This design comes from an exercise in tuning for small area on the open sky130 flow, not from production work.
Only simulation tests tie the RTL to the original design; equivalence was not proved.
Some runs may be left out. An edit can pass the tests and still lose a function that they never use.

File: flow/config.mk
export PLATFORM = sky130hd
export DESIGN_NAME = life
export DESIGN_NICKNAME = life
export VERILOG_FILES = /design/flow/design.v
export SDC_FILE = /design/flow/constraint.sdc
export NUM_CORES = 4
export LEC_CHECK = 0
export CAP_MARGIN = 20
export CORE_MARGIN = 2
export CORE_UTILIZATION = 40
export SLEW_MARGIN = 20
File: flow/constraint.sdc
create_clock -name core_clock -period 6.0 [get_ports {clk}]
set_input_delay 1.2000 -clock core_clock [delete_from_list [all_inputs] [get_ports {clk}]]
set_output_delay 1.2000 -clock core_clock [all_outputs]
set_load 0.01 [all_outputs]
File: flow/run.sh
#!/bin/bash
# synth_recipe.tcl (not shown) runs the flow's synth.tcl, then flattens the netlist and writes it again
# the make line also repeats each setting of config.mk as NAME=value (left out here)
make -C /OpenROAD-flow-scripts/flow DESIGN_CONFIG=/design/flow/config.mk WORK_HOME=/design/flow/orfs CLKGATE_MAP_FILE= SYNTH_SCRIPT=/design/flow/synth_recipe.tcl finish
File: flow/design.v
`timescale 1ns / 1ps
 module life(input logic clk,
             input logic reset,
             input logic [9:0][9:0] init,
             output logic [9:0][9:0] out);
    logic [9:0][9:0] state;
    logic [9:0][9:0] nextstate;
    always_ff @(posedge clk) 
        if(reset) state <= init;
        else state <= nextstate;
    generate
        genvar i,j;
        for (i = 0; i <= 9; i = i + 1) begin
            for (j = 0; j <= 9; j = j + 1) begin
                logic [3:0] sum;
                neighsum n(i,j, state, sum);
                calc c(sum, state[i][j],nextstate[i][j]);
            end
        end
    endgenerate
    assign out = nextstate;
 endmodule
module neighsum(input logic[3:0] i,j,
                input logic [9:0][9:0] state,
                output logic [3:0] sum);
    logic [3:0] l,r,u,d;
    assign l = i == 4'd0 ? 4'd9 : i - 1;
    assign r = i == 4'd9 ? 4'd0 : i + 1;
    assign u = j == 4'd0 ? 4'd9 : j - 1;
    assign d = j == 4'd9 ? 4'd0 : j + 1;
    assign sum = state[l][d] + 
                 state[l][j] + 
                 state[l][u] + 
                 state[i][d] + 
                 state[i][u] + 
                 state[r][d] + 
                 state[r][j] + 
                 state[r][u];    
endmodule
module calc(input logic [3:0] sum,
             input logic state,
             output logic nextstate);
    assign nextstate = ((sum == 2 & state) | sum == 3) ? 1:0;             
endmodule
module copy(input logic in,
            output logic out);
    assign out = in;
endmodule
==> results.sh, run 1 <==
export IMPL_holdPathEnd="state[29]$_DFF_P_"
export IMPL_mostFrequentLayoutCells="705 x sky130_fd_sc_hd__inv_1, 400 x sky130_fd_sc_hd__fa_1, 300 x sky130_fd_sc_hd__ha_1"
export IMPL_critPathTopFamily="adder cells"
export IMPL_timing_final_hold_violations=0
export IMPL_met2_global_route_usage=0.383
export IMPL_seq_cell_share=0.0825
export IMPL_global_route_usage_met1=0.283
export IMPL_post_synthesis_share_of_cell_area_spent_on_full_adders_half_adders_and_majority_gates=0.539
export IMPL_path_cells="inv_1, fa_1, fa_1, inv_1, fa_1, inv_1, fa_1, a211oi_1, mux2i_1, nor3_1, clkdlybuf4s50_1"
export IMPL_syn2layout_area_growth_pct=11.1
export IMPL_path_depth=11
export IMPL_synthDistinctLibCells=25
export IMPL_critical_path_buf_inv_count=4
export IMPL_vias_per_cell=5.01
export IMPL_synth_warnings=201
export IMPL_grt_pass1_vias=17400
export IMPL_reg_largest_list="state: 100 flops"
export IMPL_final_seq_area_sq_mm=0.00200
export IMPL_globalplace_congestion=0.898
export IMPL_arr_time_crit_path_ps=4530
export IMPL_fraction_of_standard_cell_area_in_multi_input_logic=0.671
export IMPL_port_buffer_count=201
export IMPL_deepest_clock_path_buffer_count=2
export IMPL_gr_usage_met3=0.0312
export IMPL_layout_cells_largest_class="multi-input combinational cells"
export IMPL_cts_root_buffer="sky130_fd_sc_hd__clkbuf_16"
export IMPL_io_pins=202
export IMPL_fraction_of_the_mapped_netlist_area_in_compound_gates=0.100
export IMPL_fin_setup_tns_ps=0
export IMPL_dr_first_iter_drc_count=655
export IMPL_clk_pin_slew_ps=90
export IMPL_die_area_sq_mm=0.0565
export IMPL_synth_top_cell_by_area="sky130_fd_sc_hd__fa_1"
export IMPL_cp_endpoint="out[25]"
export IMPL_synth_common_cells="705 x sky130_fd_sc_hd__inv_1, 400 x sky130_fd_sc_hd__fa_1, 300 x sky130_fd_sc_hd__ha_1"
export IMPL_grt_max_degree=85
export IMPL_cap_violations=0
export IMPL_clk_latency_ps=410
export IMPL_synth_top_area_frac=0.367
export IMPL_nNetsFinal=3250
export IMPL_run_status="finished clean"
export IMPL_antennaDiodeCount=0
export IMPL_crit_fanout=6
export IMPL_rsz_0062_raised_after_global_routing="no"
export IMPL_fmaxAchievable_ghz=0.174
export IMPL_layout_drive_gt1_share=0.0404
export IMPL_dpl_cell_count=3133
export IMPL_ys_seq_elements=100
export IMPL_detailedPlace_worstSlack_ps=759
export IMPL_worst_hold_slack_ps=616
export IMPL_post_cts_repair_setup_buffers=0
export IMPL_num_vias=15800
export IMPL_timing_final_setup_violations=0
export IMPL_buffers=224
export IMPL_global_route_overflow_total=0
export IMPL_top_usage_layer="met2"
export IMPL_grt_first_pass_wirelength_mm=94.7
export IMPL_synth_simple_gate_area_frac=0.0889
export IMPL_met2_wirelength_mm=29.1
export IMPL_core_area_sq_mm=0.0539
export IMPL_floorplan_initialDensity=0.405
export IMPL_met1Wirelength_mm=25.7
export IMPL_detailed_place_area_sq_mm=0.0240
export IMPL_whs_path_depth=2
export IMPL_row_count=85
export IMPL_endpoint_kind="primary output"
export IMPL_skew_ps=14.4
export IMPL_critical_path_max_stage_delay_ps=660
export IMPL_cp_required_ps=4800
Run 1, PDN straps and rails:
Scale: 1.5 px per um. Pins as bars on the die edge. Tap cells in grey.
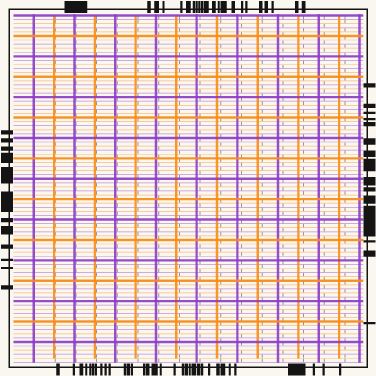
Purple marks VSS. Orange marks VDD.
17 straps on met5. 86 met1 rails follow the rows. 17 straps on met4. The core has 85 rows. 696 tap cells.

Run 1, a small window of the routed layout:
Region (94, 141) to (144, 191) um. Cells in grey, sequential cells in the stronger grey; small squares are vias.
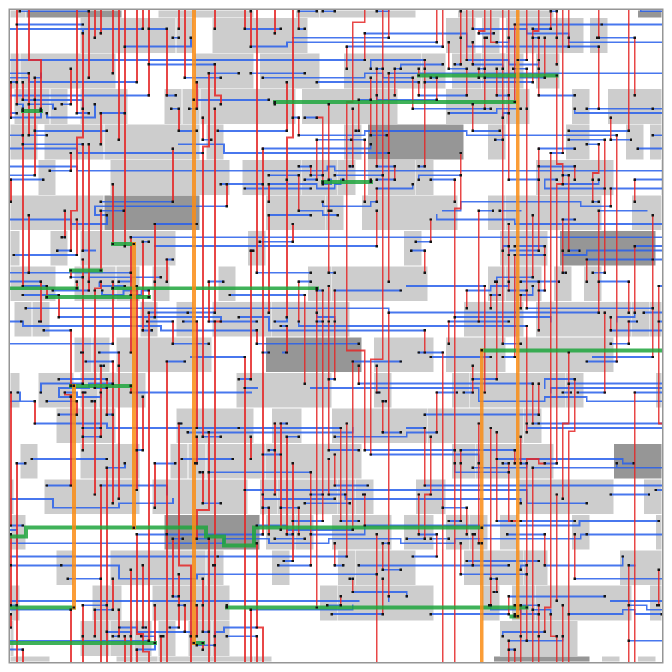
Red marks met2. Blue marks met1. Orange marks met4. Green marks met3.
Netlist names of flops here include state (6). Sequential cells in the window: 6. 152 logic cells have their middle in the window. Most frequent: inv_1 (50), fa_1 (25), ha_1 (20).

Run 1, cell classes on the final placement:
Scale: 1.5 px per um.
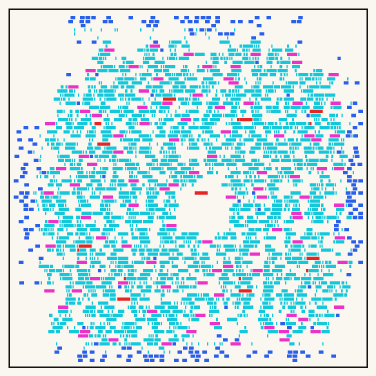
Cyan marks all other logic, cells 2113, share of their area 81%. Red marks clock drivers and dummy loads, cells 16, share of their area 1.1%. Blue marks other buffers and delay cells, cells 224, share of their area 9.4%. Magenta marks flip-flops, cells 100, share of their area 8.6%.

Run 1, pin map:
Scale: 2 px per um. Pins as bars across the die edge, other pins in grey.
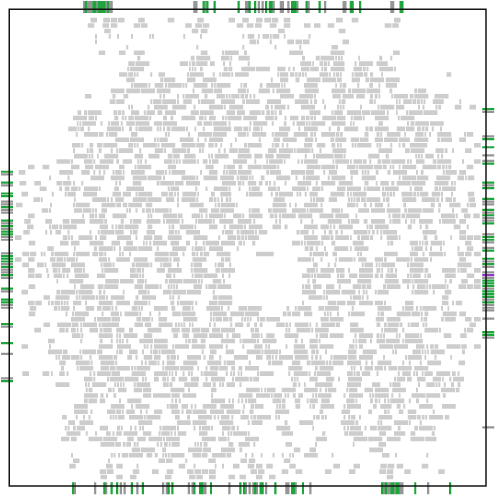

==> run 2: changes to the inputs <==
==> flow/design.v (replaced) <==
module life(input logic clk,
            input logic reset,
            input logic [9:0][9:0] init,
            output logic [9:0][9:0] out);
    logic [9:0][9:0] state;
    logic [9:0][9:0] nextstate;
    logic [9:0][9:0] d;
    always_ff @(posedge clk)
        state <= d;
    logic [1:0] v [10][10];
    logic [2:0] t [10][5];
    genvar r, c;
    generate
        for (r = 0; r < 10; r = r + 1) begin : g_row
            for (c = 0; c < 10; c = c + 1) begin : g_col
                life_fa u_col(.a(state[(r + 9) % 10][c]),
                              .b(state[r][c]),
                              .c(state[(r + 1) % 10][c]),
                              .s(v[r][c][0]),
                              .co(v[r][c][1]));
            end
            for (c = 0; c < 10; c = c + 2) begin : g_pair
                life_pair u_pair(.va(v[r][c]), .vb(v[r][c + 1]), .t(t[r][c / 2]));
            end
            for (c = 0; c < 10; c = c + 1) begin : g_cell
                life_rule u_rule(.t(t[r][c / 2]),
                                 .w(c % 2 == 0 ? v[r][(c + 9) % 10] : v[r][(c + 1) % 10]),
                                 .x(state[r][c]),
                                 .reset(reset),
                                 .init(init[r][c]),
                                 .y(nextstate[r][c]),
                                 .d(d[r][c]));
            end
        end
    endgenerate
    assign out = nextstate;
endmodule
module life_fa(input logic a, b, c,
               output logic s, co);
    assign s = a ^ b ^ c;
    assign co = (a & b) | (a & c) | (b & c);
endmodule
module life_ha(input logic a, b,
               output logic s, co);
    assign s = a ^ b;
    assign co = a & b;
endmodule
module life_pair(input logic [1:0] va, vb,
                 output logic [2:0] t);
    logic k;
    life_ha u_lo(.a(va[0]), .b(vb[0]), .s(t[0]), .co(k));
    life_fa u_hi(.a(va[1]), .b(vb[1]), .c(k), .s(t[1]), .co(t[2]));
endmodule
module life_rule(input logic [2:0] t,
                 input logic [1:0] w,
                 input logic x, reset, init,
                 output logic y, d);
    logic [3:0] s;
    assign s = {1'b0, t} + {2'b0, w};
    assign y = (s == 4'd3) | (x & (s == 4'd4));
    assign d = reset ? init : y;
endmodule
==> flow/flow/run.sh (new file) <==
#!/bin/bash
# Own layout flow: the standard ORFS flow, with two changes.
#  1. Synthesis is the standard script (flow/synth.tcl is synth_recipe.tcl
#     plus two wrappers): ABC maps with flow/abc.script, an area-oriented
#     script, instead of ORFS's delay-driven one, and Yosys's full-adder
#     extraction only runs on the adder modules (life_fa, life_ha).
#  2. Ports are buffered with buf_1 instead of the cell buffer_ports picks.
# Every tool's output goes to a log file in the work folder.
set -euo pipefail
W=$(pwd)
export MY_ABC_SCRIPT=$W/flow/abc.script
export MY_FA_SEL="life_fa life_ha"
bash standard.sh SYNTH_SCRIPT=$W/flow/synth.tcl synth > $W/synth.log 2>&1
bash standard.sh "BUFFER_PORTS_ARGS=-buffer_cell sky130_fd_sc_hd__buf_1" finish > $W/layout.log 2>&1
test -f out/final.def
==> flow/flow/abc.script (new file) <==
strash; &get -n; &deepsyn -T 10; &put; dch -f; map -a; topo
==> flow/flow/synth.tcl (new file) <==
proc synth {args} { yosys synth -nofsm -noshare {*}$args }
proc abc {args} {
  if {[info exists ::env(MY_ABC_SCRIPT)]} {
    set i [lsearch -exact $args -script]
    if {$i >= 0} { set args [lreplace $args [expr {$i+1}] [expr {$i+1}] $::env(MY_ABC_SCRIPT)] }
    set i [lsearch -exact $args -D]
    if {$i >= 0} { set args [lreplace $args $i [expr {$i+1}]] }
  }
  yosys abc {*}$args
}
proc extract_fa {args} {
  if {[info exists ::env(MY_FA_SEL)]} {
    yosys extract_fa {*}$args {*}$::env(MY_FA_SEL)
  } else {
    yosys extract_fa {*}$args
  }
}
source $::env(SCRIPTS_DIR)/synth.tcl
# left out here: clear keep_hierarchy, flatten, clean up, hide names made inside functions, write 1_2_yosys.v
==> flow/standard.sh (new file) <==
#!/bin/bash
# synth_recipe.tcl (not shown) runs the flow's synth.tcl, then flattens the netlist and writes it again
# the make line also repeats each setting of config.mk as NAME=value (left out here)
make -C /OpenROAD-flow-scripts/flow DESIGN_CONFIG=/design/flow/config.mk WORK_HOME=/design/flow/orfs CLKGATE_MAP_FILE= SYNTH_SCRIPT=/design/flow/synth_recipe.tcl "${@:-finish}"
--- a/flow/config.mk
+++ b/flow/config.mk
@@ -10,2 +10,3 @@
 export CORE_UTILIZATION = 40
 export SLEW_MARGIN = 20
+export SYNTH_HIERARCHICAL = 1
removed: flow/run.sh
Run 2, pin map:
Scale: 3 px per um. Pins as bars across the die edge, other pins in grey.
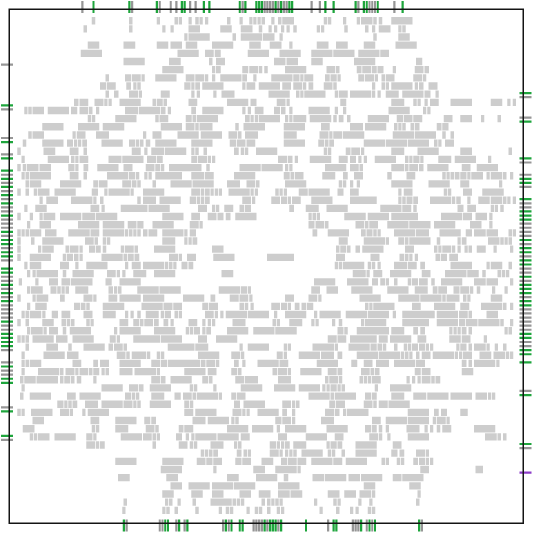
Green marks out, pins 100, direction output, edge 29 west, 27 east, 23 north, 21 south. Purple marks reset, pins 1, direction input, edge east.
All pins by edge: 61 west, 55 east, 45 north, 41 south.

Run 2, a small window of the routed layout:
Region (60, 95) to (110, 145) um. Cells in grey, sequential cells in the stronger grey; small squares are vias.
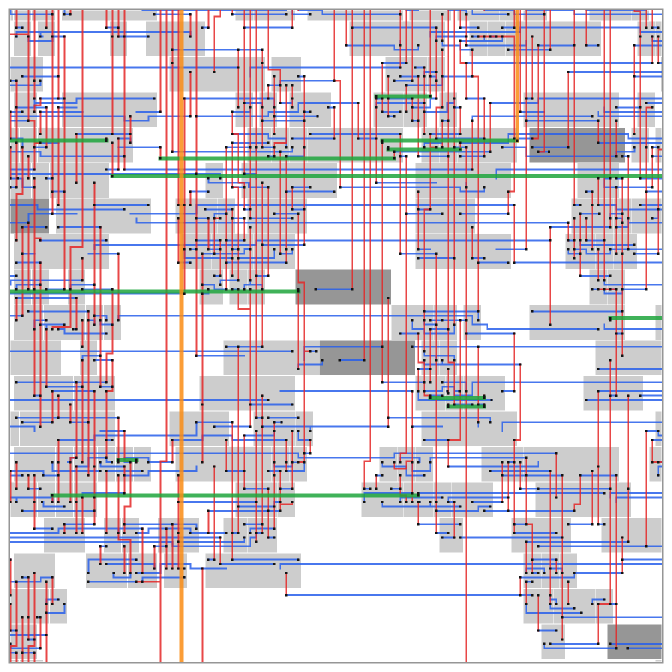
Blue marks met1. Green marks met3. Red marks met2. Orange marks met4.
Netlist names of flops here include state (4). Sequential cells in the window: 4. Most frequent: nor2_1 (40), fa_1 (23), nand2_1 (17). 143 logic cells have their middle in the window.

Run 2, cell classes on the final placement:
Scale: 2 px per um.
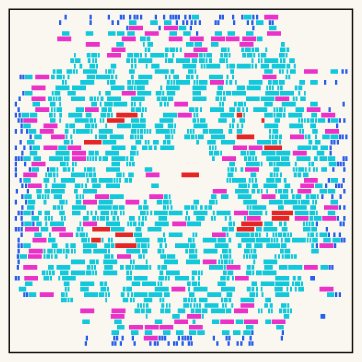
Magenta marks flip-flops, cells 100, share of their area 16%. Blue marks other buffers and delay cells, cells 202, share of their area 6.2%. Cyan marks all other logic, cells 1100, share of their area 74%. Red marks clock drivers and dummy loads, cells 16, share of their area 3.0%.

==> results.sh, run 2 <==
export IMPL_run_status="finished clean"
export IMPL_rsz_0062_raised_after_global_routing="no"
export IMPL_timing_worst_setup_path_type="flop to primary output"
export IMPL_top_usage_layer="met2"
export IMPL_layout_drive_gt1_share=0.154
export IMPL_fmaxAchievable_ghz=0.218
export IMPL_timing_final_hold_violations=0
export IMPL_seq_cell_share=0.157
export IMPL_worst_hold_path_type="flop to flop"
export IMPL_global_route_usage_met1=0.327
export IMPL_num_vias=10400
export IMPL_detailed_place_area_sq_mm=0.0124
export IMPL_cp_required_ps=4800
export IMPL_path_depth=6
export IMPL_cap_violations=0
export IMPL_port_buffer_count=201
export IMPL_critical_path_buf_inv_count=1
export IMPL_path_cells="fa_1, ha_1, fa_1, a21o_2, o41ai_1, buf_1"
export IMPL_post_synthesis_share_of_cell_area_spent_on_full_adders_half_adders_and_majority_gates=0.326
export IMPL_critical_path_max_stage_delay_ps=710
export IMPL_cp_endpoint="out[51]"
export IMPL_clk_latency_ps=360
export IMPL_core_area_sq_mm=0.0276
export IMPL_layout_cells_largest_class="multi-input combinational cells"
export IMPL_io_pins=202
export IMPL_worst_hold_slack_ps=890
export IMPL_skew_ps=10.9
export IMPL_clk_pin_slew_ps=80
export IMPL_global_route_overflow_total=0
export IMPL_drtPass1Iterations=6
export IMPL_met1Wirelength_mm=15.2
export IMPL_globalplace_congestion=0.875
export IMPL_post_route_cell_area_sq_mm=0.0127
export IMPL_timing_final_ws_setup_ps=1410
export IMPL_synth_area_leaders="sky130_fd_sc_hd__fa_1 27%, sky130_fd_sc_hd__dfxtp_1 18%, sky130_fd_sc_hd__mux2_2 10%, sky130_fd_sc_hd__nor2_1 10%, sky130_fd_sc_hd__a21o_2 7.9%"
export IMPL_synth_cell_area_sq_mm=0.0111
export IMPL_final_seq_area_sq_mm=0.00200
export IMPL_floorplan_initialDensity=0.403
export IMPL_grt_pass1_vias=9680
export IMPL_synth_warnings=9
export IMPL_cts_root_buffer="sky130_fd_sc_hd__clkbuf_16"
export IMPL_synth_common_cells="300 x sky130_fd_sc_hd__nor2_1, 150 x sky130_fd_sc_hd__fa_1"
export IMPL_antennaDiodeCount=0
export IMPL_fraction_of_the_mapped_netlist_area_in_compound_gates=0.202
export IMPL_endpoint_kind="primary output"
export IMPL_grt_first_pass_wirelength_mm=52.2
export IMPL_arr_time_crit_path_ps=3390
export IMPL_fraction_of_standard_cell_area_in_multi_input_logic=0.717
export IMPL_worst_r2r_setup_slack_ps=2770
export IMPL_critPathTopFamily="adder cells"
export IMPL_met2_global_route_usage=0.375
export IMPL_syn2layout_area_growth_pct=14.5
export IMPL_die_area_sq_mm=0.0292
export IMPL_dr_first_iter_drc_count=786
export IMPL_synth_top_area_frac=0.270
export IMPL_dpl_cell_count=1780
export IMPL_reg_largest_list="state: 100 flops"
export IMPL_buffers=202
export IMPL_whs_path_depth=3
export IMPL_detailedPlace_worstSlack_ps=1820
export IMPL_crit_fanout=6
export IMPL_synthDistinctLibCells=10
export IMPL_ys_seq_elements=100
export IMPL_mostFrequentLayoutCells="300 x sky130_fd_sc_hd__nor2_1, 200 x sky130_fd_sc_hd__buf_1, 150 x sky130_fd_sc_hd__fa_1"
export IMPL_vias_per_cell=5.77
export IMPL_grt_max_degree=52
export IMPL_deepest_clock_path_buffer_count=2
export IMPL_timing_final_setup_violations=0
export IMPL_gr_usage_met3=0.0301
export IMPL_fin_setup_tns_ps=0
export IMPL_synth_simple_gate_area_frac=0.191
export IMPL_row_count=61
export IMPL_holdPathEnd="state[71]$_DFF_P_"
export IMPL_nNetsFinal=1715
export IMPL_met2_wirelength_mm=15.3
export IMPL_synth_top_cell_by_area="sky130_fd_sc_hd__fa_1"
export IMPL_post_cts_repair_setup_buffers=0
Run 2, PDN straps and rails:
Scale: 2 px per um. Pins as bars on the die edge. Tap cells in grey.
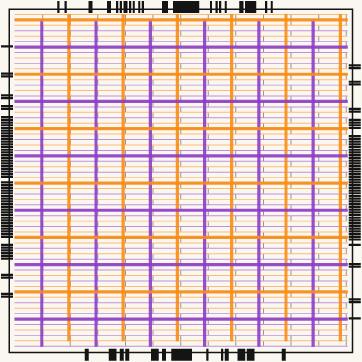

==> run 3: changes to the inputs <==
==> flow/design.v (replaced) <==
module life(input logic clk,
            input logic reset,
            input logic [9:0][9:0] init,
            output logic [9:0][9:0] out);
    logic [9:0][9:0] state_n;
    logic [9:0][9:0] nextstate;
    logic [9:0][9:0] d_n;
    logic reset_n;
    always_ff @(posedge clk)
        state_n <= d_n;
    assign reset_n = ~reset;
    logic [1:0] vn [10][10];
    logic [2:0] tn [10][5];
    genvar r, c;
    generate
        for (r = 0; r < 10; r = r + 1) begin : g_row
            for (c = 0; c < 10; c = c + 1) begin : g_col
                life_fa u_col(.a(state_n[(r + 9) % 10][c]),
                              .b(state_n[r][c]),
                              .c(state_n[(r + 1) % 10][c]),
                              .s(vn[r][c][0]),
                              .co(vn[r][c][1]));
            end
            for (c = 0; c < 10; c = c + 2) begin : g_pair
                life_pair u_pair(.va(vn[r][c]), .vb(vn[r][c + 1]), .t(tn[r][c / 2]));
            end
            for (c = 0; c < 10; c = c + 1) begin : g_cell
                life_rule u_rule(.tn(tn[r][c / 2]),
                                 .wn(c % 2 == 0 ? vn[r][(c + 9) % 10] : vn[r][(c + 1) % 10]),
                                 .xn(state_n[r][c]),
                                 .y(nextstate[r][c]));
                life_load u_load(.reset(reset),
                                 .reset_n(reset_n),
                                 .init(init[r][c]),
                                 .y(nextstate[r][c]),
                                 .d_n(d_n[r][c]));
            end
        end
    endgenerate
    assign out = nextstate;
endmodule
module life_fa(input logic a, b, c,
               output logic s, co);
    assign s = a ^ b ^ c;
    assign co = (a & b) | (a & c) | (b & c);
endmodule
module life_ha(input logic a, b,
               output logic s, co);
    assign s = a ^ b;
    assign co = a & b;
endmodule
module life_pair(input logic [1:0] va, vb,
                 output logic [2:0] t);
    logic k;
    life_ha u_lo(.a(va[0]), .b(vb[0]), .s(t[0]), .co(k));
    life_fa u_hi(.a(va[1]), .b(vb[1]), .c(k), .s(t[1]), .co(t[2]));
endmodule
module life_rule(input logic [2:0] tn,
                 input logic [1:0] wn,
                 input logic xn,
                 output logic y);
    logic [3:0] s;
    assign s = 4'd9 - {1'b0, tn} - {2'b0, wn};
    assign y = (s == 4'd3) | (~xn & (s == 4'd4));
endmodule
module life_load(input logic reset, reset_n, init, y,
                 output logic d_n);
    assign d_n = ~((reset & init) | (reset_n & y));
endmodule
==> flow/flow/abc.script (replaced) <==
strash; &get -n; &deepsyn -T 10; &put; dch -f; amap; topo
--- a/flow/config.mk
+++ b/flow/config.mk
@@ -9,4 +9,6 @@
 export CORE_MARGIN = 2
 export CORE_UTILIZATION = 40
+export CTS_BUF_LIST = sky130_fd_sc_hd__clkbuf_8
+export CTS_CLUSTER_SIZE = 20
 export SLEW_MARGIN = 20
 export SYNTH_HIERARCHICAL = 1
Run 3, PDN straps and rails:
Scale: 2 px per um. Pins as bars on the die edge. Tap cells in grey.
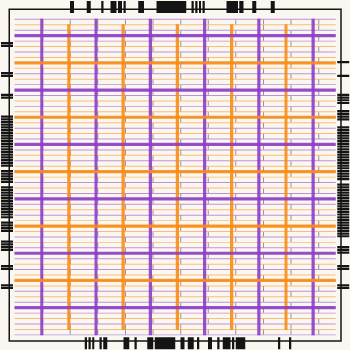
Purple marks VSS. Orange marks VDD.
202 signal pins sit on the boundary. 330 tap cells. The core has 58 rows. 59 met1 rails follow the rows.

Run 3, cell classes on the final placement:
Scale: 2 px per um.
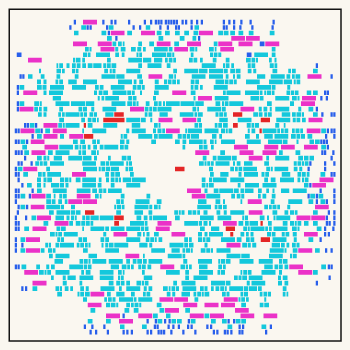
Magenta marks flip-flops, cells 100, share of their area 18%. Blue marks other buffers and delay cells, cells 203, share of their area 6.8%. Cyan marks all other logic, cells 1001, share of their area 74%. Red marks clock drivers and dummy loads, cells 16, share of their area 1.6%.

==> results.sh, run 3 <==
export IMPL_fin_setup_tns_ps=0
export IMPL_run_status="finished clean"
export IMPL_deepest_clock_path_buffer_count=2
export IMPL_synth_warnings=9
export IMPL_post_synthesis_share_of_cell_area_spent_on_full_adders_half_adders_and_majority_gates=0.349
export IMPL_floorplan_initialDensity=0.410
export IMPL_path_depth=8
export IMPL_final_seq_area_sq_mm=0.00200
export IMPL_cp_endpoint="out[35]"
export IMPL_met2_global_route_usage=0.393
export IMPL_synth_area_leaders="sky130_fd_sc_hd__fa_1 29%, sky130_fd_sc_hd__dfxtp_1 19%, sky130_fd_sc_hd__a22oi_1 7.2%, sky130_fd_sc_hd__o21bai_1 7.2%, sky130_fd_sc_hd__a31oi_1 6.0%"
export IMPL_arr_time_crit_path_ps=3260
export IMPL_whs_path_depth=3
export IMPL_globalplace_congestion=0.885
export IMPL_worst_hold_path_type="flop to flop"
export IMPL_post_route_cell_area_sq_mm=0.0118
export IMPL_synthDistinctLibCells=12
export IMPL_synth_simple_gate_area_frac=0.145
export IMPL_timing_final_hold_violations=0
export IMPL_gr_usage_met3=0.0317
export IMPL_clk_latency_ps=400
export IMPL_detailed_place_area_sq_mm=0.0116
export IMPL_rsz_0062_raised_after_global_routing="no"
export IMPL_critical_path_buf_inv_count=1
export IMPL_row_count=58
export IMPL_core_area_sq_mm=0.0253
export IMPL_seq_cell_share=0.170
export IMPL_timing_final_setup_violations=0
export IMPL_post_cts_repair_setup_buffers=0
export IMPL_top_usage_layer="met2"
export IMPL_synth_top_cell_by_area="sky130_fd_sc_hd__fa_1"
export IMPL_timing_final_ws_setup_ps=1540
export IMPL_critPathTopFamily="adder cells"
export IMPL_grt_max_degree=57
export IMPL_fraction_of_standard_cell_area_in_multi_input_logic=0.713
export IMPL_cts_root_buffer="sky130_fd_sc_hd__clkbuf_8"
export IMPL_path_cells="fa_1, ha_1, fa_1, and2_0, nor3_1, o22ai_1, a31oi_1, buf_1"
export IMPL_highest_metal_used="met4"
export IMPL_fraction_of_the_mapped_netlist_area_in_compound_gates=0.313
export IMPL_critical_path_max_stage_delay_ps=550
export IMPL_cap_violations=0
export IMPL_grt_first_pass_wirelength_mm=49.4
export IMPL_crit_fanout=4
export IMPL_layout_drive_gt1_share=0.0129
export IMPL_met1Wirelength_mm=14.6
export IMPL_dpl_cell_count=1634
export IMPL_port_buffer_count=201
export IMPL_cp_required_ps=4800
export IMPL_vias_per_cell=6.10
export IMPL_reg_largest_list="state_n: 100 flops"
export IMPL_synth_top_area_frac=0.289
export IMPL_global_route_overflow_total=0
export IMPL_skew_ps=10.3
export IMPL_syn2layout_area_growth_pct=13.2
export IMPL_detailedPlace_worstSlack_ps=2050
export IMPL_antennaDiodeCount=0
export IMPL_timing_worst_setup_path_type="flop to primary output"
export IMPL_synth_cell_area_sq_mm=0.0104
export IMPL_die_area_sq_mm=0.0273
export IMPL_io_pins=202
export IMPL_buffers=203
export IMPL_global_route_usage_met1=0.329
export IMPL_layout_cells_largest_class="multi-input combinational cells"
export IMPL_mostFrequentLayoutCells="200 x sky130_fd_sc_hd__buf_1, 150 x sky130_fd_sc_hd__fa_1"
export IMPL_num_vias=10100
export IMPL_holdPathEnd="state_n[95]$_DFF_P_"
export IMPL_clk_pin_slew_ps=110
Run 3, pin map:
Scale: 3 px per um. Pins as bars across the die edge, other pins in grey.
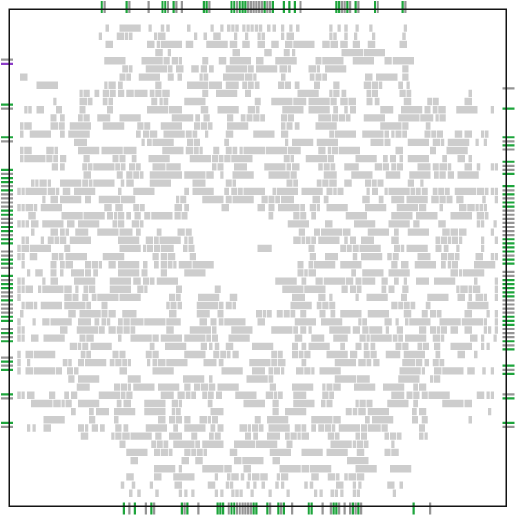
Purple marks reset, pins 1, direction input, edge west. Green marks out, pins 100, direction output, edge 29 east, 26 west, 23 north, 22 south.
All pins by edge: 57 east, 54 west, 46 north, 45 south.

Run 3, a small window of the routed layout:
Region (58, 91) to (108, 141) um. Cells in grey, sequential cells in the stronger grey; small squares are vias.
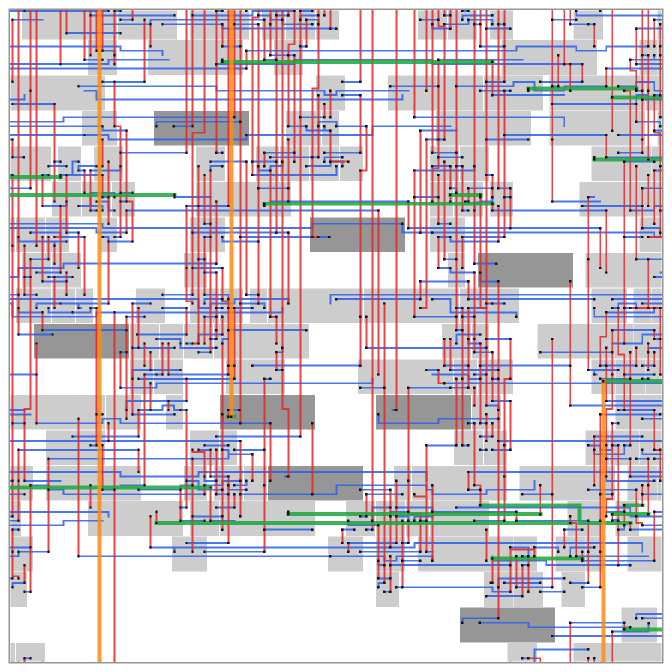

==> run 4: changes to the inputs <==
--- a/flow/config.mk
+++ b/flow/config.mk
@@ -9,6 +9,4 @@
 export CORE_MARGIN = 2
 export CORE_UTILIZATION = 40
-export CTS_BUF_LIST = sky130_fd_sc_hd__clkbuf_8
-export CTS_CLUSTER_SIZE = 20
 export SLEW_MARGIN = 20
 export SYNTH_HIERARCHICAL = 1
Run 4, a small window of the routed layout:
Region (58, 91) to (108, 141) um. Cells in grey, sequential cells in the stronger grey; small squares are vias.
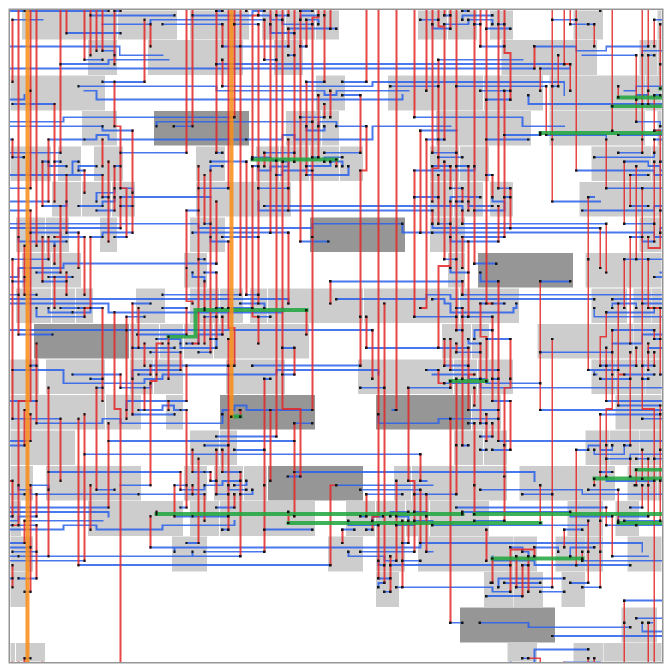
Green marks met3. Orange marks met4. Red marks met2. Blue marks met1.
Netlist names of flops here include state_n (8). Sequential cells in the window: 8. 141 logic cells have their middle in the window. Most frequent: fa_1 (24), and2_0 (16), o22ai_1 (16).

Run 4, cell classes on the final placement:
Scale: 2 px per um.
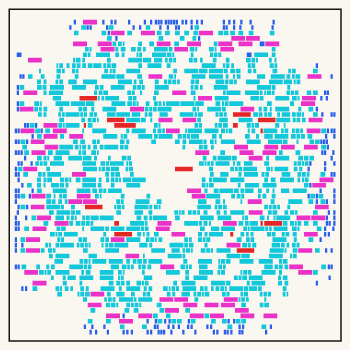
Blue marks other buffers and delay cells, cells 203, share of their area 6.8%. Red marks clock drivers and dummy loads, cells 16, share of their area 2.5%. Cyan marks all other logic, cells 1001, share of their area 73%. Magenta marks flip-flops, cells 100, share of their area 17%.

==> results.sh, run 4 <==
export IMPL_mostFrequentLayoutCells="200 x sky130_fd_sc_hd__buf_1, 150 x sky130_fd_sc_hd__fa_1"
export IMPL_critPathTopFamily="adder cells"
export IMPL_path_depth=8
export IMPL_worst_hold_path_type="flop to flop"
export IMPL_met2_global_route_usage=0.394
export IMPL_final_routed_wirelength_across_all_metal_layers_mm=32.2
export IMPL_synth_top_cell_by_area="sky130_fd_sc_hd__fa_1"
export IMPL_synthDistinctLibCells=12
export IMPL_vias_per_cell=6.07
export IMPL_detailedPlace_worstSlack_ps=2050
export IMPL_synth_cell_area_sq_mm=0.0104
export IMPL_r2r_cells=8
export IMPL_pin_slew_with_the_least_headroom_to_its_limit_ps=831
export IMPL_timing_worst_setup_path_type="flop to primary output"
export IMPL_layout_cells_largest_class="multi-input combinational cells"
export IMPL_buffers=203
export IMPL_layout_drive_gt1_share=0.0129
export IMPL_synth_most_common_cell="sky130_fd_sc_hd__fa_1"
export IMPL_post_cts_repair_setup_buffers=0
export IMPL_synth_top_area_frac=0.289
export IMPL_core_area_sq_mm=0.0253
export IMPL_fmaxAchievable_ghz=0.227
export IMPL_run_status="finished clean"
export IMPL_die_area_sq_mm=0.0273
export IMPL_highest_metal_used="met4"
export IMPL_post_synthesis_share_of_cell_area_spent_on_full_adders_half_adders_and_majority_gates=0.349
export IMPL_final_core_util=0.468
export IMPL_met1Wirelength_mm=14.6
export IMPL_post_route_cell_area_sq_mm=0.0119
export IMPL_whs_path_depth=3
export IMPL_ctsHoldBuffers=0
export IMPL_clock_tree_htree_level_count=3
export IMPL_syn2layout_area_growth_pct=14.2
export IMPL_clk_pin_slew_ps=80
export IMPL_r2r_start="state_n[73]$_DFF_P_"
export IMPL_reg_largest_list="state_n: 100 flops"
export IMPL_seq_cell_share=0.169
export IMPL_rsz_0062_raised_after_global_routing="no"
export IMPL_fraction_of_standard_cell_area_in_multi_input_logic=0.707
export IMPL_timing_final_setup_violations=0
export IMPL_critPathLaunchType="flop"
export IMPL_nFillCells=2491
export IMPL_cts_sinks=100
export IMPL_globalplace_congestion=0.885
export IMPL_skew_ps=9.56
export IMPL_deepest_clock_path_buffer_count=2
export IMPL_syn_inst=1101
export IMPL_synth_warnings=9
export IMPL_regToRegEndpoint="state_n[62]$_DFF_P_"
export IMPL_global_route_overflow_total=0
export IMPL_number_of_flip_flops_in_the_largest_register=100
export IMPL_grt_max_degree=57
export IMPL_timing_final_ws_setup_ps=1600
export IMPL_synth_area_leaders="sky130_fd_sc_hd__fa_1 29%, sky130_fd_sc_hd__dfxtp_1 19%, sky130_fd_sc_hd__a22oi_1 7.2%, sky130_fd_sc_hd__o21bai_1 7.2%, sky130_fd_sc_hd__a31oi_1 6.0%"
export IMPL_top_usage_layer="met2"
export IMPL_cts_root_buffer="sky130_fd_sc_hd__clkbuf_16"
export IMPL_critical_path_buf_inv_count=1
export IMPL_cap_violations=0
export IMPL_fraction_of_the_mapped_netlist_area_in_compound_gates=0.313
export IMPL_worst_r2r_setup_slack_ps=3070
export IMPL_critical_path_max_stage_delay_ps=550
export IMPL_synthMuxAreaShare=0
export IMPL_global_route_usage_met1=0.330
export IMPL_gr_usage_met3=0.0267
export IMPL_multiInputGateArea_sq_mm=0.00838
export IMPL_path_cells="fa_1, ha_1, fa_1, and2_0, nor3_1, o22ai_1, a31oi_1, buf_1"
export IMPL_io_pins=202
export IMPL_combinational_family_with_the_most_area_after_synthesis="adder cells"
export IMPL_synth_simple_gate_area_frac=0.145
export IMPL_grt_first_pass_wirelength_mm=49.5
export IMPL_dpl_cell_count=1634
export IMPL_holdPathEnd="state_n[95]$_DFF_P_"
export IMPL_fin_crit_sh=0.734
export IMPL_antennaDiodeCount=0
export IMPL_cp_required_ps=4800
export IMPL_num_vias=10000
export IMPL_fin_setup_tns_ps=0
export IMPL_port_buffer_count=201
export IMPL_met3RoutedLength_mm=1.95
export IMPL_arr_time_crit_path_ps=3200
export IMPL_crit_fanout=4
export IMPL_row_count=58
export IMPL_timing_final_hold_violations=0
export IMPL_detailed_place_area_sq_mm=0.0116
export IMPL_floorplan_initialDensity=0.410
export IMPL_cp_endpoint="out[51]"
export IMPL_final_seq_area_sq_mm=0.00200
export IMPL_clk_latency_ps=360
export IMPL_num_clock_buffers=12
export IMPL_multiInputCombCellCount=1000
Run 4, pin map:
Scale: 3 px per um. Pins as bars across the die edge, other pins in grey.
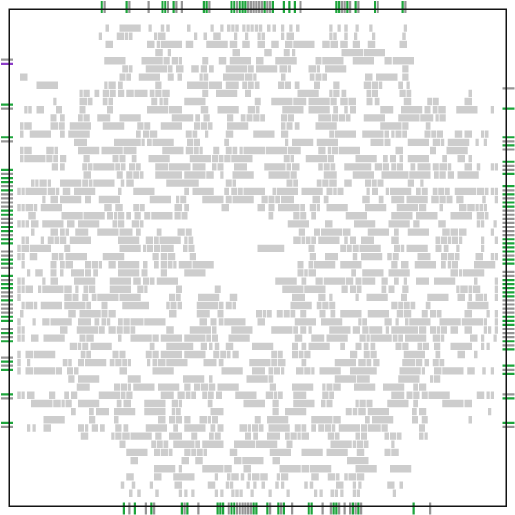
Green marks out, pins 100, direction output, edge 29 east, 26 west, 23 north, 22 south. Purple marks reset, pins 1, direction input, edge west.
All pins by edge: 57 east, 54 west, 46 north, 45 south.

==> run 5: changes to the inputs <==
--- a/flow/design.v
+++ b/flow/design.v
@@ -25,9 +25,14 @@
                 life_pair u_pair(.va(vn[r][c]), .vb(vn[r][c + 1]), .t(tn[r][c / 2]));
             end
-            for (c = 0; c < 10; c = c + 1) begin : g_cell
-                life_rule u_rule(.tn(tn[r][c / 2]),
-                                 .wn(c % 2 == 0 ? vn[r][(c + 9) % 10] : vn[r][(c + 1) % 10]),
-                                 .xn(state_n[r][c]),
-                                 .y(nextstate[r][c]));
+            for (c = 0; c < 10; c = c + 2) begin : g_cell
+                life_rule2 u_rule(.tn(tn[r][c / 2]),
+                                  .wln(vn[r][(c + 9) % 10]),
+                                  .wrn(vn[r][(c + 2) % 10]),
+                                  .xan(state_n[r][c]),
+                                  .xbn(state_n[r][c + 1]),
+                                  .ya(nextstate[r][c]),
+                                  .yb(nextstate[r][c + 1]));
+            end
+            for (c = 0; c < 10; c = c + 1) begin : g_load
                 life_load u_load(.reset(reset),
                                  .reset_n(reset_n),
@@ -56,14 +61,16 @@
     life_fa u_hi(.a(va[1]), .b(vb[1]), .c(k), .s(t[1]), .co(t[2]));
 endmodule
-module life_rule(input logic [2:0] tn,
-                 input logic [1:0] wn,
-                 input logic xn,
-                 output logic y);
-    logic [3:0] s;
-    assign s = 4'd9 - {1'b0, tn} - {2'b0, wn};
-    assign y = (s == 4'd3) | (~xn & (s == 4'd4));
+module life_rule2(input logic [2:0] tn,
+                  input logic [1:0] wln, wrn,
+                  input logic xan, xbn,
+                  output logic ya, yb);
+    logic [3:0] sa, sb;
+    assign sa = 4'd9 - {1'b0, tn} - {2'b0, wln};
+    assign sb = 4'd9 - {1'b0, tn} - {2'b0, wrn};
+    assign ya = (sa == 4'd3) | (~xan & (sa == 4'd4));
+    assign yb = (sb == 4'd3) | (~xbn & (sb == 4'd4));
 endmodule
 module life_load(input logic reset, reset_n, init, y,
                  output logic d_n);
-    assign d_n = ~((reset & init) | (reset_n & y));
+    assign d_n = ~((reset | y) & (reset_n | init));
 endmodule
==> flow/flow/abc.script (replaced) <==
strash; &get -n; &deepsyn -T 30; &put; dch -f; amap; topo
--- a/flow/config.mk
+++ b/flow/config.mk
@@ -8,5 +8,7 @@
 export CAP_MARGIN = 20
 export CORE_MARGIN = 2
-export CORE_UTILIZATION = 40
+export CORE_UTILIZATION = 60
+export CTS_BUF_LIST = sky130_fd_sc_hd__clkbuf_8
+export CTS_CLUSTER_SIZE = 20
 export SLEW_MARGIN = 20
 export SYNTH_HIERARCHICAL = 1
Run 5, PDN straps and rails:
Scale: 3 px per um. Pins as bars on the die edge. Tap cells in grey.
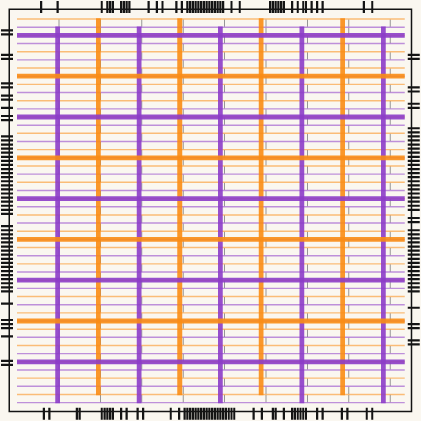
Purple marks VSS. Orange marks VDD.
The core has 47 rows. 9 straps on met5.

Run 5, pin map:
Scale: 4 px per um. Pins as bars across the die edge, other pins in grey.
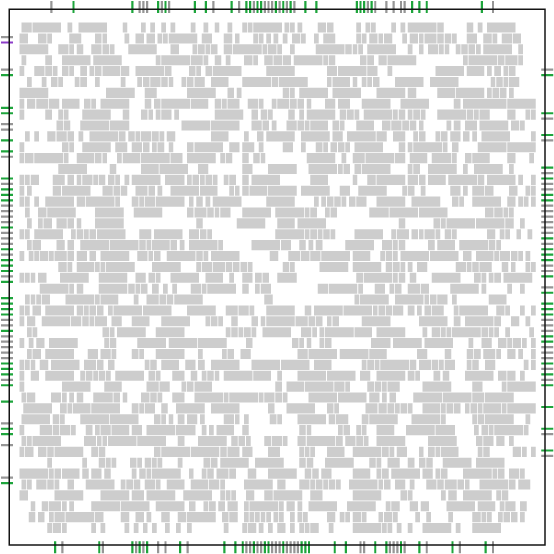
Green marks out, pins 100, direction output, edge 28 west, 24 north, 24 east, 24 south. Purple marks reset, pins 1, direction input, edge west.
All pins by edge: 55 west, 51 south, 50 east, 46 north.

==> results.sh, run 5 <==
export IMPL_layout_cells_largest_class="multi-input combinational cells"
export IMPL_mostFrequentLayoutCells="250 x sky130_fd_sc_hd__nor2_1, 200 x sky130_fd_sc_hd__buf_1, 150 x sky130_fd_sc_hd__a21oi_1, 150 x sky130_fd_sc_hd__fa_1"
export IMPL_synth_warnings=9
export IMPL_cp_endpoint="out[63]"
export IMPL_synth_cell_area_sq_mm=0.0101
export IMPL_rsz_0062_raised_after_global_routing="no"
export IMPL_synth_seq_area_share=0.199
export IMPL_arr_time_crit_path_ps=3480
export IMPL_met2_global_route_usage=0.568
export IMPL_synth_top_cell_by_area="sky130_fd_sc_hd__fa_1"
export IMPL_grt_first_pass_wirelength_mm=48.2
export IMPL_antennaDiodeCount=0
export IMPL_post_synthesis_share_of_cell_area_spent_on_full_adders_half_adders_and_majority_gates=0.360
export IMPL_holdPathEnd="state_n[96]$_DFF_P_"
export IMPL_reg_largest_list="state_n: 100 flops"
export IMPL_fraction_of_standard_cell_area_in_multi_input_logic=0.713
export IMPL_nNetsFinal=1667
export IMPL_whs_path_depth=4
export IMPL_final_routed_wirelength_across_all_metal_layers_mm=29.8
export IMPL_number_of_synthesized_flops_with_an_enable_pin=0
export IMPL_die_area_sq_mm=0.0178
export IMPL_timing_final_setup_violations=0
export IMPL_synthDistinctLibCells=13
export IMPL_dpl_cell_count=1574
export IMPL_critical_path_max_stage_delay_ps=800
export IMPL_path_depth=6
export IMPL_core_area_sq_mm=0.0165
export IMPL_finalWorstPathRequiredPeriod_ps=4680
export IMPL_fraction_of_the_mapped_netlist_area_in_compound_gates=0.279
export IMPL_detailed_place_area_sq_mm=0.0111
export IMPL_regToRegEndpoint="state_n[63]$_DFF_P_"
export IMPL_seq_cell_share=0.177
export IMPL_pin_slew_with_the_least_headroom_to_its_limit_ps=812
export IMPL_global_route_usage_met1=0.482
export IMPL_syn_inst=1151
export IMPL_floorplan_initialDensity=0.610
export IMPL_post_cts_resized=0
export IMPL_synth_simple_gate_area_frac=0.161
export IMPL_timing_final_ws_setup_ps=1320
export IMPL_final_core_util=0.685
export IMPL_timing_final_hold_violations=0
export IMPL_critPathLaunchType="flop"
export IMPL_syn2layout_area_growth_pct=12.4
export IMPL_layout_drive_gt1_share=0.0146
export IMPL_final_seq_area_sq_mm=0.00200
export IMPL_worst_hold_path_type="flop to flop"
export IMPL_cts_root_buffer="sky130_fd_sc_hd__clkbuf_8"
export IMPL_r2r_start="state_n[72]$_DFF_P_"
export IMPL_clk_pin_slew_ps=110
export IMPL_clock_cell_area_share=0.0175
export IMPL_global_route_overflow_total=0
export IMPL_post_cts_repair_setup_buffers=0
export IMPL_dr_first_iter_drc_count=826
export IMPL_clk_latency_ps=410
export IMPL_ctsHoldBuffers=0
export IMPL_number_of_flip_flops_in_the_largest_register=100
export IMPL_critical_path_buf_inv_count=1
export IMPL_cts_buffers_inserted=9
export IMPL_globalplace_congestion=0.937
export IMPL_multiInputCombCellCount=1050
export IMPL_deepest_clock_path_buffer_count=2
export IMPL_post_route_cell_area_sq_mm=0.0113
export IMPL_ys_seq_elements=100
export IMPL_synth_area_leaders="sky130_fd_sc_hd__fa_1 30%, sky130_fd_sc_hd__dfxtp_1 20%, sky130_fd_sc_hd__nor2_1 9.3%, sky130_fd_sc_hd__a21oi_1 7.5%, sky130_fd_sc_hd__ha_1 6.2%"
export IMPL_met3RoutedLength_mm=2.16
export IMPL_multiInputGateArea_sq_mm=0.00807
export IMPL_combinational_family_with_the_most_area_after_synthesis="adder cells"
export IMPL_io_pins=202
export IMPL_fmaxAchievable_ghz=0.214
export IMPL_gr_usage_met3=0.0476
export IMPL_top_usage_layer="met2"
export IMPL_detailedPlace_worstSlack_ps=1830
export IMPL_r2r_cells=6
export IMPL_port_buffer_count=201
export IMPL_cp_required_ps=4800
export IMPL_num_clock_buffers=9
export IMPL_fin_setup_tns_ps=0
export IMPL_grt_max_degree=61
export IMPL_run_status="finished clean"
export IMPL_skew_ps=9.35
export IMPL_critPathTopFamily="adder cells"
export IMPL_crit_fanout=6
export IMPL_path_cells="fa_1, ha_1, fa_1, o21ai_0, o41ai_1, buf_1"
export IMPL_highest_metal_used="met4"
export IMPL_fin_crit_sh=0.780
export IMPL_synth_most_common_cell="sky130_fd_sc_hd__nor2_1"
export IMPL_worst_r2r_setup_slack_ps=2830
export IMPL_met1Wirelength_mm=13.0
export IMPL_timing_worst_setup_path_type="flop to primary output"
export IMPL_clock_tree_htree_level_count=3
export IMPL_synthMuxAreaShare=0
export IMPL_num_vias=9958
export IMPL_row_count=47
Run 5, cell classes on the final placement:
Scale: 3 px per um.
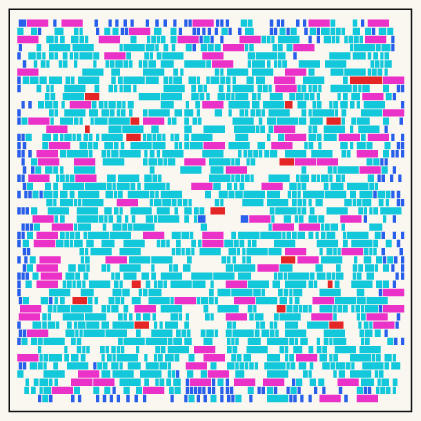
Red marks clock drivers and dummy loads, cells 16, share of their area 1.8%. Cyan marks all other logic, cells 1051, share of their area 73%. Magenta marks flip-flops, cells 100, share of their area 18%. Blue marks other buffers and delay cells, cells 203, share of their area 7.0%.

Run 5, a small window of the routed layout:
Region (42, 69) to (92, 119) um. Cells in grey, sequential cells in the stronger grey; small squares are vias.
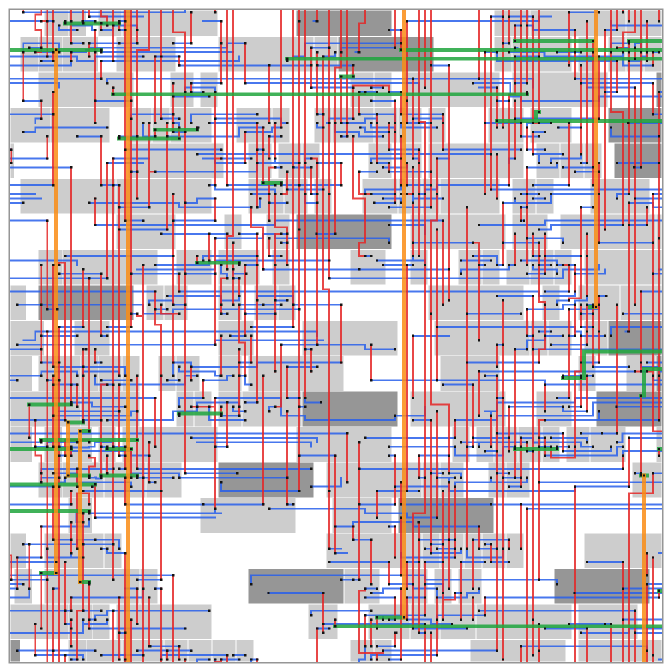

==> run 6: changes to the inputs <==
--- a/flow/config.mk
+++ b/flow/config.mk
@@ -8,5 +8,5 @@
 export CAP_MARGIN = 20
 export CORE_MARGIN = 2
-export CORE_UTILIZATION = 60
+export CORE_UTILIZATION = 40
 export CTS_BUF_LIST = sky130_fd_sc_hd__clkbuf_8
 export CTS_CLUSTER_SIZE = 20
Run 6, a small window of the routed layout:
Region (56, 89) to (106, 139) um. Cells in grey, sequential cells in the stronger grey; small squares are vias.
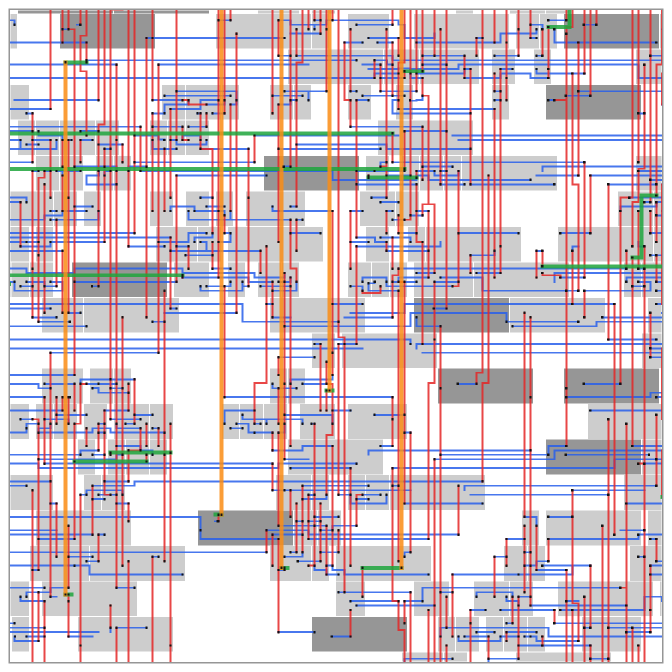
Blue marks met1. Red marks met2. Orange marks met4. Green marks met3.
Netlist names of flops here include state_n (11). 146 logic cells have their middle in the window. Sequential cells in the window: 11. Most frequent: nor2_1 (37), fa_1 (23), a21oi_1 (21).

Run 6, pin map:
Scale: 3 px per um. Pins as bars across the die edge, other pins in grey.
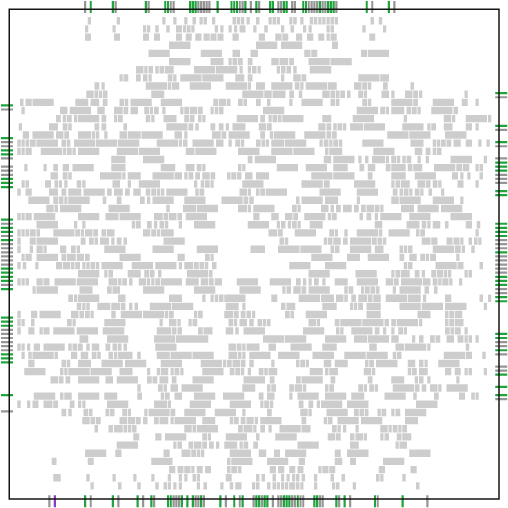
Purple marks reset, pins 1, direction input, edge south. Green marks out, pins 100, direction output, edge 27 south, 26 north, 24 east, 23 west.
All pins by edge: 56 south, 53 north, 47 east, 46 west.

Run 6, PDN straps and rails:
Scale: 2 px per um. Pins as bars on the die edge. Tap cells in grey.
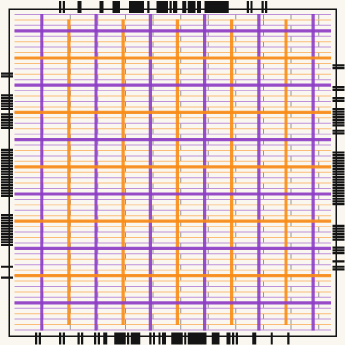
Orange marks VDD. Purple marks VSS.
11 straps on met5. 59 met1 rails follow the rows. 202 signal pins sit on the boundary. The core has 58 rows.

==> results.sh, run 6 <==
export IMPL_run_status="finished clean"
export IMPL_synth_warnings=9
export IMPL_final_seq_area_sq_mm=0.00200
export IMPL_grt_max_degree=55
export IMPL_top_usage_layer="met2"
export IMPL_multiInputGateArea_sq_mm=0.00807
export IMPL_port_buffer_count=201
export IMPL_critical_path_max_stage_delay_ps=750
export IMPL_critPathTopFamily="adder cells"
export IMPL_die_area_sq_mm=0.0265
export IMPL_fin_crit_sh=0.776
export IMPL_synth_cell_area_sq_mm=0.0101
export IMPL_worst_hold_path_type="flop to flop"
export IMPL_gr_usage_met3=0.0290
export IMPL_cts_root_buffer="sky130_fd_sc_hd__clkbuf_8"
export IMPL_clock_cell_area_share=0.0182
export IMPL_number_of_synthesized_flops_with_an_enable_pin=0
export IMPL_timing_final_hold_violations=0
export IMPL_core_area_sq_mm=0.0250
export IMPL_skew_ps=12.8
export IMPL_synth_area_leaders="sky130_fd_sc_hd__fa_1 30%, sky130_fd_sc_hd__dfxtp_1 20%, sky130_fd_sc_hd__nor2_1 9.3%, sky130_fd_sc_hd__a21oi_1 7.5%, sky130_fd_sc_hd__ha_1 6.2%"
export IMPL_worst_r2r_setup_slack_ps=2700
export IMPL_antennaDiodeCount=0
export IMPL_met1Wirelength_mm=14.7
export IMPL_final_core_util=0.460
export IMPL_arr_time_crit_path_ps=3460
export IMPL_post_synthesis_share_of_cell_area_spent_on_full_adders_half_adders_and_majority_gates=0.360
export IMPL_syn2layout_area_growth_pct=13.9
export IMPL_final_routed_wirelength_across_all_metal_layers_mm=31.9
export IMPL_ys_seq_elements=100
export IMPL_cp_required_ps=4800
export IMPL_synth_simple_gate_area_frac=0.161
export IMPL_num_vias=9697
export IMPL_multiInputCombCellCount=1050
export IMPL_ctsHoldBuffers=0
export IMPL_met2_global_route_usage=0.402
export IMPL_r2r_cells=6
export IMPL_cp_common_cell="sky130_fd_sc_hd__fa_1"
export IMPL_synthDistinctLibCells=13
export IMPL_post_route_cell_area_sq_mm=0.0115
export IMPL_layout_drive_gt1_share=0.0132
export IMPL_deepest_clock_path_buffer_count=2
export IMPL_fraction_of_standard_cell_area_in_multi_input_logic=0.703
export IMPL_seq_cell_share=0.175
export IMPL_post_cts_resized=0
export IMPL_cts_buffers_inserted=9
export IMPL_finalWorstPathRequiredPeriod_ps=4660
export IMPL_global_route_usage_met1=0.339
export IMPL_syn_inst=1151
export IMPL_cp_endpoint="out[35]"
export IMPL_tap_cells=330
export IMPL_regToRegEndpoint="state_n[35]$_DFF_P_"
export IMPL_combinational_family_with_the_most_area_after_synthesis="adder cells"
export IMPL_synthMuxAreaShare=0
export IMPL_timing_final_setup_violations=0
export IMPL_timing_worst_setup_path_type="flop to primary output"
export IMPL_critical_path_buf_inv_count=1
export IMPL_nNetsFinal=1667
export IMPL_path_depth=6
export IMPL_rsz_0062_raised_after_global_routing="no"
export IMPL_synth_most_common_cell="sky130_fd_sc_hd__nor2_1"
export IMPL_fraction_of_the_mapped_netlist_area_in_compound_gates=0.279
export IMPL_clk_pin_slew_ps=110
export IMPL_globalplace_congestion=0.894
export IMPL_global_route_overflow_total=0
export IMPL_io_pins=202
export IMPL_num_clock_buffers=13
export IMPL_critPathLaunchType="flop"
export IMPL_row_count=58
export IMPL_clock_tree_htree_level_count=3
export IMPL_reg_largest_list="state_n: 100 flops"
export IMPL_dpl_cell_count=1684
export IMPL_dr_first_iter_drc_count=650
export IMPL_number_of_flip_flops_in_the_largest_register=100
export IMPL_synth_seq_area_share=0.199
export IMPL_detailed_place_area_sq_mm=0.0113
export IMPL_detailedPlace_worstSlack_ps=1790
export IMPL_floorplan_initialDensity=0.404
export IMPL_timing_final_ws_setup_ps=1340
export IMPL_holdPathEnd="state_n[8]$_DFF_P_"
export IMPL_layout_cells_largest_class="multi-input combinational cells"
export IMPL_pin_slew_with_the_least_headroom_to_its_limit_ps=794
export IMPL_whs_path_depth=4
export IMPL_highest_metal_used="met4"
export IMPL_synth_top_cell_by_area="sky130_fd_sc_hd__fa_1"
export IMPL_r2r_start="state_n[24]$_DFF_P_"
export IMPL_cap_violations=0
export IMPL_met3RoutedLength_mm=1.63
Run 6, cell classes on the final placement:
Scale: 2 px per um.
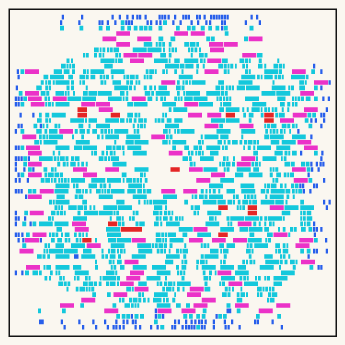

==> run 7: changes to the inputs <==
--- a/flow/design.v
+++ b/flow/design.v
@@ -65,9 +65,22 @@
                   input logic xan, xbn,
                   output logic ya, yb);
-    logic [3:0] sa, sb;
-    assign sa = 4'd9 - {1'b0, tn} - {2'b0, wln};
-    assign sb = 4'd9 - {1'b0, tn} - {2'b0, wrn};
-    assign ya = (sa == 4'd3) | (~xan & (sa == 4'd4));
-    assign yb = (sb == 4'd3) | (~xbn & (sb == 4'd4));
+    logic n_t02, n_t2t1;
+    assign n_t02 = ~(tn[0] & tn[2]);
+    assign n_t2t1 = ~(tn[2] & ~tn[1]);
+    life_rule1 u_a(.tn(tn), .wn(wln), .xn(xan), .n_t02(n_t02), .n_t2t1(n_t2t1), .y(ya));
+    life_rule1 u_b(.tn(tn), .wn(wrn), .xn(xbn), .n_t02(n_t02), .n_t2t1(n_t2t1), .y(yb));
+endmodule
+module life_rule1(input logic [2:0] tn,
+                  input logic [1:0] wn,
+                  input logic xn, n_t02, n_t2t1,
+                  output logic y);
+    logic lo_none, lo_x, lo, hi_nb, hi, big_n;
+    assign lo_none = ~(wn[0] | tn[0]);
+    assign lo_x = ~(xn | lo_none);
+    assign lo = ~((wn[0] & tn[0]) | lo_x);
+    assign hi_nb = ~(wn[1] | n_t2t1);
+    assign hi = ~((tn[1] & n_t02 & wn[1]) | hi_nb);
+    assign big_n = ~(tn[2] & lo_none & hi);
+    assign y = ~((lo | hi) & big_n);
 endmodule
 module life_load(input logic reset, reset_n, init, y,
--- a/flow/config.mk
+++ b/flow/config.mk
@@ -10,5 +10,6 @@
 export CORE_UTILIZATION = 40
 export CTS_BUF_LIST = sky130_fd_sc_hd__clkbuf_8
-export CTS_CLUSTER_SIZE = 20
+export CTS_CLUSTER_DIAMETER = 100
+export CTS_CLUSTER_SIZE = 30
 export SLEW_MARGIN = 20
 export SYNTH_HIERARCHICAL = 1
Run 7, cell classes on the final placement:
Scale: 2 px per um.
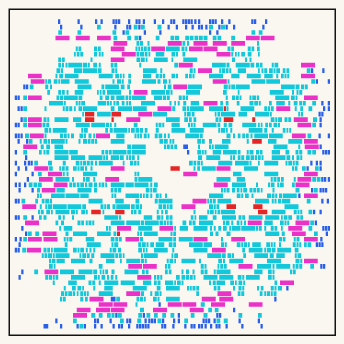
Red marks clock drivers and dummy loads, cells 15, share of their area 1.5%. Blue marks other buffers and delay cells, cells 203, share of their area 7.1%. Magenta marks flip-flops, cells 100, share of their area 18%. Cyan marks all other logic, cells 1101, share of their area 73%.

Run 7, a small window of the routed layout:
Region (56, 89) to (106, 139) um. Cells in grey, sequential cells in the stronger grey; small squares are vias.
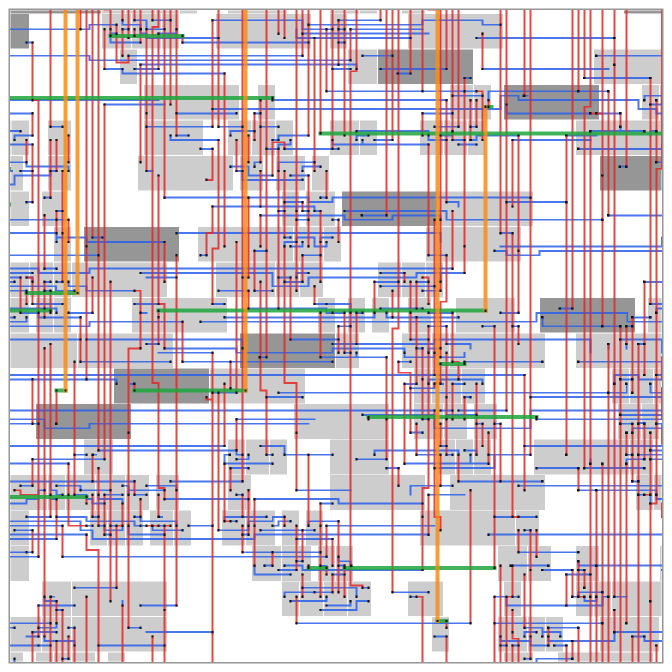
Blue marks met1. Red marks met2. Orange marks met4. Green marks met3.
Netlist names of flops here include state_n (9). 144 logic cells have their middle in the window. Sequential cells in the window: 9. Most frequent: nor2_1 (40), fa_1 (24).

==> results.sh, run 7 <==
export IMPL_timing_final_hold_violations=0
export IMPL_floorplan_initialDensity=0.409
export IMPL_ys_seq_elements=100
export IMPL_nNetsFinal=1717
export IMPL_fraction_of_standard_cell_area_in_multi_input_logic=0.705
export IMPL_num_vias=9931
export IMPL_layout_drive_gt1_share=0.0120
export IMPL_worst_hold_path_type="flop to flop"
export IMPL_holdPathEnd="state_n[50]$_DFF_P_"
export IMPL_core_area_sq_mm=0.0245
export IMPL_fraction_of_the_mapped_netlist_area_in_compound_gates=0.225
export IMPL_fin_crit_sh=0.724
export IMPL_synth_most_common_cell="sky130_fd_sc_hd__nor2_1"
export IMPL_port_buffer_count=201
export IMPL_grt_max_degree=54
export IMPL_drc=0
export IMPL_reg_largest_list="state_n: 100 flops"
export IMPL_cts_root_buffer="sky130_fd_sc_hd__clkbuf_8"
export IMPL_timing_worst_setup_path_type="flop to primary output"
export IMPL_syn_inst=1201
export IMPL_number_of_synthesized_flops_with_an_enable_pin=0
export IMPL_antennaDiodeCount=0
export IMPL_r2r_start="state_n[83]$_DFF_P_"
export IMPL_synth_simple_gate_area_frac=0.212
export IMPL_vias_per_cell=5.70
export IMPL_synth_warnings=9
export IMPL_dr_first_iter_drc_count=770
export IMPL_num_clock_buffers=11
export IMPL_final_routed_wirelength_across_all_metal_layers_mm=31.4
export IMPL_clock_tree_htree_level_count=3
export IMPL_clk_pin_slew_ps=100
export IMPL_ctsHoldBuffers=0
export IMPL_post_cts_repair_setup_buffers=0
export IMPL_final_core_util=0.464
export IMPL_tap_cells=324
export IMPL_critPathTopFamily="adder cells"
export IMPL_critical_path_max_stage_delay_ps=580
export IMPL_path_depth=8
export IMPL_final_seq_area_sq_mm=0.00200
export IMPL_synthMuxAreaShare=0
export IMPL_critPathLaunchType="flop"
export IMPL_grt_antenna_before_repair=0
export IMPL_seq_cell_share=0.176
export IMPL_globalplace_congestion=0.936
export IMPL_clock_cell_area_share=0.0149
export IMPL_detailed_place_area_sq_mm=0.0112
export IMPL_synth_area_leaders="sky130_fd_sc_hd__fa_1 30%, sky130_fd_sc_hd__dfxtp_1 20%, sky130_fd_sc_hd__nor2_1 11%, sky130_fd_sc_hd__a31oi_1 6.2%, sky130_fd_sc_hd__ha_1 6.2%"
export IMPL_whs_path_depth=4
export IMPL_postSynth_asyncResetShare=0
export IMPL_cts_buffers_inserted=9
export IMPL_dpl_cell_count=1728
export IMPL_met2_wirelength_mm=15.0
export IMPL_critical_path_buf_inv_count=1
export IMPL_syn2layout_area_growth_pct=13.5
export IMPL_multiInputGateArea_sq_mm=0.00801
export IMPL_gr_usage_met3=0.0258
export IMPL_synth_seq_area_share=0.200
export IMPL_global_route_overflow_total=0
export IMPL_io_pins=202
export IMPL_post_route_cell_area_sq_mm=0.0114
export IMPL_global_route_usage_met1=0.340
export IMPL_path_cells="fa_1, ha_1, fa_1, nand2b_1, nor2_1, a31oi_1, o21ai_0, buf_1"
export IMPL_endpoint_kind="primary output"
export IMPL_post_synthesis_share_of_cell_area_spent_on_full_adders_half_adders_and_majority_gates=0.362
export IMPL_cp_required_ps=4800
export IMPL_worst_r2r_setup_slack_ps=3090
export IMPL_synth_cell_area_sq_mm=0.0100
export IMPL_r2r_cells=8
export IMPL_layout_cells_largest_class="multi-input combinational cells"
export IMPL_top_usage_layer="met2"
export IMPL_met2_global_route_usage=0.413
export IMPL_deepest_clock_path_buffer_count=2
export IMPL_combinational_family_with_the_most_area_after_synthesis="adder cells"
export IMPL_highest_metal_used="met4"
export IMPL_post_cts_resized=0
export IMPL_timing_final_ws_setup_ps=1660
export IMPL_cap_violations=0
export IMPL_rsz_0062_raised_after_global_routing="no"
export IMPL_pin_slew_with_the_least_headroom_to_its_limit_ps=737
export IMPL_synth_top_cell_by_area="sky130_fd_sc_hd__fa_1"
export IMPL_synthDistinctLibCells=12
export IMPL_die_area_sq_mm=0.0263
export IMPL_cp_endpoint="out[39]"
export IMPL_multiInputCombCellCount=1100
export IMPL_number_of_flip_flops_in_the_largest_register=100
export IMPL_met1Wirelength_mm=14.4
export IMPL_detailedPlace_worstSlack_ps=2070
export IMPL_met3RoutedLength_mm=1.55
export IMPL_run_status="finished clean"
export IMPL_skew_ps=12.8
export IMPL_nFlopsAndLatches=100
Run 7, PDN straps and rails:
Scale: 2 px per um. Pins as bars on the die edge. Tap cells in grey.
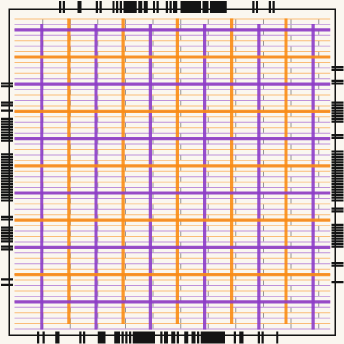
Purple marks VSS. Orange marks VDD.
58 met1 rails follow the rows. 11 straps on met4. The core has 57 rows.

==> run 8: changes to the inputs <==
--- a/flow/config.mk
+++ b/flow/config.mk
@@ -10,6 +10,5 @@
 export CORE_UTILIZATION = 40
 export CTS_BUF_LIST = sky130_fd_sc_hd__clkbuf_8
-export CTS_CLUSTER_DIAMETER = 100
-export CTS_CLUSTER_SIZE = 30
+export CTS_CLUSTER_SIZE = 20
 export SLEW_MARGIN = 20
 export SYNTH_HIERARCHICAL = 1
Run 8, pin map:
Scale: 3 px per um. Pins as bars across the die edge, other pins in grey.
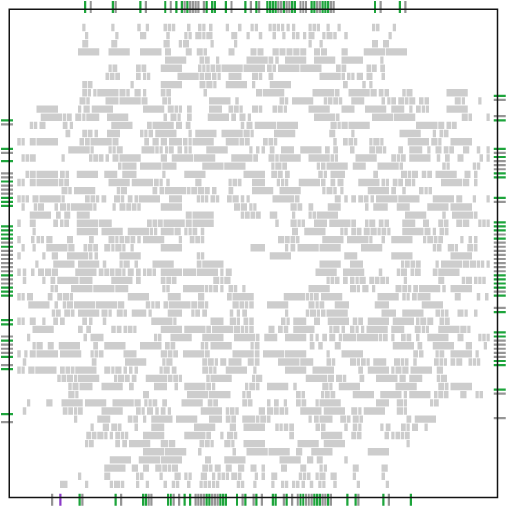
Purple marks reset, pins 1, direction input, edge south. Green marks out, pins 100, direction output, edge 29 south, 27 north, 22 west, 22 east.
All pins by edge: 58 south, 53 north, 47 east, 44 west.

==> results.sh, run 8 <==
export IMPL_synth_most_common_cell="sky130_fd_sc_hd__nor2_1"
export IMPL_grt_antenna_before_repair=0
export IMPL_cp_endpoint="out[39]"
export IMPL_post_synthesis_share_of_cell_area_spent_on_full_adders_half_adders_and_majority_gates=0.362
export IMPL_critical_path_max_stage_delay_ps=580
export IMPL_combinational_family_with_the_most_area_after_synthesis="adder cells"
export IMPL_final_core_util=0.464
export IMPL_cap_violations=0
export IMPL_worst_r2r_setup_slack_ps=3090
export IMPL_antennaDiodeCount=0
export IMPL_globalplace_congestion=0.936
export IMPL_timing_final_ws_setup_ps=1660
export IMPL_io_pins=202
export IMPL_run_status="finished clean"
export IMPL_gr_usage_met3=0.0258
export IMPL_core_area_sq_mm=0.0245
export IMPL_timing_worst_setup_path_type="flop to primary output"
export IMPL_deepest_clock_path_buffer_count=2
export IMPL_path_cells="fa_1, ha_1, fa_1, nand2b_1, nor2_1, a31oi_1, o21ai_0, buf_1"
export IMPL_synth_warnings=9
export IMPL_fraction_of_standard_cell_area_in_multi_input_logic=0.705
export IMPL_multiInputGateArea_sq_mm=0.00801
export IMPL_met3RoutedLength_mm=1.55
export IMPL_dr_first_iter_drc_count=770
export IMPL_post_cts_resized=0
export IMPL_endpoint_kind="primary output"
export IMPL_multiInputCombCellCount=1100
export IMPL_reg_largest_list="state_n: 100 flops"
export IMPL_syn_inst=1201
export IMPL_floorplan_initialDensity=0.409
export IMPL_met2_wirelength_mm=15.0
export IMPL_ys_seq_elements=100
export IMPL_worst_hold_path_type="flop to flop"
export IMPL_num_clock_buffers=11
export IMPL_num_vias=9931
export IMPL_post_cts_repair_setup_buffers=0
export IMPL_port_buffer_count=201
export IMPL_seq_cell_share=0.176
export IMPL_whs_path_depth=4
export IMPL_highest_metal_used="met4"
export IMPL_critPathLaunchType="flop"
export IMPL_synth_area_leaders="sky130_fd_sc_hd__fa_1 30%, sky130_fd_sc_hd__dfxtp_1 20%, sky130_fd_sc_hd__nor2_1 11%, sky130_fd_sc_hd__a31oi_1 6.2%, sky130_fd_sc_hd__ha_1 6.2%"
export IMPL_layout_drive_gt1_share=0.0120
export IMPL_global_route_usage_met1=0.340
export IMPL_synth_cell_area_sq_mm=0.0100
export IMPL_holdPathEnd="state_n[50]$_DFF_P_"
export IMPL_tap_cells=324
export IMPL_die_area_sq_mm=0.0263
export IMPL_top_usage_layer="met2"
export IMPL_path_depth=8
export IMPL_r2r_cells=8
export IMPL_final_routed_wirelength_across_all_metal_layers_mm=31.4
export IMPL_postSynth_asyncResetShare=0
export IMPL_fraction_of_the_mapped_netlist_area_in_compound_gates=0.225
export IMPL_grt_max_degree=54
export IMPL_synth_top_cell_by_area="sky130_fd_sc_hd__fa_1"
export IMPL_drc=0
export IMPL_synth_seq_area_share=0.200
==> run 9: changes to the inputs <==
--- a/flow/config.mk
+++ b/flow/config.mk
@@ -9,6 +9,7 @@
 export CORE_MARGIN = 2
 export CORE_UTILIZATION = 40
-export CTS_BUF_LIST = sky130_fd_sc_hd__clkbuf_8
-export CTS_CLUSTER_SIZE = 20
+export CTS_BUF_LIST = sky130_fd_sc_hd__clkbuf_16
+export CTS_CLUSTER_DIAMETER = 150
+export CTS_CLUSTER_SIZE = 40
 export SLEW_MARGIN = 20
 export SYNTH_HIERARCHICAL = 1
Run 9, pin map:
Scale: 3 px per um. Pins as bars across the die edge, other pins in grey.
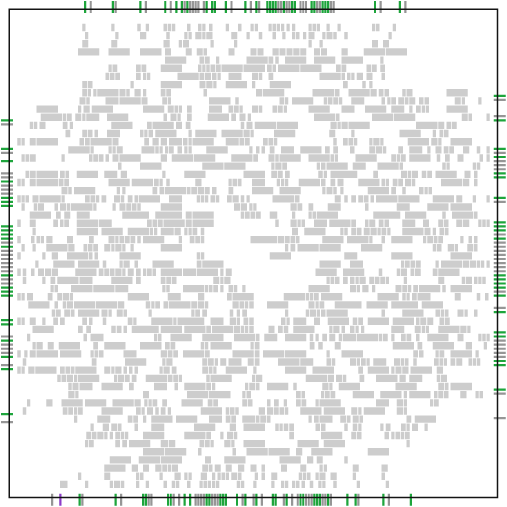
Purple marks reset, pins 1, direction input, edge south. Green marks out, pins 100, direction output, edge 29 south, 27 north, 22 west, 22 east.
All pins by edge: 58 south, 53 north, 47 east, 44 west.

Run 9, cell classes on the final placement:
Scale: 2 px per um.
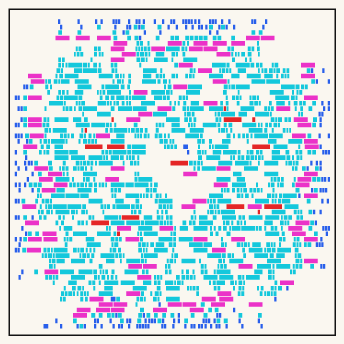
Blue marks other buffers and delay cells, cells 203, share of their area 7.0%. Red marks clock drivers and dummy loads, cells 15, share of their area 2.3%. Cyan marks all other logic, cells 1101, share of their area 73%. Magenta marks flip-flops, cells 100, share of their area 18%.

Run 9, a small window of the routed layout:
Region (56, 89) to (106, 139) um. Cells in grey, sequential cells in the stronger grey; small squares are vias.
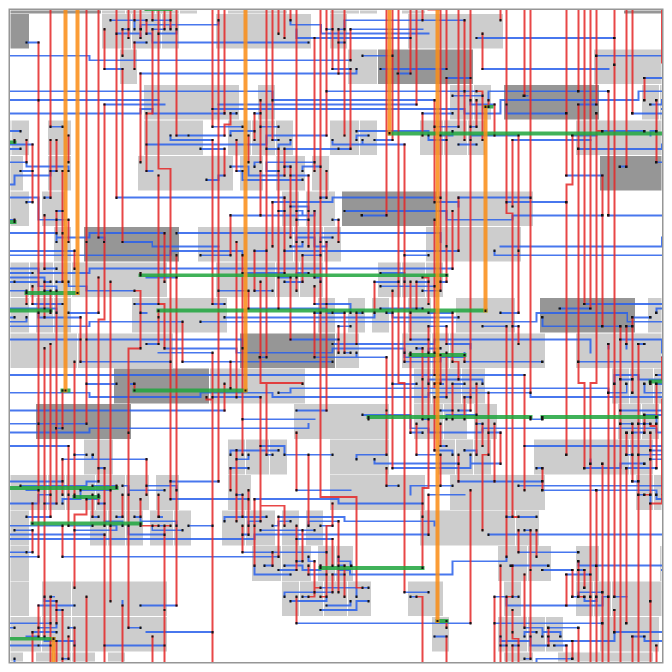
Orange marks met4. Red marks met2. Green marks met3. Blue marks met1.
144 logic cells have their middle in the window. Netlist names of flops here include state_n (9). Sequential cells in the window: 9. Most frequent: nor2_1 (40), fa_1 (24).

==> results.sh, run 9 <==
export IMPL_critPathLaunchType="flop"
export IMPL_largest_register="state_n"
export IMPL_num_clock_buffers=9
export IMPL_timing_worst_setup_path_type="flop to primary output"
export IMPL_nNetsFinal=1717
export IMPL_row_count=57
export IMPL_dominant_synthesized_flop_cell="sky130_fd_sc_hd__dfxtp_1"
export IMPL_fraction_of_the_mapped_netlist_area_in_compound_gates=0.225
export IMPL_synth_simple_gate_area_frac=0.212
export IMPL_grt_max_degree=54
export IMPL_met2_wirelength_mm=14.9
export IMPL_skew_ps=11.0
export IMPL_grt_first_pass_wirelength_mm=50.1
export IMPL_final_antenna_net_count=0
export IMPL_overall_track_demand_over_capacity_in_global_routing=0.245
export IMPL_synth_xor_area_share=0
export IMPL_syn_inst=1201
export IMPL_num_vias=9950
export IMPL_synth_warnings=9
export IMPL_regToRegEndpoint="state_n[62]$_DFF_P_"
export IMPL_holdPathEnd="state_n[50]$_DFF_P_"
export IMPL_core_area_sq_mm=0.0245
export IMPL_synth_seq_area_share=0.200
export IMPL_worst_hold_startpoint="state_n[50]$_DFF_P_"
export IMPL_inv_count=1
export IMPL_vias_per_cell=5.71
export IMPL_drc=0
export IMPL_highest_metal_used="met4"
export IMPL_io_pins=202
export IMPL_met3RoutedLength_mm=1.58
export IMPL_gr_usage_met3=0.0273
export IMPL_worst_r2r_setup_slack_ps=3090
export IMPL_synth_top_area_frac=0.300
export IMPL_timing_final_hold_violations=0
export IMPL_path_cells="fa_1, ha_1, fa_1, nand2b_1, nor2_1, a31oi_1, o21ai_0, buf_1"
export IMPL_synth_common_cells="300 x sky130_fd_sc_hd__nor2_1, 150 x sky130_fd_sc_hd__fa_1"
export IMPL_final_seq_area_sq_mm=0.00200
export IMPL_combinational_family_with_the_most_area_after_synthesis="adder cells"
export IMPL_synthMuxAreaShare=0
export IMPL_timing_final_ws_setup_ps=1690
export IMPL_cp_common_cell="sky130_fd_sc_hd__fa_1"
export IMPL_worstSetupStartpoint="state_n[38]$_DFF_P_"
export IMPL_tap_cells=324
export IMPL_final_routed_wirelength_across_all_metal_layers_mm=31.4
export IMPL_synth_area_leaders="sky130_fd_sc_hd__fa_1 30%, sky130_fd_sc_hd__dfxtp_1 20%, sky130_fd_sc_hd__nor2_1 11%, sky130_fd_sc_hd__a31oi_1 6.2%, sky130_fd_sc_hd__ha_1 6.2%"
export IMPL_synth_most_common_cell="sky130_fd_sc_hd__nor2_1"
export IMPL_dr_first_iter_drc_count=670
export IMPL_whs_path_depth=4
export IMPL_clock_tree_htree_level_count=3
export IMPL_die_area_sq_mm=0.0263
export IMPL_postSynth_asyncResetShare=0
export IMPL_path_depth=8
export IMPL_post_cts_repair_setup_buffers=0
export IMPL_synth_net_count=1503
export IMPL_routed_wire_length_per_instance_um=18.0
export IMPL_top_usage_layer="met2"
export IMPL_multiInputGateArea_sq_mm=0.00801
export IMPL_deepest_clock_path_buffer_count=2
export IMPL_synth_top_cell_by_area="sky130_fd_sc_hd__fa_1"
export IMPL_worst_hold_path_type="flop to flop"
export IMPL_floorplan_initialDensity=0.409
export IMPL_grt_pass1_vias=9507
export IMPL_worst_hold_slack_ps=922
export IMPL_critical_path_max_stage_delay_ps=560
export IMPL_antennaDiodeCount=0
export IMPL_crit_fanout=4
export IMPL_worst_path_max_delay_cell="sky130_fd_sc_hd__dfxtp_1"
export IMPL_synthDistinctLibCells=12
export IMPL_r2r_start="state_n[73]$_DFF_P_"
export IMPL_fraction_of_standard_cell_area_in_multi_input_logic=0.700
export IMPL_port_buffer_count=201
export IMPL_grt_antenna_before_repair=0
export IMPL_r2r_cells=8
export IMPL_endpoint_kind="primary output"
export IMPL_seq_cell_share=0.175
export IMPL_pin_slew_with_the_least_headroom_to_its_limit_ps=726
export IMPL_layout_drive_gt1_share=0.0106
export IMPL_post_cts_resized=0
export IMPL_globalplace_congestion=0.936
export IMPL_final_instance_count_excl_fill=1743
export IMPL_cts_sinks=100
export IMPL_synth_cell_area_sq_mm=0.0100
export IMPL_final_core_util=0.468
export IMPL_final_common_cell="sky130_fd_sc_hd__nor2_1"
export IMPL_post_synthesis_share_of_cell_area_spent_on_full_adders_half_adders_and_majority_gates=0.362
export IMPL_run_status="finished clean"
export IMPL_global_route_usage_met1=0.339
export IMPL_nonClkBufAreaFrac=0.0676
export IMPL_buffers=203
export IMPL_cp_endpoint="out[38]"
export IMPL_finalWorstPathRequiredPeriod_ps=4310
export IMPL_dpl_hpwl_mm=26.9
export IMPL_ys_seq_elements=100
export IMPL_multiInputCombCellCount=1100
export IMPL_cp_required_ps=4800
export IMPL_reg_largest_list="state_n: 100 flops"
export IMPL_cap_violations=0
export IMPL_fmaxAchievable_ghz=0.232
==> run 10: changes to the inputs <==
--- a/flow/flow/run.sh
+++ b/flow/flow/run.sh
@@ -6,4 +6,5 @@
 #     extraction only runs on the adder modules (life_fa, life_ha).
 #  2. Ports are buffered with buf_1 instead of the cell buffer_ports picks.
+#  3. Clock tree synthesis uses clkbuf_8 and no dummy loads.
 # Every tool's output goes to a log file in the work folder.
 set -euo pipefail
@@ -12,4 +13,5 @@
 export MY_FA_SEL="life_fa life_ha"
 bash standard.sh SYNTH_SCRIPT=$W/flow/synth.tcl synth > $W/synth.log 2>&1
-bash standard.sh "BUFFER_PORTS_ARGS=-buffer_cell sky130_fd_sc_hd__buf_1" finish > $W/layout.log 2>&1
+bash standard.sh "BUFFER_PORTS_ARGS=-buffer_cell sky130_fd_sc_hd__buf_1" \
+  "CTS_ARGS=-sink_clustering_enable -repair_clock_nets -dont_use_dummy_load -buf_list sky130_fd_sc_hd__clkbuf_8" finish > $W/layout.log 2>&1
 test -f out/final.def
--- a/flow/config.mk
+++ b/flow/config.mk
@@ -9,7 +9,4 @@
 export CORE_MARGIN = 2
 export CORE_UTILIZATION = 40
-export CTS_BUF_LIST = sky130_fd_sc_hd__clkbuf_16
-export CTS_CLUSTER_DIAMETER = 150
-export CTS_CLUSTER_SIZE = 40
 export SLEW_MARGIN = 20
 export SYNTH_HIERARCHICAL = 1
Run 10, pin map:
Scale: 3 px per um. Pins as bars across the die edge, other pins in grey.
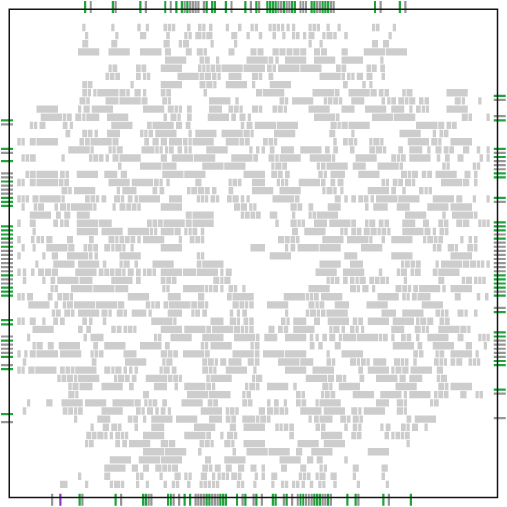
Green marks out, pins 100, direction output, edge 29 south, 27 north, 22 west, 22 east. Purple marks reset, pins 1, direction input, edge south.
All pins by edge: 58 south, 53 north, 47 east, 44 west.

Run 10, cell classes on the final placement:
Scale: 2 px per um.
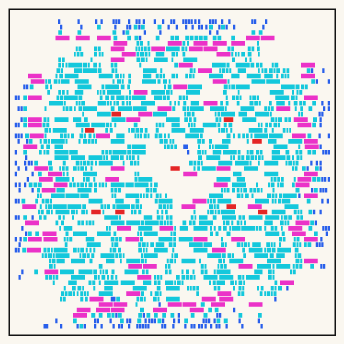
Red marks cells driving clock nets, cells 9, share of their area 1.1%. Magenta marks flip-flops, cells 100, share of their area 18%. Blue marks other buffers and delay cells, cells 203, share of their area 7.1%. Cyan marks all other logic, cells 1101, share of their area 73%.

Run 10, a small window of the routed layout:
Region (56, 89) to (106, 139) um. Cells in grey, sequential cells in the stronger grey; small squares are vias.
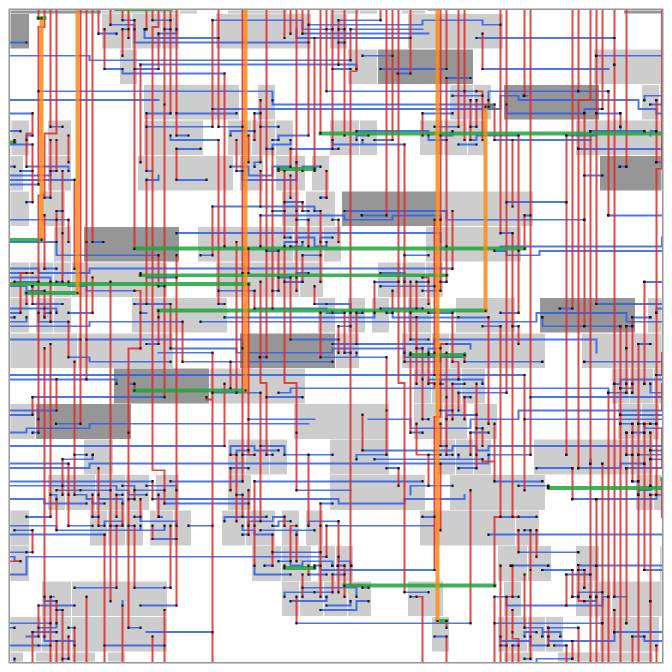
Green marks met3. Red marks met2. Orange marks met4. Blue marks met1.
144 logic cells have their middle in the window. Sequential cells in the window: 9. Most frequent: nor2_1 (40), fa_1 (24). Netlist names of flops here include state_n (9).

==> results.sh, run 10 <==
export IMPL_run_status="finished clean"
export IMPL_r2r_cells=8
export IMPL_final_seq_area_sq_mm=0.00200
export IMPL_cp_required_ps=4800
export IMPL_final_common_cell="sky130_fd_sc_hd__nor2_1"
export IMPL_crit_fanout=4
export IMPL_worst_hold_path_type="flop to flop"
export IMPL_multiInputCombCellCount=1100
export IMPL_highest_metal_used="met4"
export IMPL_num_vias=9884
export IMPL_drc=0
export IMPL_worst_hold_slack_ps=928
export IMPL_fmaxAchievable_ghz=0.230
export IMPL_synth_most_common_cell="sky130_fd_sc_hd__nor2_1"
export IMPL_globalplace_congestion=0.936
export IMPL_die_area_sq_mm=0.0263
export IMPL_io_pins=202
export IMPL_deepest_clock_path_buffer_count=2
export IMPL_routed_wire_length_per_instance_um=18.1
export IMPL_endpoint_kind="primary output"
export IMPL_overall_track_demand_over_capacity_in_global_routing=0.245
export IMPL_fraction_of_the_mapped_netlist_area_in_compound_gates=0.225
export IMPL_port_buffer_count=201
export IMPL_synth_warnings=9
export IMPL_synthDistinctLibCells=12
export IMPL_path_cells="fa_1, ha_1, fa_1, nand2b_1, nor2_1, a31oi_1, o21ai_0, buf_1"
export IMPL_worst_hold_startpoint="state_n[50]$_DFF_P_"
export IMPL_cp_common_cell="sky130_fd_sc_hd__fa_1"
export IMPL_grt_antenna_before_repair=0
export IMPL_whs_path_depth=4
export IMPL_synth_simple_gate_area_frac=0.212
export IMPL_combinational_family_with_the_most_area_after_synthesis="adder cells"
export IMPL_holdPathEnd="state_n[50]$_DFF_P_"
export IMPL_tap_cells=324
export IMPL_timing_final_hold_violations=0
export IMPL_num_clock_buffers=9
export IMPL_fraction_of_standard_cell_area_in_multi_input_logic=0.708
export IMPL_postSynth_asyncResetShare=0
export IMPL_synth_common_cells="300 x sky130_fd_sc_hd__nor2_1, 150 x sky130_fd_sc_hd__fa_1"
export IMPL_layout_drive_gt1_share=0.00920
export IMPL_critical_path_max_stage_delay_ps=570
export IMPL_dr_first_iter_drc_count=735
export IMPL_syn_inst=1201
export IMPL_buffers=203
export IMPL_synth_xor_area_share=0
export IMPL_skew_ps=19.4
export IMPL_synth_net_count=1503
export IMPL_multiInputGateArea_sq_mm=0.00801
export IMPL_vias_per_cell=5.69
export IMPL_met3RoutedLength_mm=1.72
export IMPL_pin_slew_with_the_least_headroom_to_its_limit_ps=734
export IMPL_critPathLaunchType="flop"
export IMPL_nNetsFinal=1717
export IMPL_inv_count=1
export IMPL_worst_path_max_delay_cell="sky130_fd_sc_hd__dfxtp_1"
export IMPL_global_route_usage_met1=0.338

static timing again, ports no longer ideal:
Ports are ideal in the flow. The routed layouts listed here were re-timed in OpenROAD. Step 1 (the two cells are an assumption about what drives the block):
set clk [get_ports {clk}]
set_driving_cell -lib_cell sky130_fd_sc_hd__clkbuf_16 $clk
set_driving_cell -lib_cell sky130_fd_sc_hd__buf_2 [delete_from_list [all_inputs] $clk]
Step 2 adds t to the input delays and takes it off the output delays; t is the mean of the earliest and latest rising clock arrival at the registers after step 1. Input paths then give back, and output paths get back, about the clock's delay inside the block. Slacks: ideal ports / drivers / drivers and shift; pairs: ideal ports / drivers.
run | t (ns) | setup WS [ns] | worst setup path after step 2
run 1 | 0.463 | 0.269 / 0.211 / 0.674 | register to output
run 2 | 0.401 | 1.414 / 1.366 / 1.767 | register to output
run 3 | 0.436 | 1.543 / 1.503 / 1.939 | register to output
run 4 | 0.404 | 1.599 / 1.552 / 1.956 | register to output
run 5 | 0.448 | 1.320 / 1.277 / 1.725 | register to output
run 6 | 0.426 | 1.341 / 1.301 / 1.727 | register to output
run 7 | 0.417 | 1.655 / 1.611 / 2.029 | register to output
run 8 | 0.417 | 1.655 / 1.611 / 2.029 | register to output
run 9 | 0.396 | 1.688 / 1.638 / 2.034 | register to output
run 10 | 0.418 | 1.650 / 1.606 / 2.024 | register to output
After both steps every run listed still meets setup and hold.
